Context: an optimization exercise on an open-source flow, tuned for small area. The choices shown serve that exercise and are no tape-out recipe.
In this exercise RTL edits were held to simulation tests only and were not proved equivalent to the original.
Not every run is shown, and edits may drop behaviour that the tests do not exercise.

Run 1, the worst timing path:
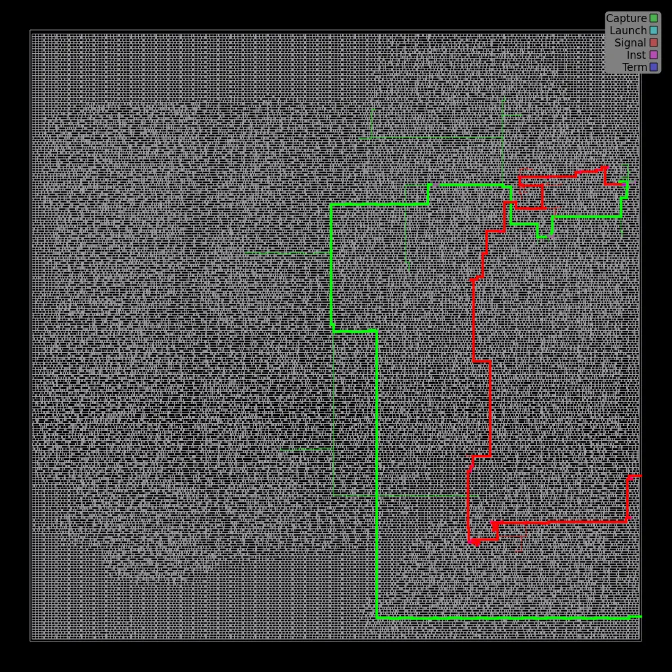
Run 1, flops by top-level scope:
The bar under the picture is 200 µm long. Other cells in gray.
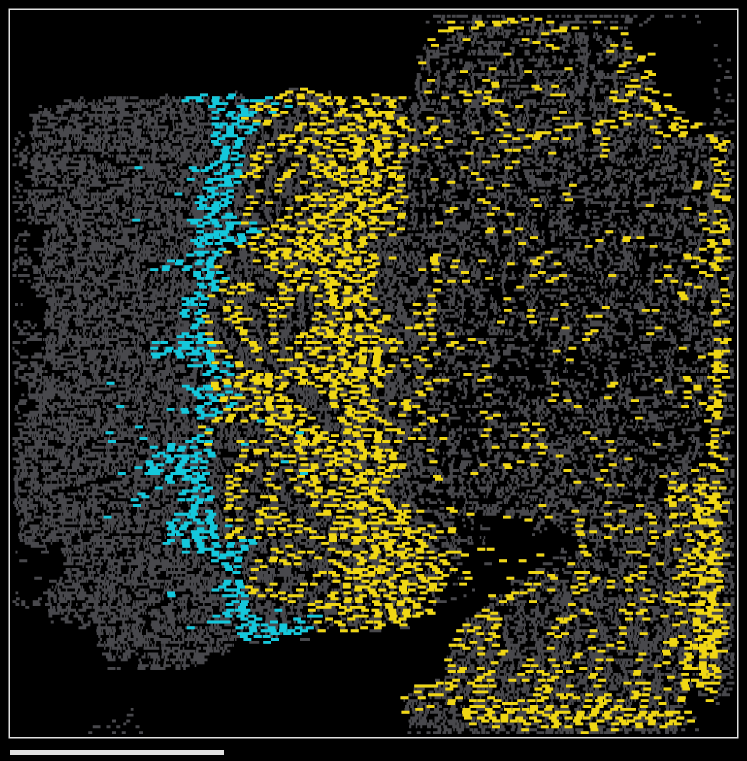
Run 1, cell classes on the final placement:
Fill, decap, tap and diode cells in gray.
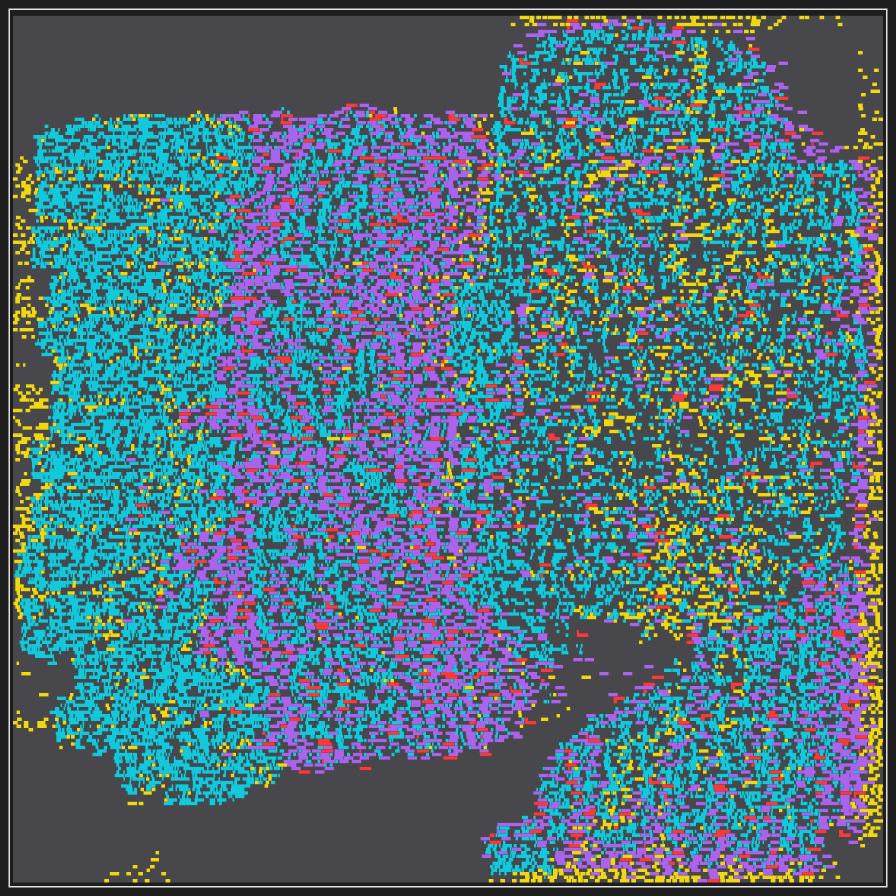
Run 1, zoomed window:
Region (489, 489) to (529, 529) µm. Cells in gray, sequential cells in the stronger gray; small squares are vias.
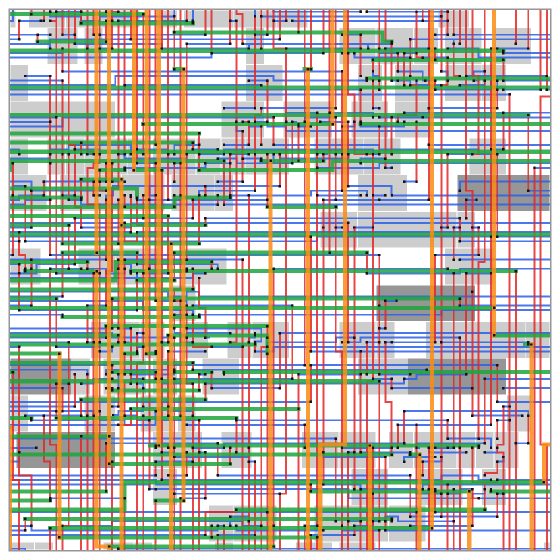
==> flow/design.v <==
`resetall
`timescale 1ns / 1ps
`default_nettype none
module axis_delay # (
    parameter DATA_WIDTH = 8,
    parameter LATENCY = 10
)(
    input wire clk,
    input wire rst,
    input wire [DATA_WIDTH-1:0] s_axis_tdata,
    input wire s_axis_tvalid,
    input wire s_axis_tlast,
    output wire [DATA_WIDTH-1:0] m_axis_tdata,
    output wire m_axis_tvalid,
    output wire m_axis_tlast
);
    integer i;
    reg [DATA_WIDTH-1:0] tdata[LATENCY-1:0];
    reg tvalid[LATENCY-1:0];
    reg tlast[LATENCY-1:0];
    assign m_axis_tdata = tdata[LATENCY-1];
    assign m_axis_tvalid = tvalid[LATENCY-1];
    assign m_axis_tlast = tlast[LATENCY-1];
    always @ (posedge clk)
        if (rst) begin
            for (i = 0; i < LATENCY; i=i+1) begin
                tdata[i] <= {DATA_WIDTH{1'b0}};
                tvalid[i] <= 1'b0;
                tlast[i] <= 1'b0;
            end
        end else begin
            if (s_axis_tvalid) begin
                tdata[0] <= s_axis_tdata;
                tvalid[0] <= 1'b1;
                tlast[0] <= s_axis_tlast;
            end else begin
                tvalid[0] <= 1'b0;
                tlast[0] <= 1'b0;
            end
            for (i = 1; i < LATENCY; i=i+1) begin
                tdata[i] <= tdata[i-1];
                tvalid[i] <= tvalid[i-1];
                tlast[i] <= tlast[i-1];
            end
        end
endmodule
`resetall
`resetall
`timescale 1ns / 1ps
`default_nettype none
module averager_tree # (
    parameter IN_DATA_WIDTH = 256,
    parameter OUT_DATA_WIDTH = 16
)(
    input wire clk,
    input wire rst,
    input wire start_signal,
    input wire [15:0] persist_cycle_length,
    input wire [IN_DATA_WIDTH-1:0] s_tdata,   
    input wire s_tvalid,
    output wire [OUT_DATA_WIDTH-1:0] m_tdata,
    output wire m_tvalid
);
    reg [15:0] r1_adder_1;
    reg [15:0] r1_adder_2;
    reg [15:0] r1_adder_3;
    reg [15:0] r1_adder_4;
    reg [15:0] r1_adder_5;
    reg [15:0] r1_adder_6;
    reg [15:0] r1_adder_7;
    reg [15:0] r1_adder_8;
    reg [15:0] r2_adder_1;
    reg [15:0] r2_adder_2;
    reg [15:0] r2_adder_3;
    reg [15:0] r2_adder_4;
    reg [15:0] r3_adder_1;
    reg [15:0] r3_adder_2;
    reg [15:0] r4_adder_1;
    reg r1_valid;
    reg r2_valid;
    reg r3_valid;
    reg r4_valid;
    assign m_tdata = r4_adder_1;
    assign m_tvalid = r4_valid;
    reg [15:0] cycle_count;
    always @ (posedge clk) begin
        if (rst) begin
            r1_adder_1 <= 16'd0;
            r1_adder_2 <= 16'd0;
            r1_adder_3 <= 16'd0;
            r1_adder_4 <= 16'd0;
            r1_adder_5 <= 16'd0;
            r1_adder_6 <= 16'd0;
            r1_adder_7 <= 16'd0;
            r1_adder_8 <= 16'd0;
            r1_valid <= 1'b0;
            r2_adder_1 <= 16'd0;
            r2_adder_2 <= 16'd0;
            r2_adder_3 <= 16'd0;
            r2_adder_4 <= 16'd0;
            r2_valid <= 1'b0;
            r3_adder_1 <= 16'd0;
            r3_adder_2 <= 16'd0;
            r3_valid <= 1'b0;
            r4_adder_1 <= 16'd0;
            r4_valid <= 1'b0;
            cycle_count <= 0;
        end else if (start_signal) begin
            cycle_count <= 0;
        end else if (s_tvalid && cycle_count < persist_cycle_length + 4) begin   
            r1_adder_1 <= (s_tdata[15:0] + s_tdata[31:16])/2;
            r1_adder_2 <= (s_tdata[47:32] + s_tdata[63:48])/2;
            r1_adder_3 <= (s_tdata[79:64] + s_tdata[95:80])/2;
            r1_adder_4 <= (s_tdata[111:96] + s_tdata[127:112])/2;
            r1_adder_5 <= (s_tdata[143:128] + s_tdata[159:144])/2;
            r1_adder_6 <= (s_tdata[175:160] + s_tdata[191:176])/2;
            r1_adder_7 <= (s_tdata[207:192] + s_tdata[223:208])/2;
            r1_adder_8 <= (s_tdata[239:224] + s_tdata[255:240])/2;
            r1_valid <= s_tvalid;
            r2_adder_1 <= (r1_adder_1 + r1_adder_2)/2;
            r2_adder_2 <= (r1_adder_3 + r1_adder_4)/2;
            r2_adder_3 <= (r1_adder_5 + r1_adder_6)/2;
            r2_adder_4 <= (r1_adder_7 + r1_adder_8)/2;
            r2_valid <= r1_valid;
            r3_adder_1 <= (r2_adder_1 + r2_adder_2)/2;
            r3_adder_2 <= (r2_adder_3 + r2_adder_4)/2;
            r3_valid <= r2_valid;
            r4_adder_1 <= (r3_adder_1 + r3_adder_2)/2;
            r4_valid <= r3_valid;
            cycle_count <= cycle_count + 1;
        end else begin
            r4_adder_1 <= 0;
            r4_valid <= 0;
        end
    end
endmodule
`resetall
`resetall
`timescale 1ns / 1ps
`default_nettype none
module loss_compensator # (
    parameter DATA_WIDTH = 256,
    parameter WORD_WIDTH = 16
)(
    input wire clk,
    input wire rst,
    input wire [DATA_WIDTH-1:0] pre_mul_tdata,
    input wire pre_mul_tvalid,
    output reg pre_mul_tready,
    input wire [WORD_WIDTH-1:0] multiply,
    output reg [DATA_WIDTH-1:0] post_mul_tdata,
    output reg post_mul_tvalid,
    input wire post_mul_tready  
);
    integer i;
    reg [DATA_WIDTH-1:0] tdata;
    reg tvalid;
    wire [DATA_WIDTH-1:0] shifted_tdata;
    wire shifted_tvalid;
   always @ (posedge clk)
        if (rst) begin
            post_mul_tdata <= 0;
            post_mul_tvalid <= 1'b0;
            pre_mul_tready <= 1'b1;  
        end else begin
            post_mul_tdata <= tdata;
            post_mul_tvalid <= tvalid;
            pre_mul_tready <= 1'b1;  
        end
    always @ (posedge clk)
        if (rst) begin
            tdata <= 0;
            tvalid <= 0;
        end else begin
            if (pre_mul_tvalid) begin
                for (i=0; i<DATA_WIDTH/WORD_WIDTH; i=i+1) begin
                    tdata[i*WORD_WIDTH +: WORD_WIDTH] <= pre_mul_tdata[i*WORD_WIDTH+7 +: 8] * multiply;
                end
                tvalid <= 1'b1;
            end else begin
                tdata <= {DATA_WIDTH{1'b0}};
                tvalid <= 1'b0;
            end
        end
endmodule
`resetall
`resetall
`timescale 1ns / 1ps
`default_nettype none
module preamble_detect # (
    parameter CYCLE_SAMPLE_NUM = 16,
    parameter DATA_WIDTH = 256
)(
    input wire clk,
    input wire rst,
    input wire state_changed,
    input wire [DATA_WIDTH-1:0] input_adc_tdata,
    input wire input_adc_tvalid,
    input wire [15:0] monitor_cycle_length,
    input wire [15:0] preamble_cycle_length,
    output reg [255:0] pattern_match_agg,
    output reg [15:0]  matched_pattern,
    output reg [DATA_WIDTH-1:0] output_detected_tdata,
    output reg output_detected_tvalid
);
    reg [15:0] pattern_match [15:0];
    reg [15:0] pattern_match_error;
    wire [CYCLE_SAMPLE_NUM-1:0] average_tdata;
    wire average_tvalid;
    wire [DATA_WIDTH-1:0] delay_tdata;
    wire delay_tvalid;
    reg [DATA_WIDTH-1:0] buffer_tdata;
    reg buffer_tvalid;
    reg [DATA_WIDTH-1:0] post_tail_tdata;
    reg post_tail_tvalid;
    reg [15:0] compare_with_average;
    integer x;
    always @ (posedge clk)
        if (rst) begin
            output_detected_tdata <= {DATA_WIDTH{1'b0}};
            output_detected_tvalid <= 1'b0;
            for (x=0; x<16; x=x+1) begin
                pattern_match[x] <= 0;
            end
            pattern_match_error <= 0;
            compare_with_average <= 16'd0;
            pattern_match_agg <= 0;
            matched_pattern <= 16'd0;
            post_tail_tdata <= {DATA_WIDTH{1'b0}};
            post_tail_tvalid <= 1'b0;
        end else if (state_changed) begin
            output_detected_tdata <= {DATA_WIDTH{1'b0}};
            output_detected_tvalid <= 1'b0;
            for (x=0; x<16; x=x+1) begin
                pattern_match[x] <= 0;
            end
            pattern_match_error <= 0;
            compare_with_average <= 16'd0;
            pattern_match_agg <= 0;
        end else begin
            for (x=0; x<16; x=x+1) begin
                pattern_match_agg[x*16 +: 16] <= pattern_match[x];
            end
            if (average_tvalid) begin
                for (x=0; x<16; x=x+1) begin
                    if (delay_tdata[x*16 +: 16] < average_tdata) begin
                        compare_with_average[x] <= 1'b0;
                    end else begin
                        compare_with_average[x] <= 1'b1;
                    end
                end
                if (compare_with_average == 16'b0000_0000_1111_1111) begin
                    pattern_match[0] <= pattern_match[0] + 1;
                end else if (compare_with_average == 16'b0000_0001_1111_1110) begin
                    pattern_match[1] <= pattern_match[1] + 1;
                end else if (compare_with_average == 16'b0000_0011_1111_1100) begin
                    pattern_match[2] <= pattern_match[2] + 1;
                end else if (compare_with_average == 16'b0000_0111_1111_1000) begin
                    pattern_match[3] <= pattern_match[3] + 1;
                end else if (compare_with_average == 16'b0000_1111_1111_0000) begin
                    pattern_match[4] <= pattern_match[4] + 1;
                end else if (compare_with_average == 16'b0001_1111_1110_0000) begin
                    pattern_match[5] <= pattern_match[5] + 1;
                end else if (compare_with_average == 16'b0011_1111_1100_0000) begin
                    pattern_match[6] <= pattern_match[6] + 1;
                end else if (compare_with_average == 16'b0111_1111_1000_0000) begin
                    pattern_match[7] <= pattern_match[7] + 1;
                end else if (compare_with_average == 16'b1111_1111_0000_0000) begin
                    pattern_match[8] <= pattern_match[8] + 1;
                end else if (compare_with_average == 16'b1111_1110_0000_0001) begin
                    pattern_match[9] <= pattern_match[9] + 1;
                end else if (compare_with_average == 16'b1111_1100_0000_0011) begin
                    pattern_match[10] <= pattern_match[10] + 1;
                end else if (compare_with_average == 16'b1111_1000_0000_0111) begin
                    pattern_match[11] <= pattern_match[11] + 1;
                end else if (compare_with_average == 16'b1111_0000_0000_1111) begin
                    pattern_match[12] <= pattern_match[12] + 1;
                end else if (compare_with_average == 16'b1110_0000_0001_1111) begin
                    pattern_match[13] <= pattern_match[13] + 1;
                end else if (compare_with_average == 16'b1100_0000_0011_1111) begin
                    pattern_match[14] <= pattern_match[14] + 1;
                end else if (compare_with_average == 16'b1000_0000_0111_1111) begin
                    pattern_match[15] <= pattern_match[15] + 1;
                end else begin
                    pattern_match_error <= pattern_match_error + 1;
                end
            end 
            if (pattern_match[0] >= preamble_cycle_length && preamble_cycle_length > 0) begin
                output_detected_tdata <= post_tail_tdata;
                output_detected_tvalid <= post_tail_tvalid;
                matched_pattern <= 16'b0000_0000_1111_1111;
            end else if (pattern_match[1] >= preamble_cycle_length-1 && preamble_cycle_length > 0) begin
                output_detected_tdata <= {delay_tdata[15:0], post_tail_tdata[255:16]};
                output_detected_tvalid <= post_tail_tvalid;
                matched_pattern <= 16'b0000_0001_1111_1110;
            end else if (pattern_match[2] >= preamble_cycle_length-1 && preamble_cycle_length > 0) begin
                output_detected_tdata <= {delay_tdata[31:0], post_tail_tdata[255:32]};
                output_detected_tvalid <= post_tail_tvalid;
                matched_pattern <= 16'b0000_0011_1111_1100;
            end else if (pattern_match[3] >= preamble_cycle_length-1 && preamble_cycle_length > 0) begin
                output_detected_tdata <= {delay_tdata[47:0], post_tail_tdata[255:48]};
                output_detected_tvalid <= post_tail_tvalid;
                matched_pattern <= 16'b0000_0111_1111_1000;
            end else if (pattern_match[4] >= preamble_cycle_length-1 && preamble_cycle_length > 0) begin
                output_detected_tdata <= {delay_tdata[63:0], post_tail_tdata[255:64]};
                output_detected_tvalid <= post_tail_tvalid;
                matched_pattern <= 16'b0000_1111_1111_0000;
            end else if (pattern_match[5] >= preamble_cycle_length-1 && preamble_cycle_length > 0) begin
                output_detected_tdata <= {delay_tdata[79:0], post_tail_tdata[255:80]};
                output_detected_tvalid <= post_tail_tvalid;
                matched_pattern <= 16'b0001_1111_1110_0000;
            end else if (pattern_match[6] >= preamble_cycle_length-1 && preamble_cycle_length > 0) begin
                output_detected_tdata <= {delay_tdata[95:0], post_tail_tdata[255:96]};
                output_detected_tvalid <= post_tail_tvalid;
                matched_pattern <= 16'b0011_1111_1100_0000;
            end else if (pattern_match[7] >= preamble_cycle_length-1 && preamble_cycle_length > 0) begin
                output_detected_tdata <= {delay_tdata[111:0], post_tail_tdata[255:112]};
                output_detected_tvalid <= post_tail_tvalid;
                matched_pattern <= 16'b0111_1111_1000_0000;
            end else if (pattern_match[8] >= preamble_cycle_length-1 && preamble_cycle_length > 0) begin
                output_detected_tdata <= {delay_tdata[127:0], post_tail_tdata[255:128]};
                output_detected_tvalid <= post_tail_tvalid;
                matched_pattern <= 16'b1111_1111_0000_0000;
            end else if (pattern_match[9] >= preamble_cycle_length-1 && preamble_cycle_length > 0) begin
                output_detected_tdata <= {delay_tdata[143:0], post_tail_tdata[255:144]};
                output_detected_tvalid <= post_tail_tvalid;
                matched_pattern <= 16'b1111_1110_0000_0001;
            end else if (pattern_match[10] >= preamble_cycle_length-1 && preamble_cycle_length > 0) begin
                output_detected_tdata <= {delay_tdata[159:0], post_tail_tdata[255:160]};
                output_detected_tvalid <= post_tail_tvalid;
                matched_pattern <= 16'b1111_1100_0000_0011;
            end else if (pattern_match[11] >= preamble_cycle_length-1 && preamble_cycle_length > 0) begin
                output_detected_tdata <= {delay_tdata[175:0], post_tail_tdata[255:176]};
                output_detected_tvalid <= post_tail_tvalid;
                matched_pattern <= 16'b1111_1000_0000_0111;
            end else if (pattern_match[12] >= preamble_cycle_length-1 && preamble_cycle_length > 0) begin
                output_detected_tdata <= {delay_tdata[191:0], post_tail_tdata[255:192]};
                output_detected_tvalid <= post_tail_tvalid;
                matched_pattern <= 16'b1111_0000_0000_1111;
            end else if (pattern_match[13] >= preamble_cycle_length-1 && preamble_cycle_length > 0) begin
                output_detected_tdata <= {delay_tdata[207:0], post_tail_tdata[255:208]};
                output_detected_tvalid <= post_tail_tvalid;
                matched_pattern <= 16'b1110_0000_0001_1111;
            end else if (pattern_match[14] >= preamble_cycle_length-1 && preamble_cycle_length > 0) begin
                output_detected_tdata <= {delay_tdata[223:0], post_tail_tdata[255:224]};
                output_detected_tvalid <= post_tail_tvalid;
                matched_pattern <= 16'b1100_0000_0011_1111;
            end else if (pattern_match[15] >= preamble_cycle_length-1 && preamble_cycle_length > 0) begin
                output_detected_tdata <= {delay_tdata[239:0], post_tail_tdata[255:240]};
                output_detected_tvalid <= post_tail_tvalid;
                matched_pattern <= 16'b1000_0000_0111_1111;
            end else begin
                output_detected_tdata <= {DATA_WIDTH{1'b0}};
                output_detected_tvalid <= 1'b0;
                matched_pattern <= 16'd0;
            end
            post_tail_tdata <= delay_tdata;
            post_tail_tvalid <= delay_tvalid;
        end
    generate
        averager_tree # (
        ) averager_tree_preamble_detection_inst(
            .clk(clk),
            .rst(rst),
            .start_signal(state_changed),
            .persist_cycle_length(monitor_cycle_length),
            .s_tdata(input_adc_tdata),
            .s_tvalid(input_adc_tvalid),
            .m_tdata(average_tdata),
            .m_tvalid(average_tvalid)
        );
    endgenerate
    generate
        axis_delay # (
            .DATA_WIDTH(DATA_WIDTH),
            .LATENCY(4)  
        ) axis_delay_preamble_detection_inst (
            .clk(clk),
            .rst(rst),
            .s_axis_tdata(input_adc_tdata),
            .s_axis_tvalid(input_adc_tvalid),
            .s_axis_tlast(),
            .m_axis_tdata(delay_tdata),
            .m_axis_tvalid(delay_tvalid),
            .m_axis_tlast()
        );
    endgenerate
endmodule
`resetall
`resetall
`timescale 1ns / 1ps
`default_nettype none
module adc_frontend (
    input  wire         clk,
    input  wire         rst,
    input  wire [255:0] adc_tdata,
    input  wire         adc_tvalid,
    input  wire         state_changed,
    input  wire [15:0]  optical_loss,
    input  wire [15:0]  monitor_cycle_length,
    input  wire [15:0]  preamble_cycle_length,
    output wire [255:0] pattern_match_agg,
    output wire [15:0]  matched_pattern,
    output wire [255:0] detected_tdata,
    output wire         detected_tvalid
);
    wire [255:0] amplified_tdata;
    wire         amplified_tvalid;
    loss_compensator loss_compensator_inst (
        .clk(clk),
        .rst(rst),
        .pre_mul_tdata(adc_tdata),
        .pre_mul_tvalid(adc_tvalid),
        .pre_mul_tready(),
        .multiply(optical_loss),
        .post_mul_tdata(amplified_tdata),
        .post_mul_tvalid(amplified_tvalid),
        .post_mul_tready(1'b1)
    );
    preamble_detect preamble_detect_inst (
        .clk(clk),
        .rst(rst),
        .state_changed(state_changed),
        .input_adc_tdata(amplified_tdata),
        .input_adc_tvalid(amplified_tvalid),
        .monitor_cycle_length(monitor_cycle_length),
        .preamble_cycle_length(preamble_cycle_length),
        .pattern_match_agg(pattern_match_agg),
        .matched_pattern(matched_pattern),
        .output_detected_tdata(detected_tdata),
        .output_detected_tvalid(detected_tvalid)
    );
endmodule
`resetall
==> flow/run.sh <==
#!/bin/bash
# synth_recipe.tcl (not shown) runs the flow's synth.tcl, then flattens the netlist and writes it again
# the make line also repeats each setting of config.mk as NAME=value (left out here)
make -C /OpenROAD-flow-scripts/flow DESIGN_CONFIG=/design/flow/config.mk WORK_HOME=/design/flow/orfs CLKGATE_MAP_FILE= SYNTH_SCRIPT=/design/flow/synth_recipe.tcl finish
==> flow/config.mk <==
export PLATFORM = sky130hd
export DESIGN_NAME = adc_frontend
export DESIGN_NICKNAME = adc_frontend
export VERILOG_FILES = /design/flow/design.v
export SDC_FILE = /design/flow/constraint.sdc
export NUM_CORES = 8
export LEC_CHECK = 0
export CAP_MARGIN = 20
export CORE_MARGIN = 2
export CORE_UTILIZATION = 40
export SLEW_MARGIN = 20
==> flow/constraint.sdc <==
create_clock -name core_clock -period 6.0 [get_ports {clk}]
set_input_delay 1.2000 -clock core_clock [delete_from_list [all_inputs] [get_ports {clk}]]
set_output_delay 1.2000 -clock core_clock [all_outputs]
set_load 0.01 [all_outputs]
==> results_dict.tcl, run 1 <==
set metrics [dict create \
    tritoncts "yes" \
    synth_top_family_by_area "simple AND/OR/NAND/NOR gates" \
    hold_depth 1 \
    fin_nets 24327 \
    dp.cells 27583 \
    fin_setup_tns_ps 0 \
    synth-compound-area-share_pct 17.7 \
    vias 167717 \
    synthMuxAreaShare_pct 2.96 \
    grt_pass1_vias 159031 \
    fin_area_mm2 0.219 \
    setup_violations 0 \
    synthXorXnorAreaFrac_pct 3.55 \
    syn-cell-area_mm2 0.182 \
    synthSimpleGateAreaFrac_pct 19.6 \
    ys.flop_type "dfxtp_1" \
    r2r_start "preamble_detect_inst.pattern_match[14][0]" \
    m1WireLength_mm 325 \
    async_reset_ff_share_pct 0 \
    grt_use_met1_pct 44.1 \
    cap_viol_max_count 0 \
    rr_worst_depth 18 \
    dp_hpwl_mm 580 \
    criticalPathCategory "in -> reg" \
    yosysMostFrequentCell "dfxtp_1" \
    yosysTopAreaCell "dfxtp_1" \
    final_common_cell "dfxtp_1" \
    synth.area.top_cells "dfxtp_1 (31%), fa_1 (11%), ha_1 (7.7%)" \
    ant_nets 0 \
    cts_root_buf "clkbuf_16" \
    fin_skew_ps 102 \
    path_buf_inv 8 \
    synth_edf_count 0 \
    num_rows 247 \
    place_area_mm2 0.208 \
    remaining_drc_errors 0 \
    syn_inst 20863 \
    grt_busiest_layer "met2" \
    holdBufCountCts 0 \
    viasPerCell 5.95 \
    routed-wl-met3_mm 94.9 \
    drive_gt1_share_pct 12.0 \
    max_stage_delay_ps 540 \
    syn2layout_area_growth_pct 19.9 \
    hold_slack_ps 390 \
    rsz0062_at_grt "false" \
    grt-ovfl-total 0 \
    synth_common_cells "dfxtp_1 (2860), nor2_1 (1964), nand2_1 (1754)" \
    crit_family "compound AO/OA/AOI/OAI gates" \
    ys_ff_latch 2860 \
    grt_max_degree 220 \
    maxSlewViolCount 0 \
    grt_usage_pct 33.1 \
    max_freq_ghz 0.171 \
    seq_area_frac_synth_pct 31.4 \
    hp-class "reg -> reg" \
    yosysWarnings 8 \
    wl_met2_mm 310 \
    synthDistinctLibCells 99 \
    antenna_found_initial 78 \
    end_kind "register" \
    synth_top_area_share_pct 31.4 \
    first_pass_iters 10 \
    setup_ws_ps 136 \
    clk_pin_slew_ps 60 \
    min_period_over_period_pct 97.7 \
    utilization_pct 48.3 \
    htree_levels 5 \
    outcome "no timing/DRC/antenna violations" \
    port_buffers 708 \
    slowest_stage "or4_4" \
    r2r_setup_slack_ps 1140 \
    critPathArrivalTime_ps 6670 \
    timing.rr.end "preamble_detect_inst.output_detected_tdata[139]" \
    use_met2_pct 46.1 \
    layout_common_cells "dfxtp_1 (2844), nor2_1 (1956), nand2_1 (1747), buf_4 (1674), nor2b_1 (1130)" \
    slew_headroom_pct 8.09 \
    die_h_um 679 \
    synth_adder_area_share_pct 18.4 \
    drt_iter0_drc 20919 \
    cp_cell_sequence "clkdlybuf4s50_1, buf_4, or4_4, buf_4, nor3_1, buf_4, xnor2_2, ha_1, and3_1, a221o_1, a221oi_2, buf_4, and2_4, buf_4, buf_4, a221oi_1, o21ai_0, buf_4, nor2_1, o31a_1, o41ai_1" \
    io_pins 837 \
]
## Picture notes: 'the worst timing path'
final std cells w/o fill: 28191
min Tclk post-route: 5860 ps

## Picture notes: 'flops by top-level scope'
[yellow] `preamble_detect_inst` | sequential cells: 2346
[cyan] `loss_compensator_inst` | sequential cells: 514 | where: a vertical strip on the left

## Picture notes: 'cell classes on the final placement'
[cyan] remaining logic cells | cells: 16112 | share of their area: 56%
[red] clock drivers and dummy loads | cells: 558 | share of their area: 5.1%
[yellow] remaining buffers and delay cells | cells: 2637 | share of their area: 12%
[purple] sequential cells | cells: 2860 | share of their area: 27%

## Picture notes: 'zoomed window'
[red] M2
[green] M3
[orange] M4
[blue] M1
netlist names of flops here include: `preamble_detect_inst.post_tail_tdata` (3), `preamble_detect_inst.output_detected_tdata` (2)
cells with their middle in the window: 86
most frequent: buf_4 (16), nor2_1 (11)
sequential cells in the window: 5

[run 1: worst max path at each step]
stage                              startpoint                                               to  cells after the start
global placement    preamble_cycle_length[12]  preamble_detect_inst.output_detected_tdata[139]                     21
global route        preamble_cycle_length[12]  preamble_detect_inst.output_detected_tdata[139]                     21
CTS                 preamble_cycle_length[12]  preamble_detect_inst.output_detected_tdata[107]                     21
finish              preamble_cycle_length[12]  preamble_detect_inst.output_detected_tdata[139]                     21
detailed placement  preamble_cycle_length[12]  preamble_detect_inst.output_detected_tdata[107]                     21
floorplan            preamble_cycle_length[0]  preamble_detect_inst.output_detected_tdata[158]                     16
[run 1: area by class of cell]
| type | count | area [µm²] |
|---|---|---|
| fill | 42825 | 234000 |
| multi-input combinational | 15007 | 114000 |
| sequential | 2860 | 57300 |
| timing repair buffer | 2637 | 24900 |
| clock buffer | 393 | 8550 |
| tap | 5976 | 7480 |
| inverter | 1105 | 4150 |
| clock inverter | 165 | 2170 |
| antenna | 48 | 120 |
[run 1: timing repair]
action / 4_1_cts / 5_1_grt
buffers inserted: 0 / 2
gates resized for setup: 0 / 4
hold endpoints to repair: 0 / 0
endpoints found under the setup margin: 0 / 9
Run 1, congestion heat map:
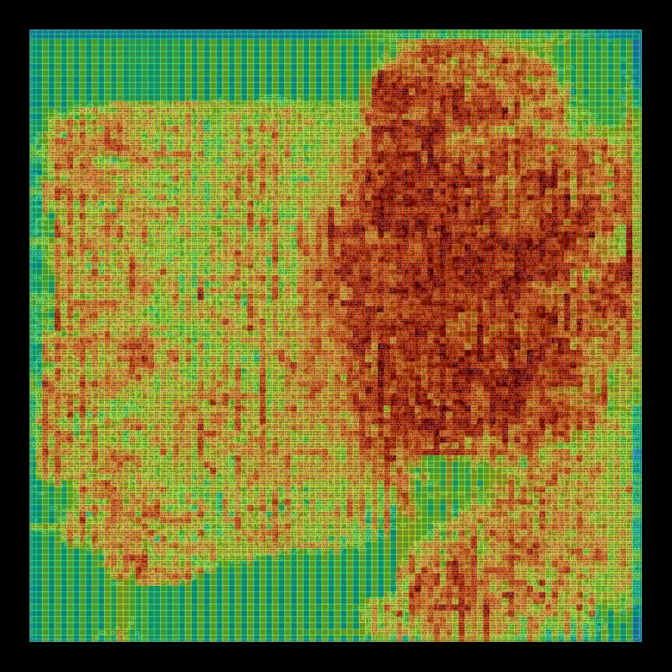

--- run 2 (changed files replaced; the others as in run 1) ---
==> flow/design.v <==
`resetall
`timescale 1ns / 1ps
`default_nettype none
module averager_tree (
    input  wire [255:0] s_tdata,
    output wire [15:0]  m_tdata
);
    wire [16:0] l1 [0:7];
    wire [16:0] l2 [0:3];
    wire [16:0] l3 [0:1];
    wire [16:0] l4;
    genvar g;
    generate
        for (g = 0; g < 8; g = g + 1) begin : a1
            assign l1[g] = {1'b0, s_tdata[g*32 +: 16]} + {1'b0, s_tdata[g*32+16 +: 16]};
        end
        for (g = 0; g < 4; g = g + 1) begin : a2
            assign l2[g] = {1'b0, l1[2*g][16:1]} + {1'b0, l1[2*g+1][16:1]};
        end
        for (g = 0; g < 2; g = g + 1) begin : a3
            assign l3[g] = {1'b0, l2[2*g][16:1]} + {1'b0, l2[2*g+1][16:1]};
        end
    endgenerate
    assign l4 = {1'b0, l3[0][16:1]} + {1'b0, l3[1][16:1]};
    assign m_tdata = l4[16:1];
endmodule
`resetall
`resetall
`timescale 1ns / 1ps
`default_nettype none
module loss_compensator (
    input  wire [127:0] amp,
    input  wire [15:0]  gain,
    output wire [255:0] prod
);
    genvar g;
    generate
        for (g = 0; g < 16; g = g + 1) begin : lane
            assign prod[g*16 +: 16] = amp[g*8 +: 8] * gain;
        end
    endgenerate
endmodule
`resetall
`resetall
`timescale 1ns / 1ps
`default_nettype none
module adc_frontend (
    input  wire         clk,
    input  wire         rst,
    input  wire [255:0] adc_tdata,
    input  wire         adc_tvalid,
    input  wire         state_changed,
    input  wire [15:0]  optical_loss,
    input  wire [15:0]  monitor_cycle_length,
    input  wire [15:0]  preamble_cycle_length,
    output wire [255:0] pattern_match_agg,
    output wire [15:0]  matched_pattern,
    output wire [255:0] detected_tdata,
    output wire         detected_tvalid
);
    integer i;
    reg [127:0] t_amp;
    reg [15:0]  t_gain;
    reg         t_valid;
    reg [127:0] p_amp;
    reg [15:0]  p_gain;
    reg         p_valid;
    always @(posedge clk) begin
        if (adc_tvalid) begin
            for (i = 0; i < 16; i = i + 1)
                t_amp[i*8 +: 8] <= adc_tdata[i*16+7 +: 8];
            t_gain <= optical_loss;
        end
        t_valid <= !rst && adc_tvalid;
        p_amp   <= t_amp;
        p_gain  <= t_gain;
        p_valid <= !rst && t_valid;
    end
    wire [255:0] prod;
    loss_compensator mul_inst (
        .amp(p_amp),
        .gain(p_gain),
        .prod(prod)
    );
    reg [255:0] d0, d1, d2, d3;
    reg         v0, v1, v2, v3;
    always @(posedge clk) begin
        d0 <= prod;
        d1 <= d0;
        d2 <= d1;
        d3 <= d2;
        v0 <= !rst && p_valid;
        v1 <= !rst && v0;
        v2 <= !rst && v1;
        v3 <= !rst && v2;
    end
    reg [15:0] cycle_count;
    wire       avg_en = !rst && !state_changed && p_valid &&
                        ({1'b0, cycle_count} < {1'b0, monitor_cycle_length} + 17'd4);
    reg        avg_pend;        
    reg [15:0] avg_s1, avg_s2, avg_s3, avg_s4;
    reg [1:0]  avg_fill;        
    reg        avg_valid;
    wire [15:0] tree_avg;
    averager_tree tree_inst (
        .s_tdata(d0),
        .m_tdata(tree_avg)
    );
    wire [15:0] avg_stage1 = avg_pend ? tree_avg : avg_s1;
    always @(posedge clk) begin
        avg_pend <= avg_en;
        avg_s1   <= avg_stage1;
        if (avg_en) begin
            avg_s2 <= avg_stage1;
            avg_s3 <= avg_s2;
            avg_s4 <= avg_s3;
        end
        if (rst) begin
            cycle_count <= 16'd0;
            avg_fill    <= 2'd0;
            avg_valid   <= 1'b0;
        end else if (state_changed) begin
            cycle_count <= 16'd0;
        end else if (avg_en) begin
            cycle_count <= cycle_count + 16'd1;
            if (avg_fill != 2'd3)
                avg_fill <= avg_fill + 2'd1;
            avg_valid <= (avg_fill == 2'd3);
        end else begin
            avg_valid <= 1'b0;
        end
    end
    reg  [15:0] compare_with_average;
    reg  [255:0] agg;
    reg         inc_pend;
    reg  [3:0]  inc_idx;
    wire [15:0] pat_hit;
    genvar g;
    generate
        for (g = 0; g < 16; g = g + 1) begin : pat
            wire [31:0] rot = {16'h00FF, 16'h00FF} << g;
            assign pat_hit[g] = (compare_with_average == rot[31:16]);
        end
    endgenerate
    reg [3:0] hit_idx;
    always @(*) begin
        hit_idx = 4'd0;
        for (i = 15; i >= 0; i = i - 1)
            if (pat_hit[i]) hit_idx = i[3:0];
    end
    wire [255:0] cnt;
    generate
        for (g = 0; g < 16; g = g + 1) begin : counters
            assign cnt[g*16 +: 16] = agg[g*16 +: 16] +
                                     {15'd0, inc_pend && (inc_idx == g)};
        end
    endgenerate
    always @(posedge clk) begin
        if (rst || state_changed) begin
            compare_with_average <= 16'd0;
            agg      <= 256'd0;
            inc_pend <= 1'b0;
        end else begin
            if (avg_valid)
                for (i = 0; i < 16; i = i + 1)
                    compare_with_average[i] <= !(d3[i*16 +: 16] < avg_s4);
            agg      <= cnt;
            inc_pend <= avg_valid && (|pat_hit);
        end
        inc_idx <= hit_idx;
    end
    assign pattern_match_agg = agg;
    wire [15:0] qual;
    assign qual[0] = (preamble_cycle_length != 16'd0) &&
                     (cnt[15:0] >= preamble_cycle_length);
    generate
        for (g = 1; g < 16; g = g + 1) begin : q
            assign qual[g] = (preamble_cycle_length != 16'd0) &&
                             (cnt[g*16 +: 16] >= preamble_cycle_length - 16'd1);
        end
    endgenerate
    reg [3:0] sel_idx;
    always @(*) begin
        sel_idx = 4'd0;
        for (i = 15; i >= 0; i = i - 1)
            if (qual[i]) sel_idx = i[3:0];
    end
    reg [255:0] post_tail;
    reg         post_tail_valid;
    reg [255:0] prev_tail;
    reg         out_valid;
    reg         out_any;
    reg [3:0]   out_rot;
    always @(posedge clk) begin
        if (rst) begin
            post_tail_valid <= 1'b0;
            out_valid <= 1'b0;
            out_any   <= 1'b0;
        end else if (state_changed) begin
            out_valid <= 1'b0;
        end else begin
            post_tail       <= d3;
            post_tail_valid <= v3;
            out_valid <= (|qual) && post_tail_valid;
            out_any   <= |qual;
            out_rot   <= sel_idx;
        end
        prev_tail <= post_tail;
    end
    wire [511:0] both = {post_tail, prev_tail};
    assign detected_tdata  = both >> (out_rot * 16);
    assign detected_tvalid = out_valid;
    wire [31:0] mp = {16'h00FF, 16'h00FF} << out_rot;
    assign matched_pattern = out_any ? mp[31:16] : 16'd0;
endmodule
`resetall
Run 2, congestion heat map:
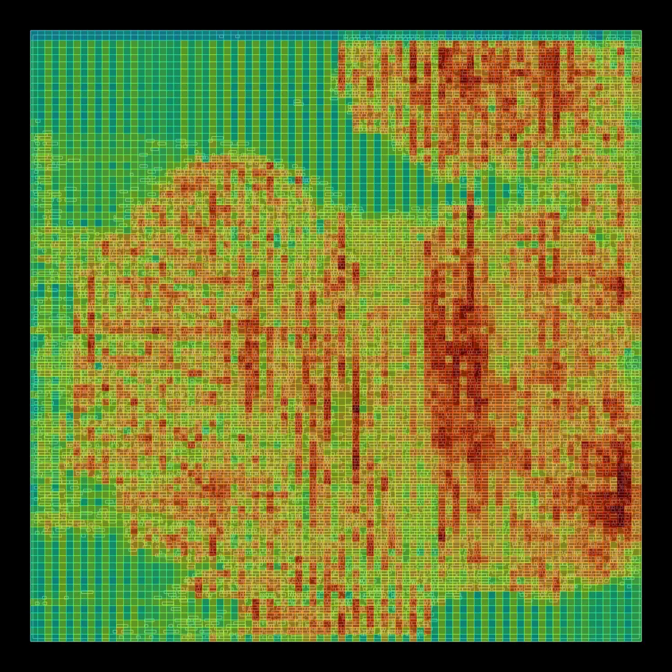
Final Util: 47.4%
Total Routing Usage GR: 24.9%
met2 Use GR: 37.2%
layer with the highest usage: met2
Avg WL per Cell: 23.1 µm

Run 2, zoomed window:
Region (422, 422) to (462, 462) µm. Cells in gray, sequential cells in the stronger gray; small squares are vias.
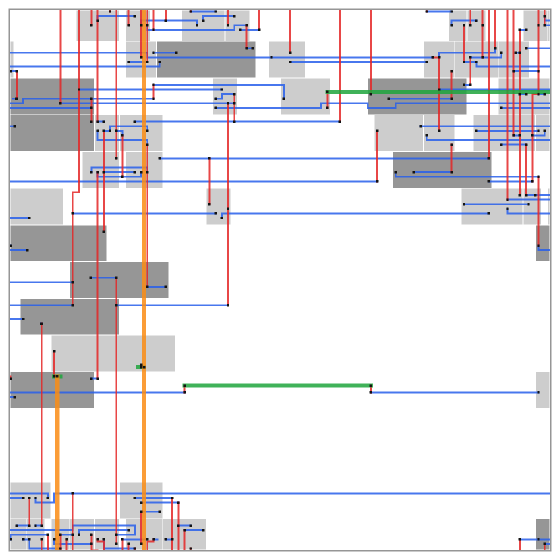
[green] M3
[red] M2
[blue] M1
[orange] M4
most frequent: dfxtp_1 (9), nand3_1 (4), nand2_1 (4)
cells with their middle in the window: 44
sequential cells in the window: 9
netlist names of flops here include: `agg` (5), `inc_idx` (3)

Run 2, cell classes on the final placement:
Fill, decap, tap and diode cells in gray.
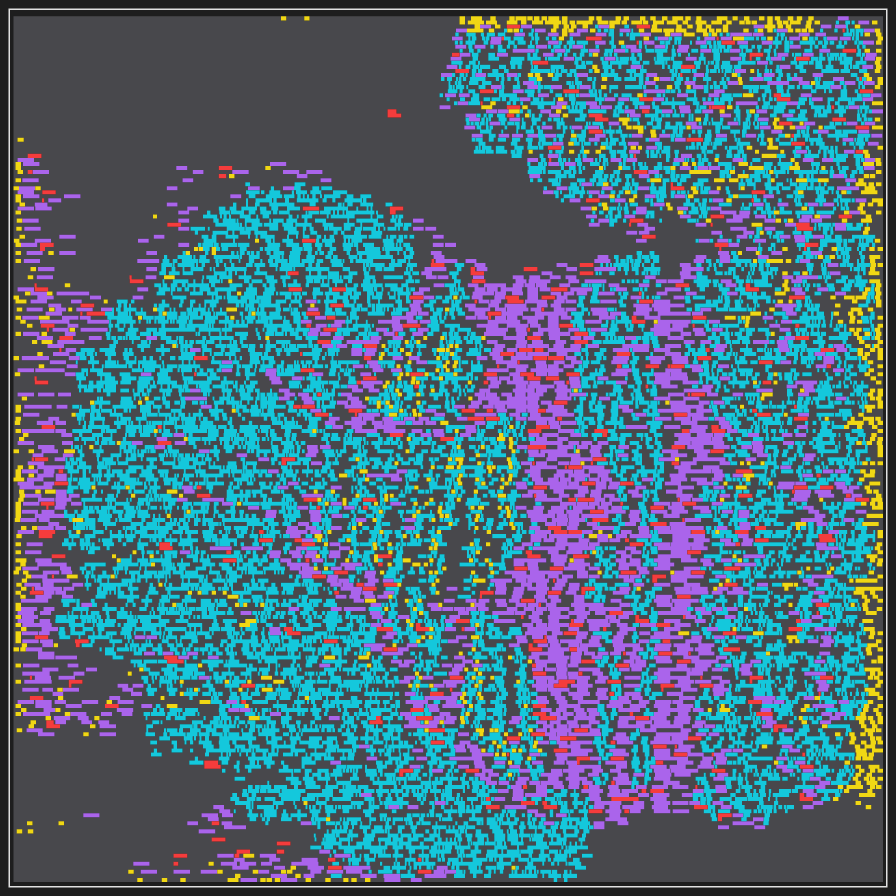
[red] clock drivers and dummy loads | cells: 454 | share of their area: 5.3%
[purple] sequential cells | cells: 2198 | share of their area: 31%
[yellow] remaining buffers and delay cells | cells: 1193 | share of their area: 7.2%
[cyan] remaining logic cells | cells: 10523 | share of their area: 56%

==> results_dict.tcl, run 2 <==
set metrics [dict create \
    gp_congestion 0.979 \
    final.min_clock_period_ps 6040 \
    avgSynthCellArea_um2 10.3 \
    fin_setup_tns_ps -39.5 \
    failed_checks "negative setup slack" \
    cts_inserted_buffers 241 \
    use_met3_pct 3.82 \
    clock_sinks 2198 \
    cp.required_ps 6620 \
    hold_path_startpoint "d1[129]" \
    fin_area_mm2 0.161 \
    criticalPathCategory "reg -> reg" \
    synthMuxAreaShare_pct 7.49 \
    io_pins 837 \
    hold_violations 0 \
    drt_iter0_drc 8832 \
    synth_edf_count 452 \
    dp.cells 18425 \
    setup_ws_ps -39.5 \
    synthXorXnorAreaFrac_pct 5.30 \
    hold_depth 0 \
    endpoint "avg_s2[14]" \
    r2r_start "d0[224]" \
    ys_ff_latch 2198 \
    top_layer_used "met5" \
    hp-class "reg -> reg" \
    wl_met2_mm 185 \
    synth_adder_area_share_pct 24.8 \
    rsz0062_at_grt "true" \
    core_mm2 0.340 \
    m1WireLength_mm 203 \
    routed-wl-met3_mm 32.4 \
    layout_common_cells "dfxtp_1 (1710), nand2_1 (1330), ha_1 (1122), and2_1 (1090), inv_1 (1060)" \
    clk_latency_ps 970 \
    timing.rr.end "avg_s2[14]" \
    slew_headroom_pct 27.6 \
    vias 99746 \
    antenna_found_initial 67 \
    cts_max_path_buffers 4 \
    synth_common_cells "dfxtp_1 (1746), nand2_1 (1335), ha_1 (1156)" \
    syn2layout_area_growth_pct 17.8 \
    place_ws_ps -391 \
    critPathArrivalTime_ps 6660 \
    die_x_um 589 \
    grt_use_met1_pct 36.5 \
    place_area_mm2 0.152 \
    yosysWarnings 2 \
    drive_gt1_share_pct 10.8 \
    htree_levels 4 \
    maxSlewViolCount 0 \
    rr_worst_depth 26 \
    synth-compound-area-share_pct 7.86 \
    grt_max_degree 126 \
    final_cells 18931 \
    syn-cell-area_mm2 0.137 \
    dp_hpwl_mm 353 \
    seq_area_frac_synth_pct 35.4 \
    hold_end "d2[129]" \
    synth.area.top_cells "dfxtp_1 (26%), fa_1 (14%), ha_1 (11%)" \
    fin_skew_ps 106 \
    ys.flop_type "dfxtp_1" \
    grt_pass1_wl_mm 648 \
    r2r_setup_slack_ps -40 \
    grt_pass1_vias 96980 \
    yosysMostFrequentCell "dfxtp_1" \
    outcome "finished with violations" \
    die_h_um 589 \
    fin_nets 16596 \
    end_kind "register" \
    synth_top_area_share_pct 25.5 \
    cts_root_buf "clkbuf_16" \
    wirelength_mm 437 \
    num_rows 214 \
    port_buffers 708 \
    tritoncts "yes" \
    clk_pin_slew_ps 60 \
    crit_start "d0[224]" \
    worst_slew_pin_slew_ps 1080 \
    setup_violations 1 \
    viasPerCell 5.27 \
    synth_top_family_by_area "adder cells" \
    dieArea_mm2 0.347 \
    synthSimpleGateAreaFrac_pct 14.5 \
    critPathMaxFanout 6 \
    synthDistinctLibCells 88 \
    final_common_cell "dfxtp_1" \
    grt-ovfl-total 0 \
    hold_slack_ps 270 \
    max_freq_ghz 0.166 \
    async_reset_ff_share_pct 0 \
    cap_viol_max_count 0 \
    remaining_drc_errors 0 \
    min_period_over_period_pct 101 \
    syn_inst 13307 \
    yosysTopAreaCell "dfxtp_1" \
    cp-start-kind "register" \
    ant_nets 0 \
    first_pass_iters 6 \
    initial_core_util_pct 40.2 \
]
run 2: layout make-up:
class                   instances  area (µm²)
diodes                         27        67.6
clock buffers                 323        6690
clock inverters               131        1550
fillers                     31560      179000
inverters                    1064        4020
multi-input cells            9459       83400
flip-flops and latches       2198       48600
well taps                    4536        5680
repair buffers               1193       11300
run 2: worst max-delay path, stage by stage, from the launching register on:
cell      delay [ps]
dfxtp_2          330
nand2_2           60
fa_2             400
nor2b_1          160
o31a_1           220
o21a_1           130
nor2_1            50
xnor2_1          250
ha_2             380
and3_1           190
a211o_1          320
a21oi_2          160
xnor2_1          120
ha_4             290
or2_4            120
o31ai_2           60
a21oi_2          210
buf_4            160
a211oi_2          50
or3_4            420
o21ai_1          230
xor2_1           130
ha_1             230
or4_4            490
a31oi_4          210
xnor2_2           90
mux2_4           270
run 2: timing repair:
| item | 4_1_cts | 5_1_grt |
|---|---|---|
| hold endpoints to repair | 0 | 0 |
| pin swaps | 28 | 87 |
| endpoints found under the setup margin | 10 | 12 |
| hold buffers | 0 | 0 |
| gates resized for setup | 87 | 171 |
| setup buffers | 8 | 17 |
Run 2, the worst timing path:
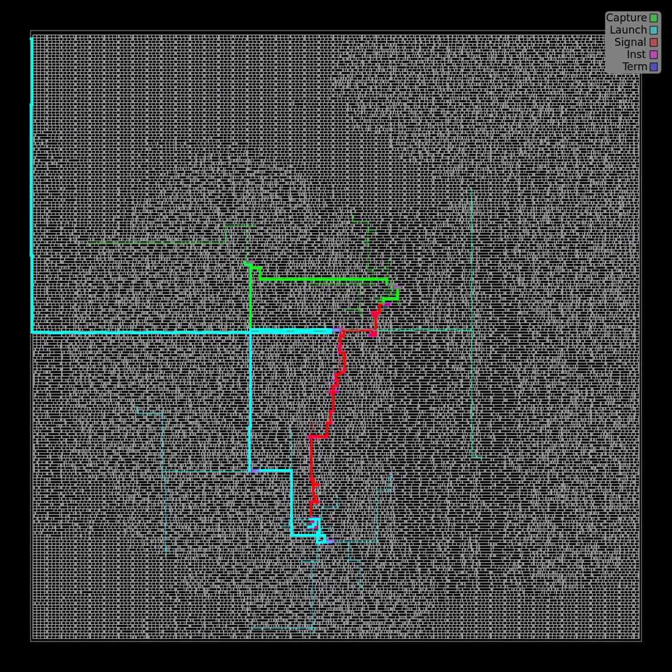

--- run 3: outline of the changes from run 2 ---
flow/design.v: 216 -> 990 lines; modules unchanged: 0
  averager_tree: edited, 23 -> 475 lines
  avg_cpa: new, 7 lines
  loss_compensator: edited, 12 -> 18 lines
  mul_lane: new, 190 lines
  mul_pp: new, 6 lines
  mul_pp0: new, 6 lines
  mul_cpa: new, 8 lines
  adder_fa: new, 7 lines
  adder_ha: new, 7 lines
  adc_frontend: edited, 169 -> 207 lines
  cnt_inc: new, 21 lines
  cmp_ge: new, 20 lines
  cmp_maj: new, 6 lines
==> module mul_pp as of run 3 <==
module mul_pp (
    input  wire s1, s2, s3, x1, x2, x3,
    output wire y_n
);
    assign y_n = ~((s1 & x1) | (s2 & x2) | (s3 & x3));
endmodule
==> module adc_frontend as of run 3 <==
module adc_frontend (
    input  wire         clk,
    input  wire         rst,
    input  wire [255:0] adc_tdata,
    input  wire         adc_tvalid,
    input  wire         state_changed,
    input  wire [15:0]  optical_loss,
    input  wire [15:0]  monitor_cycle_length,
    input  wire [15:0]  preamble_cycle_length,
    output wire [255:0] pattern_match_agg,
    output wire [15:0]  matched_pattern,
    output wire [255:0] detected_tdata,
    output wire         detected_tvalid
);
    integer i;
    genvar g;
    reg [127:0] t_amp;
    reg [15:0]  t_gain;
    reg         t_valid;
    always @(posedge clk) begin
        if (adc_tvalid) begin
            for (i = 0; i < 16; i = i + 1)
                t_amp[i*8 +: 8] <= adc_tdata[i*16+7 +: 8];
            t_gain <= optical_loss;
        end
        t_valid <= !rst && adc_tvalid;
    end
    reg [127:0] p_amp, d0_amp, d1_amp;
    reg [15:0]  p_gain, d0_gain, d1_gain, d1_gain3;
    reg         p_valid;
    always @(posedge clk) begin
        p_amp    <= t_amp;
        p_gain   <= t_gain;
        p_valid  <= !rst && t_valid;
        d0_amp   <= p_amp;
        d0_gain  <= p_gain;
        d1_amp   <= d0_amp;
        d1_gain  <= d0_gain;
        d1_gain3 <= d0_gain + {d0_gain[14:0], 1'b0};
    end
    wire [255:0] prod;
    loss_compensator mul_inst (
        .amp(d1_amp),
        .gain(d1_gain),
        .gain3(d1_gain3),
        .prod(prod)
    );
    reg [255:0] d2, d3;
    reg         v0, v1, v2, v3;
    always @(posedge clk) begin
        d2 <= prod;
        d3 <= d2;
        v0 <= !rst && p_valid;
        v1 <= !rst && v0;
        v2 <= !rst && v1;
        v3 <= !rst && v2;
    end
    reg [15:0] cycle_count;
    wire       avg_en = !rst && !state_changed && p_valid &&
                        ({1'b0, cycle_count} < {1'b0, monitor_cycle_length} + 17'd4);
    reg [1:0]  avg_fill;        
    reg        avg_valid;
    reg        ev1, ev2, ev3;   
    always @(posedge clk) begin
        ev1 <= avg_en;
        ev2 <= ev1;
        ev3 <= ev2;
        if (rst) begin
            cycle_count <= 16'd0;
            avg_fill    <= 2'd0;
            avg_valid   <= 1'b0;
        end else if (state_changed) begin
            cycle_count <= 16'd0;
        end else if (avg_en) begin
            cycle_count <= cycle_count + 16'd1;
            if (avg_fill != 2'd3)
                avg_fill <= avg_fill + 2'd1;
            avg_valid <= (avg_fill == 2'd3);
        end else begin
            avg_valid <= 1'b0;
        end
    end
    wire [15:0] tree_avg;
    averager_tree tree_inst (
        .s_tdata(d2),
        .m_tdata(tree_avg)
    );
    reg [15:0] avg_q1, avg_q2, avg_q3, avg_q4;
    always @(posedge clk) begin
        if (ev3) begin
            avg_q1 <= tree_avg;
            avg_q2 <= avg_q1;
            avg_q3 <= avg_q2;
            avg_q4 <= avg_q3;
        end
    end
    reg [15:0] avg_cur;
    always @(*) begin
        case ({1'b0, ev1} + {1'b0, ev2} + {1'b0, ev3})
            2'd0:    avg_cur = avg_q4;
            2'd1:    avg_cur = avg_q3;
            2'd2:    avg_cur = avg_q2;
            default: avg_cur = avg_q1;
        endcase
    end
    reg  [15:0]  compare_with_average;
    reg  [255:0] agg;
    reg          inc_pend;
    reg  [3:0]   inc_idx;
    wire [15:0] avg_cur_n = ~avg_cur;
    wire [15:0] lane_ge;
    generate
        for (g = 0; g < 16; g = g + 1) begin : cmp
            cmp_ge u_ge (
                .a(d3[g*16 +: 16]),
                .bn(avg_cur_n),
                .y(lane_ge[g])
            );
        end
    endgenerate
    wire [15:0] pat_hit;
    generate
        for (g = 0; g < 16; g = g + 1) begin : pat
            wire [31:0] rot = {16'h00FF, 16'h00FF} << g;
            assign pat_hit[g] = (compare_with_average == rot[31:16]);
        end
    endgenerate
    reg [3:0] hit_idx;
    always @(*) begin
        hit_idx = 4'd0;
        for (i = 15; i >= 0; i = i - 1)
            if (pat_hit[i]) hit_idx = i[3:0];
    end
    wire [255:0] cnt;
    generate
        for (g = 0; g < 16; g = g + 1) begin : counters
            cnt_inc u_inc (
                .a(agg[g*16 +: 16]),
                .b(inc_pend && (inc_idx == g)),
                .y(cnt[g*16 +: 16])
            );
        end
    endgenerate
    always @(posedge clk) begin
        if (rst || state_changed) begin
            compare_with_average <= 16'd0;
            agg      <= 256'd0;
            inc_pend <= 1'b0;
        end else begin
            if (avg_valid)
                compare_with_average <= lane_ge;
            agg      <= cnt;
            inc_pend <= avg_valid && (|pat_hit);
        end
        inc_idx <= hit_idx;
    end
    assign pattern_match_agg = agg;
    wire [15:0] qual;
    wire        thr_ok = (preamble_cycle_length != 16'd0);
    wire [15:0] thr0_n = ~preamble_cycle_length;
    wire [15:0] thr1_n = ~(preamble_cycle_length - 16'd1);
    generate
        for (g = 0; g < 16; g = g + 1) begin : q
            wire ge;
            cmp_ge u_ge (
                .a(cnt[g*16 +: 16]),
                .bn(g == 0 ? thr0_n : thr1_n),
                .y(ge)
            );
            assign qual[g] = thr_ok && ge;
        end
    endgenerate
    reg [3:0] sel_idx;
    always @(*) begin
        sel_idx = 4'd0;
        for (i = 15; i >= 0; i = i - 1)
            if (qual[i]) sel_idx = i[3:0];
    end
    reg [255:0] post_tail;
    reg         post_tail_valid;
    reg [255:0] prev_tail;
    reg         out_valid;
    reg         out_any;
    reg [3:0]   out_rot;
    always @(posedge clk) begin
        if (rst) begin
            post_tail_valid <= 1'b0;
            out_valid <= 1'b0;
            out_any   <= 1'b0;
        end else if (state_changed) begin
            out_valid <= 1'b0;
        end else begin
            post_tail[255:16] <= d3[255:16];
            post_tail_valid   <= v3;
            out_valid <= (|qual) && post_tail_valid;
            out_any   <= |qual;
            out_rot   <= sel_idx;
        end
        post_tail[15:0] <= d3[15:0];
        prev_tail <= post_tail;
    end
    wire [511:0] both = {post_tail, prev_tail};
    assign detected_tdata  = both >> (out_rot * 16);
    assign detected_tvalid = out_valid;
    wire [31:0] mp = {16'h00FF, 16'h00FF} << out_rot;
    assign matched_pattern = out_any ? mp[31:16] : 16'd0;
endmodule
==> module mul_cpa as of run 3 <==
module mul_cpa (
    input  wire [7:0] a,
    input  wire [7:0] b,
    input  wire        ci,
    output wire [7:0] s
);
    assign s = a + b + {7'd0, ci};
endmodule
==> module cnt_inc as of run 3 <==
module cnt_inc (
    input  wire [15:0] a,
    input  wire        b,
    output wire [15:0] y
);
    wire [15:0] c;
    wire        c8 = b & (&a[7:0]);
    genvar i;
    generate
        for (i = 0; i < 15; i = i + 1) begin : h
            if (i == 7) begin : mid
                assign y[i] = a[i] ^ c[i];
            end else begin : ha
                adder_ha u (.a(a[i]), .b(i == 0 ? b : (i == 8 ? c8 : c[i])), .s(y[i]), .co(c[i+1]));
            end
        end
    endgenerate
    assign c[0] = b;
    assign c[8] = c8;
    assign y[15] = a[15] ^ c[15];
endmodule
==> module avg_cpa as of run 3 <==
module avg_cpa (
    input  wire [15:0] a,
    input  wire [15:0] b,
    output wire [15:0] s
);
    assign s = a + b;
endmodule
==> module loss_compensator as of run 3 <==
module loss_compensator (
    input  wire [127:0] amp,
    input  wire [15:0]  gain,
    input  wire [15:0]  gain3,      
    output wire [255:0] prod
);
    genvar g;
    generate
        for (g = 0; g < 16; g = g + 1) begin : lane
            mul_lane u_lane (
                .amp(amp[g*8 +: 8]),
                .m(gain),
                .m3(gain3),
                .p(prod[g*16 +: 16])
            );
        end
    endgenerate
endmodule
==> module adder_fa as of run 3 <==
module adder_fa (
    input  wire a, b, c,
    output wire s, co
);
    assign s  = a ^ b ^ c;
    assign co = (a & b) | (c & (a ^ b));
endmodule
==> module adder_ha as of run 3 <==
module adder_ha (
    input  wire a, b,
    output wire s, co
);
    assign s  = a ^ b;
    assign co = a & b;
endmodule
==> module mul_pp0 as of run 3 <==
module mul_pp0 (
    input  wire s1, s3, x1, x3,
    output wire y_n
);
    assign y_n = ~((s1 & x1) | (s3 & x3));
endmodule
==> module cmp_ge as of run 3 <==
module cmp_ge (
    input  wire [15:0] a,
    input  wire [15:0] bn,
    output wire        y
);
    wire [8:0] lo;
    wire [8:0] h0, h1;
    assign lo[1] = a[0] | bn[0];
    assign h0[1] = a[8] & bn[8];
    assign h1[1] = a[8] | bn[8];
    genvar i;
    generate
        for (i = 1; i < 8; i = i + 1) begin : ch
            cmp_maj ul (.a(a[i]),   .b(bn[i]),   .c(lo[i]), .y(lo[i+1]));
            cmp_maj u0 (.a(a[i+8]), .b(bn[i+8]), .c(h0[i]), .y(h0[i+1]));
            cmp_maj u1 (.a(a[i+8]), .b(bn[i+8]), .c(h1[i]), .y(h1[i+1]));
        end
    endgenerate
    assign y = lo[8] ? h1[8] : h0[8];
endmodule
==> module cmp_maj as of run 3 <==
module cmp_maj (
    input  wire a, b, c,
    output wire y
);
    assign y = (a & b) | (c & (a | b));
endmodule
==> flow/flow/run.sh (new file) <==
#!/bin/bash
# Layout flow: the standard flow (standard.sh, unchanged synthesis), with
# the ports buffered by the smallest buffer (buf_1) instead of the delay buffer
# that buffer_ports picks by default. Every port still gets its buffer.
set -euo pipefail
cd "$(dirname "$0")/.."
echo 'export BUFFER_PORTS_ARGS = -buffer_cell sky130_fd_sc_hd__buf_1' >> config.mk
bash standard.sh > flow_make.log 2>&1
==> flow/standard.sh (new file) <==
#!/bin/bash
# synth_recipe.tcl (not shown) runs the flow's synth.tcl, then flattens the netlist and writes it again
# the make line also repeats each setting of config.mk as NAME=value (left out here)
make -C /OpenROAD-flow-scripts/flow DESIGN_CONFIG=/design/flow/config.mk WORK_HOME=/design/flow/orfs CLKGATE_MAP_FILE= SYNTH_SCRIPT=/design/flow/synth_recipe.tcl "${@:-finish}"
--- a/flow/config.mk
+++ b/flow/config.mk
@@ -9,3 +9,9 @@
 export CORE_MARGIN = 2
 export CORE_UTILIZATION = 40
+export CTS_BUF_LIST = sky130_fd_sc_hd__clkbuf_8
+export CTS_CLUSTER_DIAMETER = 50
+export CTS_CLUSTER_SIZE = 16
 export SLEW_MARGIN = 20
+export SYNTH_HIERARCHICAL = 1
+export SYNTH_MINIMUM_KEEP_SIZE = 0
+export BUFFER_PORTS_ARGS = -buffer_cell sky130_fd_sc_hd__buf_1
removed: flow/run.sh
Run 3, the worst timing path:
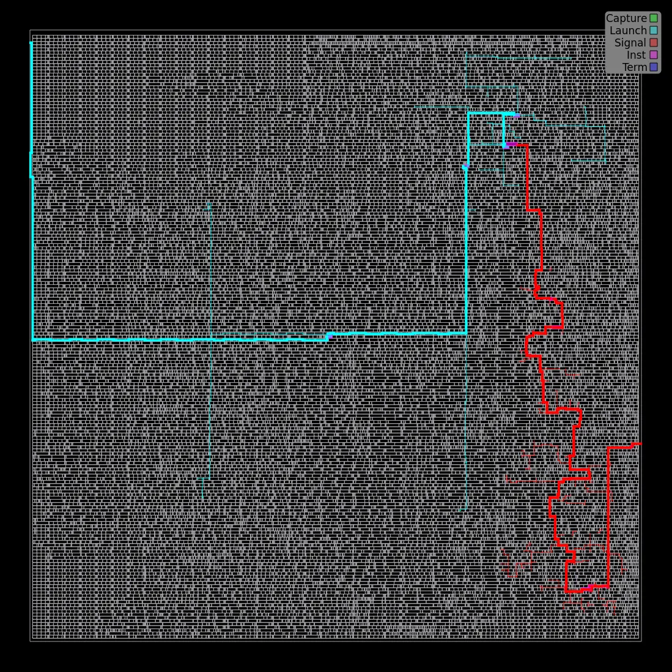
Final TNS setup: 0 ps
Final Util: 45.8%
worst setup margin: 289 ps
min Tclk post-route: 5710 ps
final std cells w/o fill: 13708

Run 3, zoomed window:
Region (375, 375) to (415, 415) µm. Cells in gray, sequential cells in the stronger gray; small squares are vias.
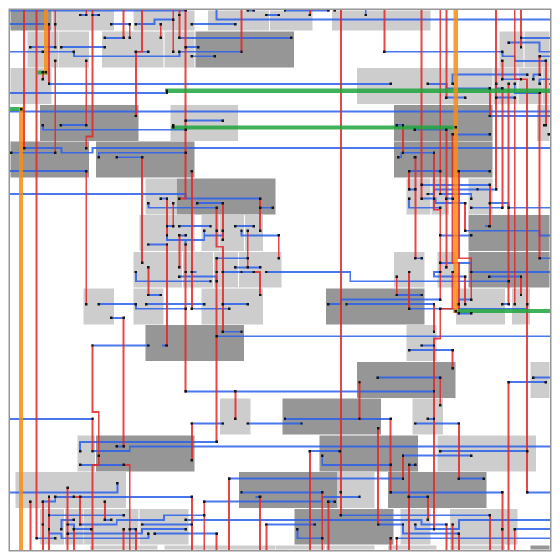
[orange] M4
[blue] M1
[red] M2
[green] M3
cells with their middle in the window: 67
sequential cells in the window: 18
most frequent: dfxtp_1 (18), nor2b_1 (7), ha_1 (5)
netlist names of flops here include: `agg` (3), `prev_tail` (3), `avg_fill` (2)

Run 3, cell area per tile:
The bar under the picture is 200 µm long. 26 x 26 tiles, from dark blue (low) to red (high), 0 to 100% covered.
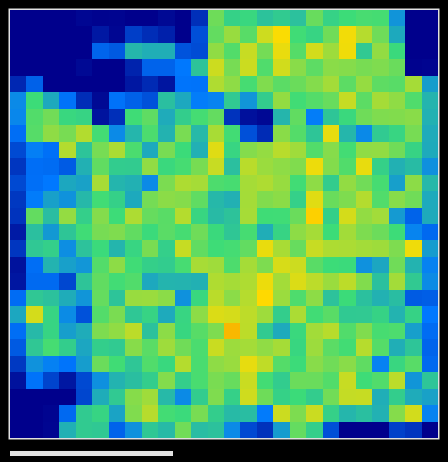
emptiest ninth of the die: top left
nearly empty tiles: 8.7%
tiles over 75% full: 0.40%
fullest tile: 79%
mean over tiles: 43%

==> results_dict.tcl, run 3 <==
set metrics [dict create \
    remaining_drc_errors 0 \
    hold_violations 0 \
    num_rows 191 \
    initial_core_util_pct 40.3 \
    synthMuxAreaShare_pct 9.71 \
    layout_common_cells "dfxtp_1 (1509), a222oi_1 (768), buf_1 (707), fa_1 (677), maj3_2 (672)" \
    grt_pass1_wl_mm 576 \
    min_period_over_period_pct 95.2 \
    cp-start-kind "register" \
    drt_iter0_drc 15162 \
    worst_slew_pin_slew_ps 1150 \
    clk_pin_slew_ps 90 \
    syn_inst 8935 \
    ant_nets 0 \
    cts_max_path_buffers 4 \
    end_kind "output pin" \
    synth_top_area_share_pct 28.2 \
    outcome "no timing/DRC/antenna violations" \
    setup_violations 0 \
    htree_levels 4 \
    antenna_found_initial 34 \
    yosysMostFrequentCell "dfxtp_1" \
    async_reset_ff_share_pct 0 \
    maxSlewViolCount 0 \
    drive_gt1_share_pct 21.9 \
    synth_common_cells "dfxtp_1 (1539), a222oi_1 (768), fa_1 (693)" \
    grt-ovfl-total 0 \
    synth_edf_count 452 \
    io_pins 837 \
    port_buffers 708 \
    rsz0062_at_grt "false" \
    fin_skew_ps 136 \
    place_area_mm2 0.118 \
    syn-cell-area_mm2 0.109 \
    synth-compound-area-share_pct 13.4 \
    slowest_stage "edfxtp_1" \
    slew_headroom_pct 22.3 \
    dp.cells 13239 \
    final_common_cell "dfxtp_1" \
    hold_slack_ps 281 \
    path_buf_inv 3 \
    ys_ff_latch 1991 \
    viasPerCell 6.07 \
    cp_cell_sequence "buf_4, buf_12, mux4_2, mux2_2, nand2_1, o21ai_0, buf_1" \
    synth_adder_area_share_pct 24.0 \
    grt_usage_pct 27.9 \
    grt_pass1_vias 81186 \
    fin_area_mm2 0.124 \
    criticalPathCategory "reg -> out" \
    tritoncts "yes" \
    avgSynthCellArea_um2 12.2 \
    fillerInstances 24900 \
    vias 83273 \
    cap_viol_max_count 0 \
    cts_root_buf "clkbuf_8" \
    wirelength_mm 400 \
    critPathArrivalTime_ps 4510 \
    cts_setup_buffers 0 \
    cts_resized 0 \
    hp-class "reg -> reg" \
    fin_nets 11302 \
    multi_input_area_mm2 0.0624 \
    ys.flop_type "dfxtp_1" \
    clk_latency_ps 1080 \
    die_x_um 527 \
    synthXorXnorAreaFrac_pct 1.26 \
    synth_top_family_by_area "adder cells" \
    seqCellArea_mm2 0.0445 \
    die_h_um 527 \
    clock_sinks 1991 \
    grt_max_degree 238 \
    first_pass_iters 17 \
    place_ws_ps -701 \
    dp_hpwl_mm 313 \
    crit_family "buffers and inverters" \
    synth.area.top_cells "dfxtp_1 (28%), fa_1 (13%), edfxtp_1 (12%)" \
    seq_area_frac_synth_pct 40.6 \
    gp_congestion 1.00 \
    cp.required_ps 4800 \
    yosysWarnings 7 \
    synthDistinctLibCells 92 \
    critPathMaxFanout 169 \
    synthSimpleGateAreaFrac_pct 8.33 \
    post_drt_wl_per_cell_um 29.2 \
    max_stage_delay_ps 850 \
    max_freq_ghz 0.175 \
    dieArea_mm2 0.277 \
    syn2layout_area_growth_pct 13.6 \
    cts_inserted_buffers 246 \
    holdBufCountCts 0 \
    yosysTopAreaCell "dfxtp_1" \
    core_mm2 0.271 \
]
## run 3: layout make-up
type	count	share of cell area (%)
repair buffers	1007	4.50
flip-flops and latches	1991	35.8
multi-input cells	6282	50.3
inverters	390	1.20
clock inverters	193	1.77
diodes	19	0.0383
clock buffers	256	2.84
well taps	3570	3.60
## run 3: cell families after synthesis
kind of cell    Yosys count
flops                  1991
compound gates         1870
fa+ha+maj              1748
simple gates           1642
mux                     816
buf+inv                 694
xor+xnor                157
other cells              17
## run 3: layer usage
| layer | wire (µm) | GRT usage (%) | share of wire, % | vias to the layer above |
|---|---|---|---|---|
| met5 | 97 | 0 | 0.024 | - |
| met4 | 22500 | 13.5 | 5.6 | 10 |
| met3 | 38400 | 5.60 | 9.6 | 791 |
| met2 | 169000 | 41.1 | 42 | 5088 |
| met1 | 170000 | 39.1 | 42 | 41371 |
| li1 | - | - | - | 36013 |
## run 3: final timing paths
check                           startpoint            endpoint  slack [ps]  cells past startpoint
worst max-delay path            out_rot[0]  detected_tdata[96]         290                      7
worst min-delay path             p_gain[5]          d0_gain[5]         280                      0
worst max register to register  inc_idx[0]             out_any         290                     21
worst min register to register   p_gain[5]          d0_gain[5]         280                      0
Run 3, cell classes on the final placement:
Fill, decap, tap and diode cells in gray.
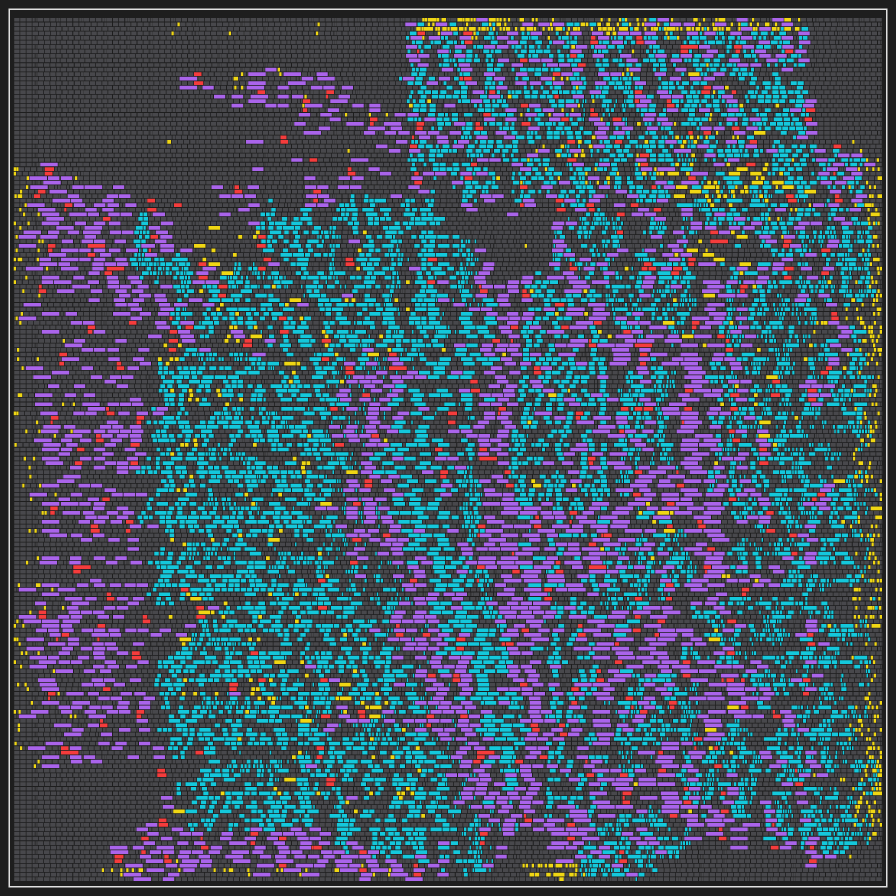

--- run 4 (diff from run 3) ---
--- a/flow/design.v
+++ b/flow/design.v
@@ -935,7 +935,10 @@
         prev_tail <= post_tail;
     end
     wire [511:0] both = {post_tail, prev_tail};
-    assign detected_tdata  = both >> (out_rot * 16);
+    wire [383:0] rot8 = out_rot[3] ? both[511:128] : both[383:0];
+    wire [319:0] rot4 = out_rot[2] ? rot8[383:64] : rot8[319:0];
+    wire [287:0] rot2 = out_rot[1] ? rot4[319:32] : rot4[287:0];
+    assign detected_tdata = out_rot[0] ? rot2[271:16] : rot2[255:0];
     assign detected_tvalid = out_valid;
     wire [31:0] mp = {16'h00FF, 16'h00FF} << out_rot;
     assign matched_pattern = out_any ? mp[31:16] : 16'd0;
--- a/flow/config.mk
+++ b/flow/config.mk
@@ -6,11 +6,14 @@
 export NUM_CORES = 8
 export LEC_CHECK = 0
 export CAP_MARGIN = 20
+export CELL_PAD_IN_SITES_DETAIL_PLACEMENT = 1
+export CELL_PAD_IN_SITES_GLOBAL_PLACEMENT = 1
 export CORE_MARGIN = 2
-export CORE_UTILIZATION = 40
+export CORE_UTILIZATION = 55
 export CTS_BUF_LIST = sky130_fd_sc_hd__clkbuf_8
 export CTS_CLUSTER_DIAMETER = 50
 export CTS_CLUSTER_SIZE = 16
+export PLACE_DENSITY = 0.7
 export SLEW_MARGIN = 20
 export SYNTH_HIERARCHICAL = 1
 export SYNTH_MINIMUM_KEEP_SIZE = 0
Run 4, cell classes on the final placement:
Fill, decap, tap and diode cells in gray.
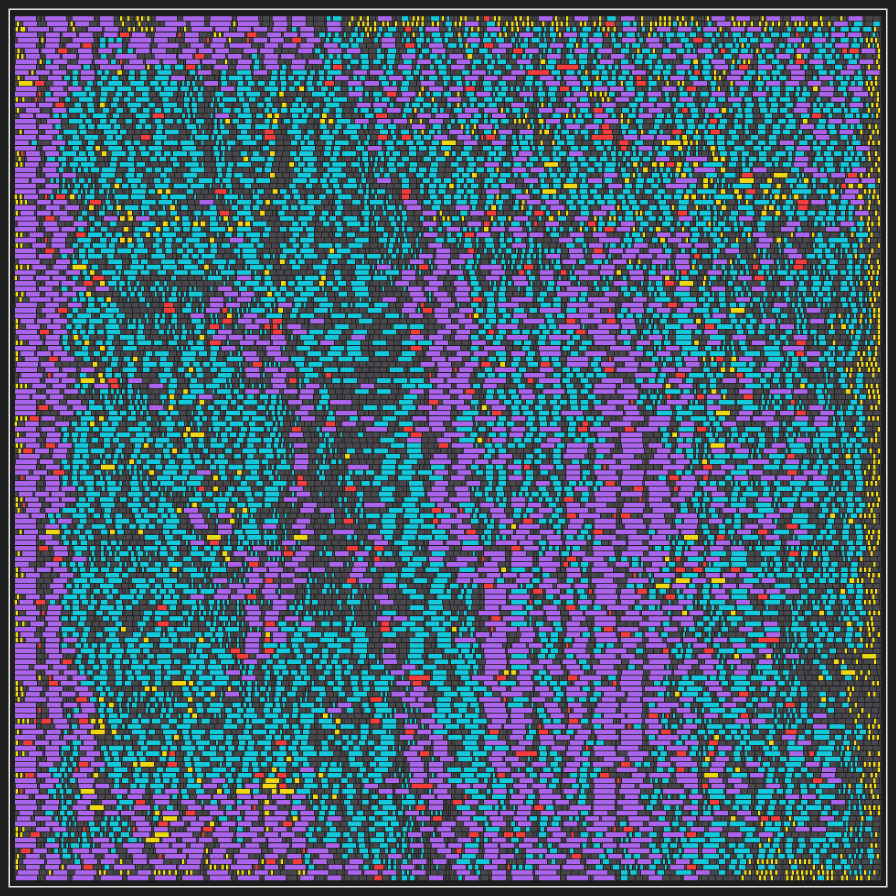
[purple] sequential cells | cells: 1991 | share of their area: 39%
[red] clock drivers and dummy loads | cells: 347 | share of their area: 3.6%
[yellow] remaining buffers and delay cells | cells: 983 | share of their area: 4.6%
[cyan] remaining logic cells | cells: 5831 | share of their area: 53%

Run 4, the worst timing path:
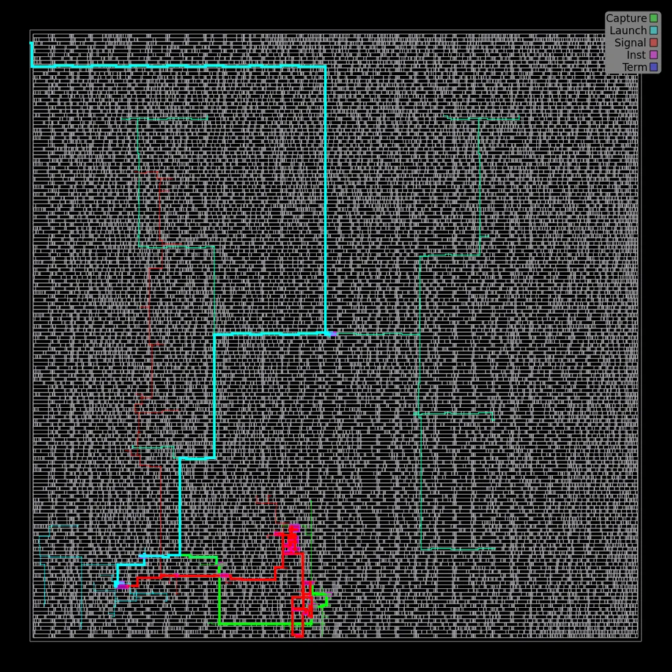
worst setup margin: 262 ps
Final Util: 61.7%
min Tclk post-route: 5740 ps

Run 4, zoomed window:
Region (311, 311) to (351, 351) µm. Cells in gray, sequential cells in the stronger gray; small squares are vias.
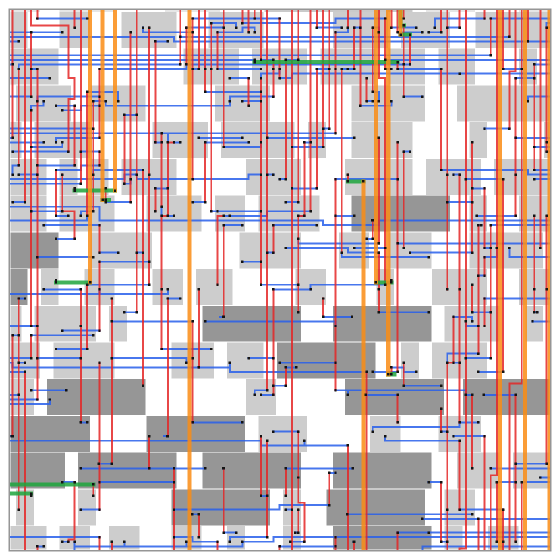
[green] M3
[blue] M1
[orange] M4
[red] M2
netlist names of flops here include: `agg` (11)
sequential cells in the window: 16
cells with their middle in the window: 96
most frequent: maj3_2 (23), dfxtp_1 (16), buf_1 (12)

==> results_dict.tcl, run 4 <==
set metrics [dict create \
    outcome "no timing/DRC/antenna violations" \
    cts_max_path_buffers 3 \
    synthDistinctLibCells 86 \
    cp.required_ps 6910 \
    syn_inst 7989 \
    drt_iter0_drc 14291 \
    initial_core_util_pct 55.3 \
    rr_worst_depth 17 \
    synth.area.top_cells "dfxtp_1 (29%), fa_1 (13%), edfxtp_1 (13%)" \
    yosysTopAreaCell "dfxtp_1" \
    grt_pass1_wl_mm 539 \
    cp-start-kind "register" \
    ys.flop_type "dfxtp_1" \
    m1WireLength_mm 149 \
    worst_slew_pin_slew_ps 1290 \
    grt_usage_pct 37.6 \
    grt_busiest_layer "met2" \
    synth_top_family_by_area "adder cells" \
    setup_violations 0 \
    drive_gt1_share_pct 21.0 \
    maxSlewViolCount 0 \
    crit_path_frequent_cell "fa_1" \
    max_freq_ghz 0.174 \
    top_layer_used "met5" \
    use_met3_pct 8.05 \
    synth_adder_area_share_pct 25.0 \
    remaining_drc_errors 0 \
    critPathMaxFanout 39 \
    synthSimpleGateAreaFrac_pct 6.73 \
    seq_area_frac_synth_pct 42.3 \
    gp_congestion 1.01 \
    hold_depth 0 \
    dieArea_mm2 0.194 \
    htree_levels 4 \
    cts_setup_buffers 0 \
    core_mm2 0.190 \
    fin_nets 10377 \
    grt-ovfl-total 0 \
    syn-cell-area_mm2 0.105 \
    cts_resized 0 \
    dp.cells 11315 \
    cap_viol_max_count 0 \
    clk_latency_ps 1030 \
    max_stage_delay_ps 780 \
    end_kind "register" \
    synth_common_cells "dfxtp_1 (1539), a222oi_1 (768), fa_1 (693)" \
    synthXorXnorAreaFrac_pct 1.29 \
    antenna_found_initial 51 \
    fin_skew_ps 72.3 \
    path_buf_inv 4 \
    criticalPathCategory "reg -> reg" \
    die_h_um 441 \
    yosysMostFrequentCell "dfxtp_1" \
    grt_use_met1_pct 51.0 \
    use_met2_pct 56.1 \
    layout_common_cells "dfxtp_1 (1513), a222oi_1 (768), buf_1 (707), mux2i_1 (681), fa_1 (678)" \
    synth_edf_count 452 \
    cts_inserted_buffers 186 \
    final_common_cell "dfxtp_1" \
    hold_path_startpoint "p_amp[59]" \
    routed-wl-met3_mm 37.9 \
    io_pins 837 \
    port_buffers 708 \
    clk_pin_slew_ps 100 \
    fin_setup_tns_ps 0 \
    syn2layout_area_growth_pct 11.6 \
    clock_sinks 1991 \
    timing.rr.end "d2[14]" \
    tritoncts "yes" \
    cts_root_buf "clkbuf_8" \
    min_period_over_period_pct 95.6 \
    synth-compound-area-share_pct 11.4 \
    synth_top_area_share_pct 29.4 \
    avgSynthCellArea_um2 13.1 \
    num_rows 160 \
    ys_ff_latch 1991 \
    hold_violations 0 \
    ant_nets 0 \
    holdBufCountCts 0 \
    cp_cell_sequence "buf_4, buf_12, a22oi_2, fa_2, fa_1, fa_1, fa_1, fa_1, fa_1, fa_1, inv_1, fa_1, nor2b_4, o31a_1, or4_1, nand3_1, inv_1" \
    slowest_stage "dfxtp_4" \
    hold_end "d0_amp[59]" \
    die_x_um 441 \
    wl_met2_mm 163 \
    crit_family "adder cells" \
    post_drt_wl_per_cell_um 32.0 \
    synthMuxAreaShare_pct 11.1 \
    yosysWarnings 7 \
    grt_max_degree 115 \
    final_cells 11716 \
    slew_headroom_pct 14.2 \
    r2r_start "d1_gain3[0]" \
    vias 78212 \
    dp_hpwl_mm 294 \
    viasPerCell 6.68 \
    hp-class "reg -> reg" \
    grt_pass1_vias 79795 \
    critPathArrivalTime_ps 6650 \
    r2r_setup_slack_ps 260 \
    rsz0062_at_grt "false" \
    first_pass_iters 17 \
    async_reset_ff_share_pct 0 \
    wirelength_mm 375 \
]
## run 4: stage by stage
stage	hold slack [ps]	instance area, µm²	setup slack (ps)
2_1_floorplan	310	105000	-39.8
6_report	311	117000	262
4_1_cts	242	117000	202
5_1_grt	295	117000	71.1
3_5_place_dp	313	113000	-609
3_3_place_gp	310	113000	-524
## run 4: area by class of cell
| cell class | instances | area (µm²) |
|---|---|---|
| Antenna cell | 53 | 133 |
| Clock buffer | 192 | 2640 |
| Clock inverter | 155 | 1400 |
| Fill cell | 18639 | 72700 |
| Inverter | 390 | 1480 |
| Multi-Input combinational cell | 5441 | 58700 |
| Sequential cell | 1991 | 44500 |
| Tap cell | 2511 | 3140 |
| Timing Repair Buffer | 983 | 5200 |
## run 4: worst max-delay path by stage
stage	startpoint	to	slack [ps]	cells after the start
after floorplan	d1_gain3[0]	d2[110]	-40	15
after global placement	preamble_cycle_length[5]	out_any	-520	19
after detailed placement	preamble_cycle_length[5]	out_any	-610	19
after CTS	inc_pend	out_any	200	19
after global routing	inc_pend	out_any	70	20
final	d1_gain3[0]	d2[14]	260	17
Run 4, cell area per tile:
The bar under the picture is 100 µm long. 22 x 22 tiles, from dark blue (low) to red (high), 0 to 100% covered.
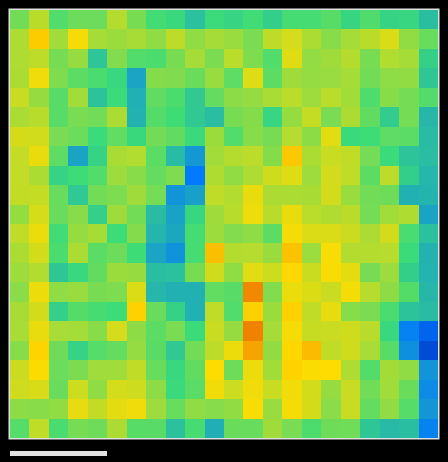

--- run 5 (diff from run 4) ---
--- a/flow/design.v
+++ b/flow/design.v
@@ -514,10 +514,10 @@
     wire s1_0 = amp[0] & ~amp[1];
     wire s2_0 = ~amp[0] & amp[1];
     wire s3_0 = amp[0] & amp[1];
-    wire ppn0_0;
-    mul_pp0 u_ppn0_0 (.s1(s1_0), .s3(s3_0), .x1(m[0]), .x3(m3[0]), .y_n(ppn0_0));
-    wire ppn0_1;
-    mul_pp u_ppn0_1 (.s1(s1_0), .s2(s2_0), .s3(s3_0), .x1(m[1]), .x2(m[0]), .x3(m3[1]), .y_n(ppn0_1));
+    wire ppt0_0;
+    mul_ppt0 u_ppt0_0 (.s1(s1_0), .s3(s3_0), .x1(m[0]), .x3(m3[0]), .y(ppt0_0));
+    wire ppt0_1;
+    mul_ppt u_ppt0_1 (.s1(s1_0), .s2(s2_0), .s3(s3_0), .x1(m[1]), .x2(m[0]), .x3(m3[1]), .y(ppt0_1));
     wire ppn0_2;
     mul_pp u_ppn0_2 (.s1(s1_0), .s2(s2_0), .s3(s3_0), .x1(m[2]), .x2(m[1]), .x3(m3[2]), .y_n(ppn0_2));
     wire ppn0_3;
@@ -683,8 +683,8 @@
     adder_fa u_s53 (.a(ppn0_15), .b(ppn1_15), .c(ppn2_15), .s(s53), .co(c54));
     wire s55, c56;
     adder_fa u_s55 (.a(ppn3_15), .b(c50), .c(s53), .s(s55), .co(c56));
-    assign p[0] = ~ppn0_0;
-    assign p[1] = ~ppn0_1;
+    assign p[0] = ppt0_0;
+    assign p[1] = ppt0_1;
     assign p[2] = ~s1;
     assign p[3] = ~s3;
     assign p[4] = ~s7;
@@ -707,6 +707,18 @@
 );
     assign y_n = ~((s1 & x1) | (s3 & x3));
 endmodule
+module mul_ppt (
+    input  wire s1, s2, s3, x1, x2, x3,
+    output wire y
+);
+    assign y = (s1 & x1) | (s2 & x2) | (s3 & x3);
+endmodule
+module mul_ppt0 (
+    input  wire s1, s3, x1, x3,
+    output wire y
+);
+    assign y = (s1 & x1) | (s3 & x3);
+endmodule
 module mul_cpa (
     input  wire [7:0] a,
     input  wire [7:0] b,
@@ -860,12 +872,11 @@
             assign pat_hit[g] = (compare_with_average == rot[31:16]);
         end
     endgenerate
-    reg [3:0] hit_idx;
-    always @(*) begin
-        hit_idx = 4'd0;
-        for (i = 15; i >= 0; i = i - 1)
-            if (pat_hit[i]) hit_idx = i[3:0];
-    end
+    wire [3:0] hit_idx;
+    assign hit_idx[0] = |(pat_hit & 16'hAAAA);
+    assign hit_idx[1] = |(pat_hit & 16'hCCCC);
+    assign hit_idx[2] = |(pat_hit & 16'hF0F0);
+    assign hit_idx[3] = |(pat_hit & 16'hFF00);
     wire [255:0] cnt;
     generate
         for (g = 0; g < 16; g = g + 1) begin : counters
--- a/flow/config.mk
+++ b/flow/config.mk
@@ -9,11 +9,10 @@
 export CELL_PAD_IN_SITES_DETAIL_PLACEMENT = 1
 export CELL_PAD_IN_SITES_GLOBAL_PLACEMENT = 1
 export CORE_MARGIN = 2
-export CORE_UTILIZATION = 55
+export CORE_UTILIZATION = 40
 export CTS_BUF_LIST = sky130_fd_sc_hd__clkbuf_8
-export CTS_CLUSTER_DIAMETER = 50
-export CTS_CLUSTER_SIZE = 16
-export PLACE_DENSITY = 0.7
+export CTS_CLUSTER_DIAMETER = 55
+export CTS_CLUSTER_SIZE = 18
 export SLEW_MARGIN = 20
 export SYNTH_HIERARCHICAL = 1
 export SYNTH_MINIMUM_KEEP_SIZE = 0
Run 5, cell area per tile:
The bar under the picture is 200 µm long. 26 x 26 tiles, from dark blue (low) to red (high), 0 to 100% covered.
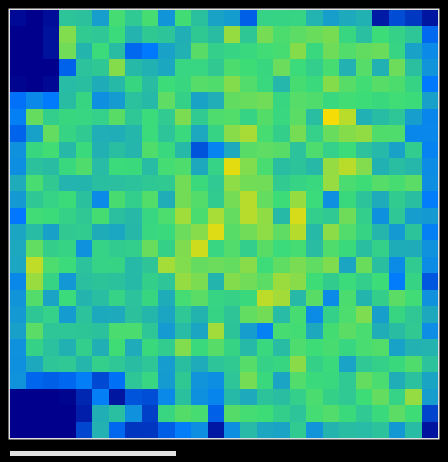
densest ninth of the die: middle
mean over tiles: 43%
fullest tile: 74%
emptiest ninth of the die: bottom left
nearly empty tiles: 3.6%

Run 5, zoomed window:
Region (367, 367) to (407, 407) µm. Cells in gray, sequential cells in the stronger gray; small squares are vias.
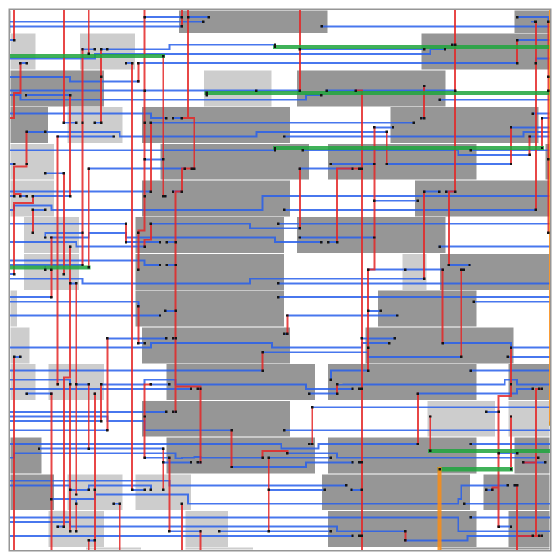
[blue] M1
[green] M3
[orange] M4
[red] M2
netlist names of flops here include: `post_tail` (23)
sequential cells in the window: 25
cells with their middle in the window: 40
most frequent: edfxtp_1 (23), maj3_2 (10), clkbuf_8 (3)

Run 5, the worst timing path:
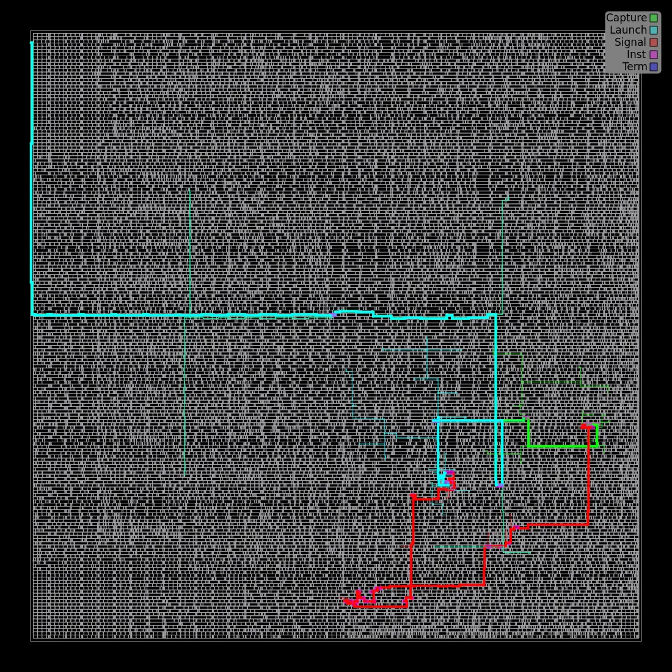
final std cells w/o fill: 12713
min Tclk post-route: 5690 ps
Final Util: 45.4%
worst setup margin: 306 ps

==> results_dict.tcl, run 5 <==
set metrics [dict create \
    cts_inserted_buffers 203 \
    criticalPathCategory "reg -> reg" \
    rsz0062_at_grt "false" \
    num_rows 188 \
    synthSimpleGateAreaFrac_pct 6.80 \
    cap_viol_max_count 0 \
    endpoint "out_any" \
    yosysTopAreaCell "dfxtp_1" \
    fin_setup_tns_ps 0 \
    dp_hpwl_mm 303 \
    clock_sinks 1991 \
    clk_pin_slew_ps 110 \
    place_ws_ps -551 \
    synth_adder_area_share_pct 25.0 \
    synth_top_family_by_area "adder cells" \
    cts_root_buf "clkbuf_8" \
    post_drt_wl_per_cell_um 30.4 \
    synthDistinctLibCells 81 \
    clk_latency_ps 1050 \
    cts_max_path_buffers 4 \
    gp_congestion 0.963 \
    synth-compound-area-share_pct 11.3 \
    first_pass_iters 17 \
    synthMuxAreaShare_pct 11.1 \
    core_mm2 0.262 \
    hold_slack_ps 321 \
    grt_usage_pct 28.2 \
    max_stage_delay_ps 350 \
    synthXorXnorAreaFrac_pct 1.28 \
    initial_core_util_pct 40.1 \
    fillerInstances 27219 \
    seq_area_frac_synth_pct 42.2 \
    synth.area.top_cells "dfxtp_1 (29%), fa_1 (13%), edfxtp_1 (13%)" \
    avgSynthCellArea_um2 13.1 \
    synth_top_area_share_pct 29.3 \
    ys_ff_latch 1991 \
    slowest_stage "dfxtp_1" \
    fin_skew_ps 72.1 \
    dp.cells 12325 \
    syn2layout_area_growth_pct 13.0 \
    slew_headroom_pct 25.1 \
    syn-cell-area_mm2 0.105 \
    worst_slew_pin_slew_ps 1120 \
    cp-start-kind "register" \
    grt_pass1_vias 76708 \
    remaining_drc_errors 0 \
    maxSlewViolCount 0 \
    yosysMostFrequentCell "dfxtp_1" \
    htree_levels 4 \
    synth_edf_count 452 \
    crit_path_frequent_cell "maj3_2" \
    tritoncts "yes" \
    antenna_found_initial 23 \
    final_common_cell "dfxtp_1" \
    cp.required_ps 6920 \
    crit_start "inc_idx[2]" \
    setup_violations 0 \
    hp-class "in -> reg" \
    syn_inst 8025 \
    timing.rr.end "out_any" \
    grt-ovfl-total 0 \
    cp_cell_sequence "nand3b_1, nor3_2, buf_4, nand4_1, nor3_2, ha_1, or2_2, maj3_2, maj3_2, maj3_2, maj3_2, maj3_2, maj3_2, maj3_2, mux2_4, nor4_2, buf_4, and3_1, a31oi_2, mux2i_1, nor2_1" \
    crit_family "adder cells" \
    max_freq_ghz 0.176 \
    fin_nets 10399 \
    grt_pass1_wl_mm 553 \
    outcome "no timing/DRC/antenna violations" \
    grt_max_degree 174 \
    multi_input_area_mm2 0.0585 \
]
-- run 5: worst reg2reg max path: cells and delay by family, from the launching register on --
family                     cells  cell delay (ps)
buffers and inverters          2              340
adders and majority gates      8             2460
muxes                          2              530
and+or+nand+nor                8             1680
AOI/OAI and AO/OA              1              190
DFF                            1              350
-- run 5: area by class of cell --
cell class,count,share of cell area (%)
multi-input cells,5459,49.2
repair buffers,984,4.41
clock inverters,163,1.51
flip-flops and latches,1991,37.4
well taps,3515,3.70
clock buffers,213,2.47
diodes,12,0.0253
inverters,376,1.20
-- run 5: metal layers --
metal | vias to the layer above | GRT usage [%] | wire [µm]
li1 | 32748 | - | -
met1 | 38883 | 40.9 | 172000
met2 | 3824 | 41.6 | 164000
met3 | 560 | 4.52 | 33200
met4 | 4 | 11.8 | 17900
met5 | - | 0 | 27
-- run 5: timing repair --
action	in CTS	in global routing
gates resized for setup	0	3
endpoints found under the setup margin	0	2
buffers inserted	0	0
hold buffers	0	0
Run 5, cell classes on the final placement:
Fill, decap, tap and diode cells in gray.
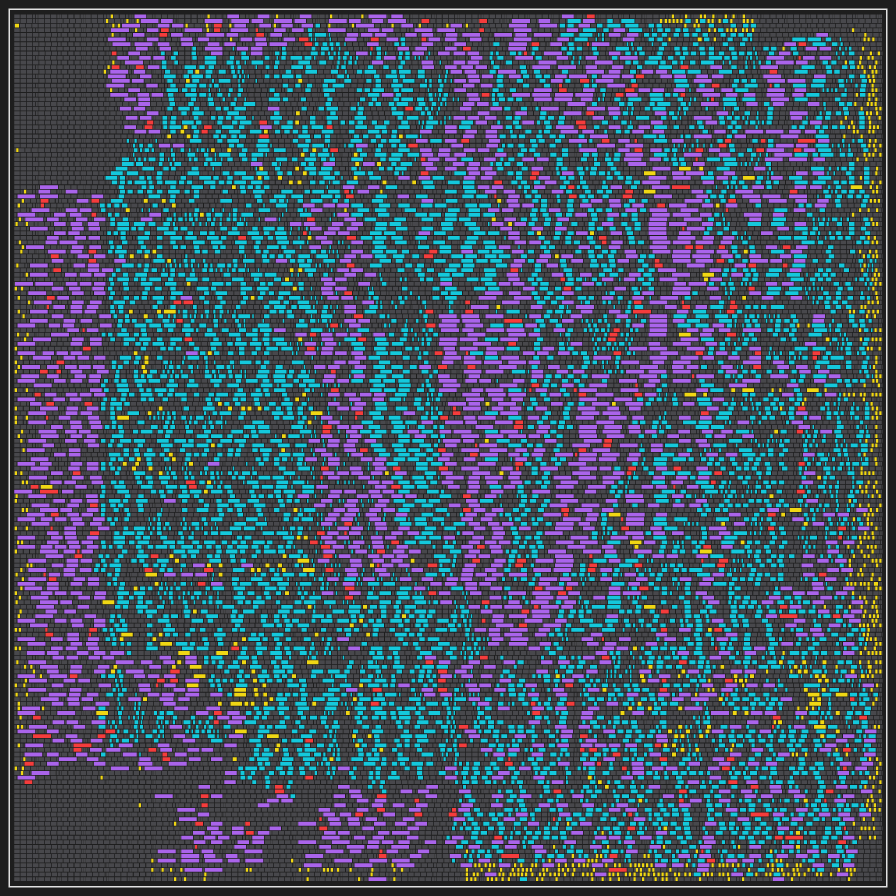

--- run 6 (diff from run 5) ---
--- a/flow/config.mk
+++ b/flow/config.mk
@@ -9,10 +9,11 @@
 export CELL_PAD_IN_SITES_DETAIL_PLACEMENT = 1
 export CELL_PAD_IN_SITES_GLOBAL_PLACEMENT = 1
 export CORE_MARGIN = 2
-export CORE_UTILIZATION = 40
+export CORE_UTILIZATION = 55
 export CTS_BUF_LIST = sky130_fd_sc_hd__clkbuf_8
 export CTS_CLUSTER_DIAMETER = 55
 export CTS_CLUSTER_SIZE = 18
+export PLACE_DENSITY = 0.7
 export SLEW_MARGIN = 20
 export SYNTH_HIERARCHICAL = 1
 export SYNTH_MINIMUM_KEEP_SIZE = 0
Run 6, cell classes on the final placement:
Fill, decap, tap and diode cells in gray.
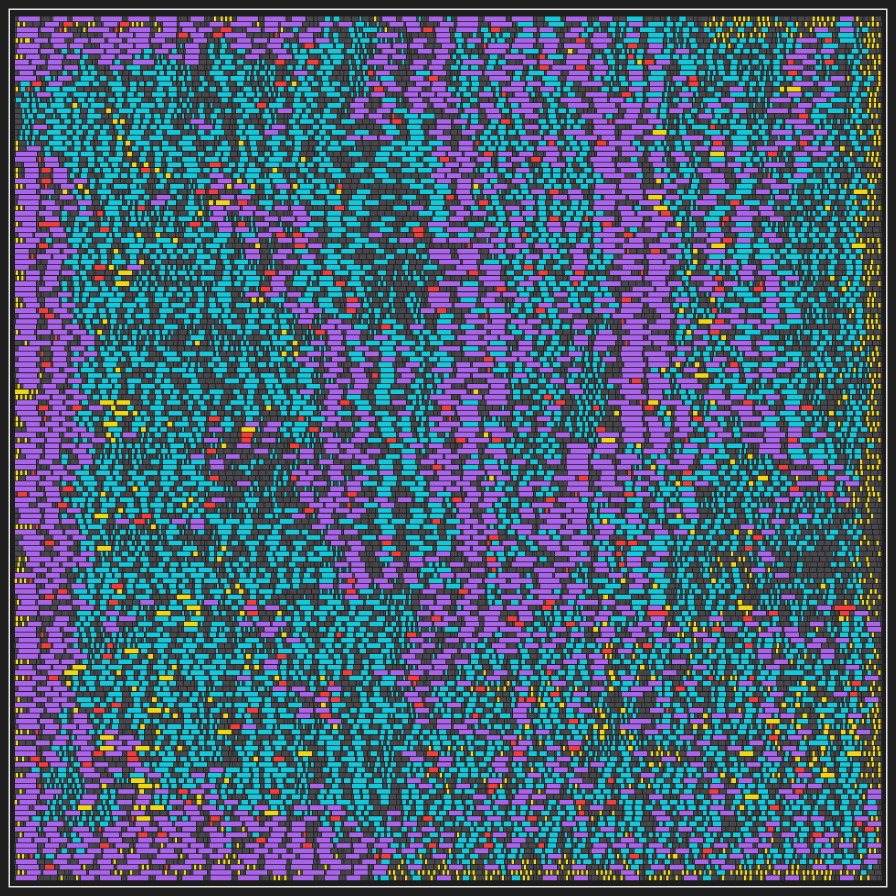
[red] clock drivers and dummy loads | cells: 325 | share of their area: 3.3%
[cyan] remaining logic cells | cells: 5835 | share of their area: 53%
[purple] sequential cells | cells: 1991 | share of their area: 39%
[yellow] remaining buffers and delay cells | cells: 957 | share of their area: 4.5%

Run 6, cell area per tile:
The bar under the picture is 100 µm long. 22 x 22 tiles, from dark blue (low) to red (high), 0 to 100% covered.
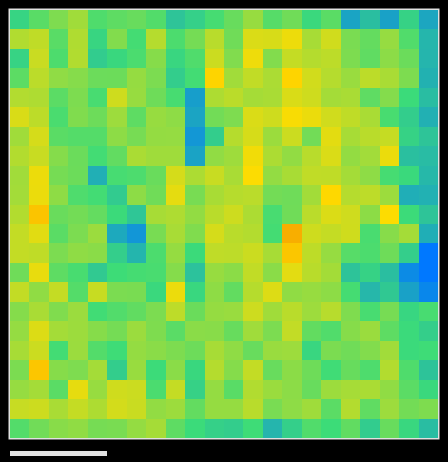
fullest tile: 80%
mean over tiles: 58%
tiles over 75% full: 1.4%

Run 6, congestion heat map:
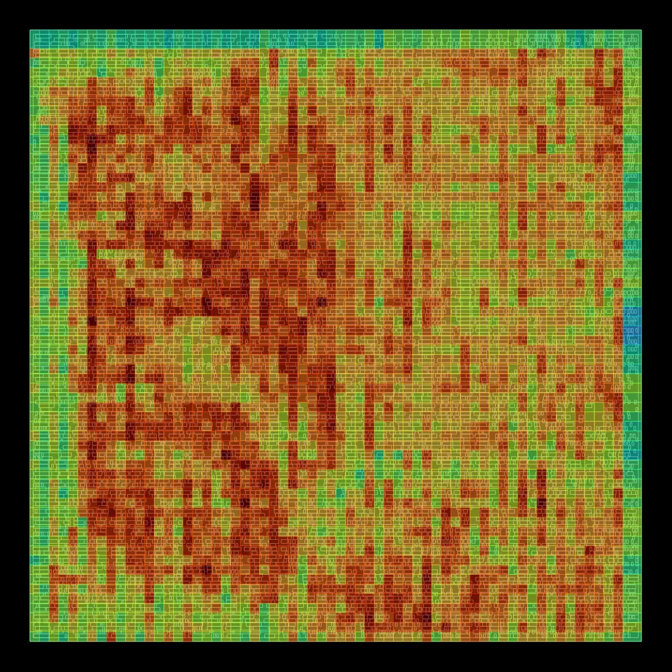
routing usage on met3: 8.08%
met2 Use GR: 55.3%

==> results_dict.tcl, run 6 <==
set metrics [dict create \
    viasPerCell 6.70 \
    die_x_um 441 \
    criticalPathCategory "reg -> reg" \
    antenna_found_initial 46 \
    fin_setup_tns_ps 0 \
    synth_top_area_share_pct 29.3 \
    grt_max_degree 239 \
    io_pins 837 \
    synth_common_cells "dfxtp_1 (1539), a222oi_1 (768), fa_1 (693)" \
    dp_hpwl_mm 289 \
    tritoncts "yes" \
    path_buf_inv 0 \
    fin_area_mm2 0.117 \
    cts_inserted_buffers 174 \
    cap_viol_max_count 0 \
    hold_path_startpoint "t_amp[37]" \
    grt_pass1_wl_mm 536 \
    drt_iter0_drc 14685 \
    utilization_pct 61.3 \
    avgSynthCellArea_um2 13.1 \
    hp-class "reg -> reg" \
    critPathMaxFanout 4 \
    r2r_setup_slack_ps 280 \
    place_area_mm2 0.113 \
    num_rows 160 \
    hold_violations 0 \
    ys_ff_latch 1991 \
    slowest_stage "or3b_2" \
    crit_start "inc_pend" \
    seq_area_frac_synth_pct 42.2 \
    hold_slack_ps 298 \
    max_stage_delay_ps 520 \
    syn-cell-area_mm2 0.105 \
    initial_core_util_pct 55.3 \
    drive_gt1_share_pct 20.3 \
    final_common_cell "dfxtp_1" \
    wirelength_mm 373 \
    outcome "no timing/DRC/antenna violations" \
    holdBufCountCts 0 \
    maxSlewViolCount 0 \
    hold_depth 0 \
    syn_inst 8025 \
    cp-start-kind "register" \
    grt-ovfl-total 0 \
    port_buffers 708 \
    grt_pass1_vias 78731 \
    slew_headroom_pct 22.3 \
    synth.area.top_cells "dfxtp_1 (29%), fa_1 (13%), edfxtp_1 (13%)" \
    end_kind "register" \
    synth_edf_count 452 \
    core_mm2 0.190 \
    die_h_um 441 \
    grt_usage_pct 37.5 \
    fillerInstances 18867 \
    dp.cells 11294 \
    clock_sinks 1991 \
    setup_ws_ps 275 \
    layout_common_cells "dfxtp_1 (1509), a222oi_1 (768), buf_1 (707), fa_1 (693), mux2i_1 (681)" \
    worst_slew_pin_slew_ps 1150 \
    cp_num_cells 18 \
    vias 78036 \
    fin_nets 10343 \
    endpoint "out_any" \
    rr_worst_depth 18 \
    setup_violations 0 \
    cts_resized 0 \
    crit_family "adder cells" \
    yosysMostFrequentCell "dfxtp_1" \
    clk_pin_slew_ps 100 \
    final.min_clock_period_ps 5720 \
    first_pass_iters 14 \
    yosysWarnings 7 \
    dieArea_mm2 0.195 \
    timing.rr.end "out_any" \
    ys.flop_type "dfxtp_1" \
    place_ws_ps -489 \
    crit_path_frequent_cell "maj3_2" \
    async_reset_ff_share_pct 0 \
    synthDistinctLibCells 81 \
    fin_skew_ps 72.1 \
    cp_cell_sequence "or3b_2, nor2_1, nand4_1, nor3_2, ha_1, or2_2, maj3_2, maj3_2, maj3_2, maj3_2, maj3_2, maj3_2, maj3_2, mux2_4, nor3_1, a31oi_1, mux2i_1, nor2_1" \
    remaining_drc_errors 0 \
    min_period_over_period_pct 95.4 \
    clk_latency_ps 1030 \
    cts_max_path_buffers 3 \
    hold_end "p_amp[37]" \
    ant_nets 0 \
    htree_levels 4 \
    max_freq_ghz 0.175 \
    cts_root_buf "clkbuf_8" \
    r2r_start "inc_pend" \
    post_drt_wl_per_cell_um 32.1 \
    cts_setup_buffers 0 \
    syn2layout_area_growth_pct 10.9 \
    yosysTopAreaCell "dfxtp_1" \
    critPathArrivalTime_ps 6570 \
    final_cells 11640 \
    cp.required_ps 6850 \
    gp_congestion 0.983 \
]
## run 6: area by class of cell
cell class	instances	area, µm²	area share [%]
antenna	21	52.6	0.0451
inverter	376	1430	1.22
clock inverter	141	1250	1.08
multi-input combinational	5459	58500	50.2
clock buffer	184	2530	2.17
tap	2511	3140	2.70
timing repair buffer	957	5150	4.42
sequential	1991	44500	38.2
## run 6: modules after synthesis, one instance, submodules excluded, a selection
module	copies in the design	area, µm²	flops+latches
adder_ha	239	12.5	0
mul_pp0	48	12.5	0
cnt_inc	16	42.5	0
cmp_maj	672	11.3	0
adder_fa	658	20.0	0
averager_tree	1	97.6	0
avg_cpa	1	810	0
mul_lane	16	171	0
mul_cpa	16	318	0
mul_ppt0	16	8.76	0
cmp_ge	32	33.8	0
mul_ppt	16	13.8	0
## run 6: per-layer routing
metal	part of all wire (%)	track usage, %
met1	40	51.7
met2	43	55.3
met3	10	8.08
met4	6.5	20.2
met5	0.030	0
## run 6: cell families after synthesis
logic type,Yosys count,share of synthesized area [%]
DFF,1991,42.2
muxes,921,11.1
AOI/OAI and AO/OA,1398,11.3
and+or+nand+nor,1190,6.80
adders and majority gates,1748,25.0
other,17,0.0607
buffers and inverters,607,2.32
xor gates and xnor gates,153,1.28
--- run 7 (diff from run 6) ---
--- a/flow/flow/run.sh
+++ b/flow/flow/run.sh
@@ -4,5 +4,5 @@
 # that buffer_ports picks by default. Every port still gets its buffer.
 set -euo pipefail
 cd "$(dirname "$0")/.."
-echo 'export BUFFER_PORTS_ARGS = -buffer_cell sky130_fd_sc_hd__buf_1' >> config.mk
+printf '\n'>> config.mk; echo 'export BUFFER_PORTS_ARGS = -buffer_cell sky130_fd_sc_hd__buf_1' >> config.mk
 bash standard.sh > flow_make.log 2>&1
--- a/flow/config.mk
+++ b/flow/config.mk
@@ -9,12 +9,13 @@
 export CELL_PAD_IN_SITES_DETAIL_PLACEMENT = 1
 export CELL_PAD_IN_SITES_GLOBAL_PLACEMENT = 1
 export CORE_MARGIN = 2
-export CORE_UTILIZATION = 55
+export CORE_UTILIZATION = 65
 export CTS_BUF_LIST = sky130_fd_sc_hd__clkbuf_8
 export CTS_CLUSTER_DIAMETER = 55
 export CTS_CLUSTER_SIZE = 18
-export PLACE_DENSITY = 0.7
+export PLACE_DENSITY = 0.8
 export SLEW_MARGIN = 20
 export SYNTH_HIERARCHICAL = 1
 export SYNTH_MINIMUM_KEEP_SIZE = 0
+
 export BUFFER_PORTS_ARGS = -buffer_cell sky130_fd_sc_hd__buf_1
==> results_dict.tcl, run 7 <==
set metrics [dict create \
    outcome "stopped before the end" \
    yosysMostFrequentCell "dfxtp_1" \
    synth_top_area_share_pct 29.3 \
    grt_usage_pct 77.5 \
    avgSynthCellArea_um2 13.1 \
    synth_common_cells "dfxtp_1 (1539), a222oi_1 (768), fa_1 (693)" \
    synth-compound-area-share_pct 11.3 \
    stop_error "[ERROR GRT-0232] Routing congestion too high. Check the congestion heatmap in the GUI." \
    synth_edf_count 452 \
    synth_adder_area_share_pct 25.0 \
    place_ws_ps -390 \
    synth.area.top_cells "dfxtp_1 (29%), fa_1 (13%), edfxtp_1 (13%)" \
    worst-ep-kind "register input" \
    holdBufCountCts 0 \
    syn_inst 8025 \
    io_pins 837 \
    synthMuxAreaShare_pct 11.1 \
    port_buffers 708 \
    syn-cell-area_mm2 0.105 \
    async_reset_ff_share_pct 0 \
    seq_area_frac_synth_pct 42.2 \
    crit_endpoint "d2[30]$_DFF_P_/D" \
    cts_inserted_buffers 167 \
    place_area_mm2 0.112 \
    initial_core_util_pct 65.4 \
    cts_max_path_buffers 3 \
    htree_levels 4 \
    synthDistinctLibCells 81 \
    synth_top_family_by_area "adder cells" \
    die_h_um 406 \
    gp_congestion 1.01 \
    yosysTopAreaCell "dfxtp_1" \
    clock_sinks 1991 \
    ys_ff_latch 1991 \
    dp_hpwl_mm 318 \
    dp.cells 10925 \
    ys.flop_type "dfxtp_1" \
    yosysWarnings 7 \
    cts_resized 2 \
    num_rows 147 \
    cts_setup_buffers 0 \
    cts_root_buf "clkbuf_8" \
    die_x_um 406 \
    grt_max_degree 146 \
    stop_stage "global routing (5_1_grt)" \
    synthSimpleGateAreaFrac_pct 6.80 \
    grt-ovfl-total 17 \
    synthXorXnorAreaFrac_pct 1.28 \
]
[run 7: cell counts after synthesis]
Identical to the previous run, type by type.
[run 7: cell families after synthesis]
| family | Yosys count |
|---|---|
| xor gates and xnor gates | 153 |
| muxes | 921 |
| AOI/OAI and AO/OA | 1398 |
| adders and majority gates | 1748 |
| buffers and inverters | 607 |
| other | 17 |
| DFF | 1991 |
| and+or+nand+nor | 1190 |
[run 7: routing by layer]
layer / GRT usage (%) / overflow
met5: 35.7 / 1
met4: 75.9 / 7
met2: 92.2 / 9
met3: 63.2 / 0
met1: 78.3 / 0
[run 7: worst max path at each step]
stage / startpoint / end
after CTS: inc_idx[1] / out_rot[0]
after detailed placement: preamble_cycle_length[4] / out_any
after global placement: preamble_cycle_length[4] / out_any
after floorplan: preamble_cycle_length[4] / out_rot[0]

afterwards: timing with drivers on the ports:
The results above use ideal ports. As a check the final layouts listed here were re-extracted and re-timed, cells and wires unchanged. Step 1: set_driving_cell puts a clkbuf_16 on clk and a buf_2 on each other input, an assumption about the parent block. Step 2 moves the port delays by t, midway between the first and last clock arrival at a register: inputs arrive t later, outputs are due t later. That takes back most of the time a late clock gives input paths. a / b / c = ideal / step 1 / step 2; a / b = the first two.
run | shift t [ns] | setup WS [ns] | worst hold slack (ns) | worst slew at a driven data input, ns | cell pins on the clock port's net
run 1 | 1.076 | 0.136 / 0.231 / -0.846 | 0.390 / 0.390 / 0.390 | 0.17 | 1
run 2 | 1.024 | -0.039 / -0.051 / -0.090 | 0.270 / 0.270 / 0.270 | 0.13 | 1
run 3 | 1.115 | 0.289 / 0.189 / -0.564 | 0.281 / 0.259 / 0.281 | 0.10 | 1
run 4 | 1.099 | 0.262 / 0.262 / -0.578 | 0.311 / 0.273 / 0.311 | 0.11 | 1
run 5 | 1.111 | 0.306 / 0.266 / -0.527 | 0.321 / 0.256 / 0.321 | 0.16 | 1
run 6 | 1.076 | 0.275 / 0.275 / -0.602 | 0.298 / 0.298 / 0.298 | 0.06 | 1
Met with ideal ports but missed after step 2: setup timing in 5 of these runs. The setup slack of run 1, which loses most, moves by +0.095 ns with the drivers and by -0.982 ns with both steps.
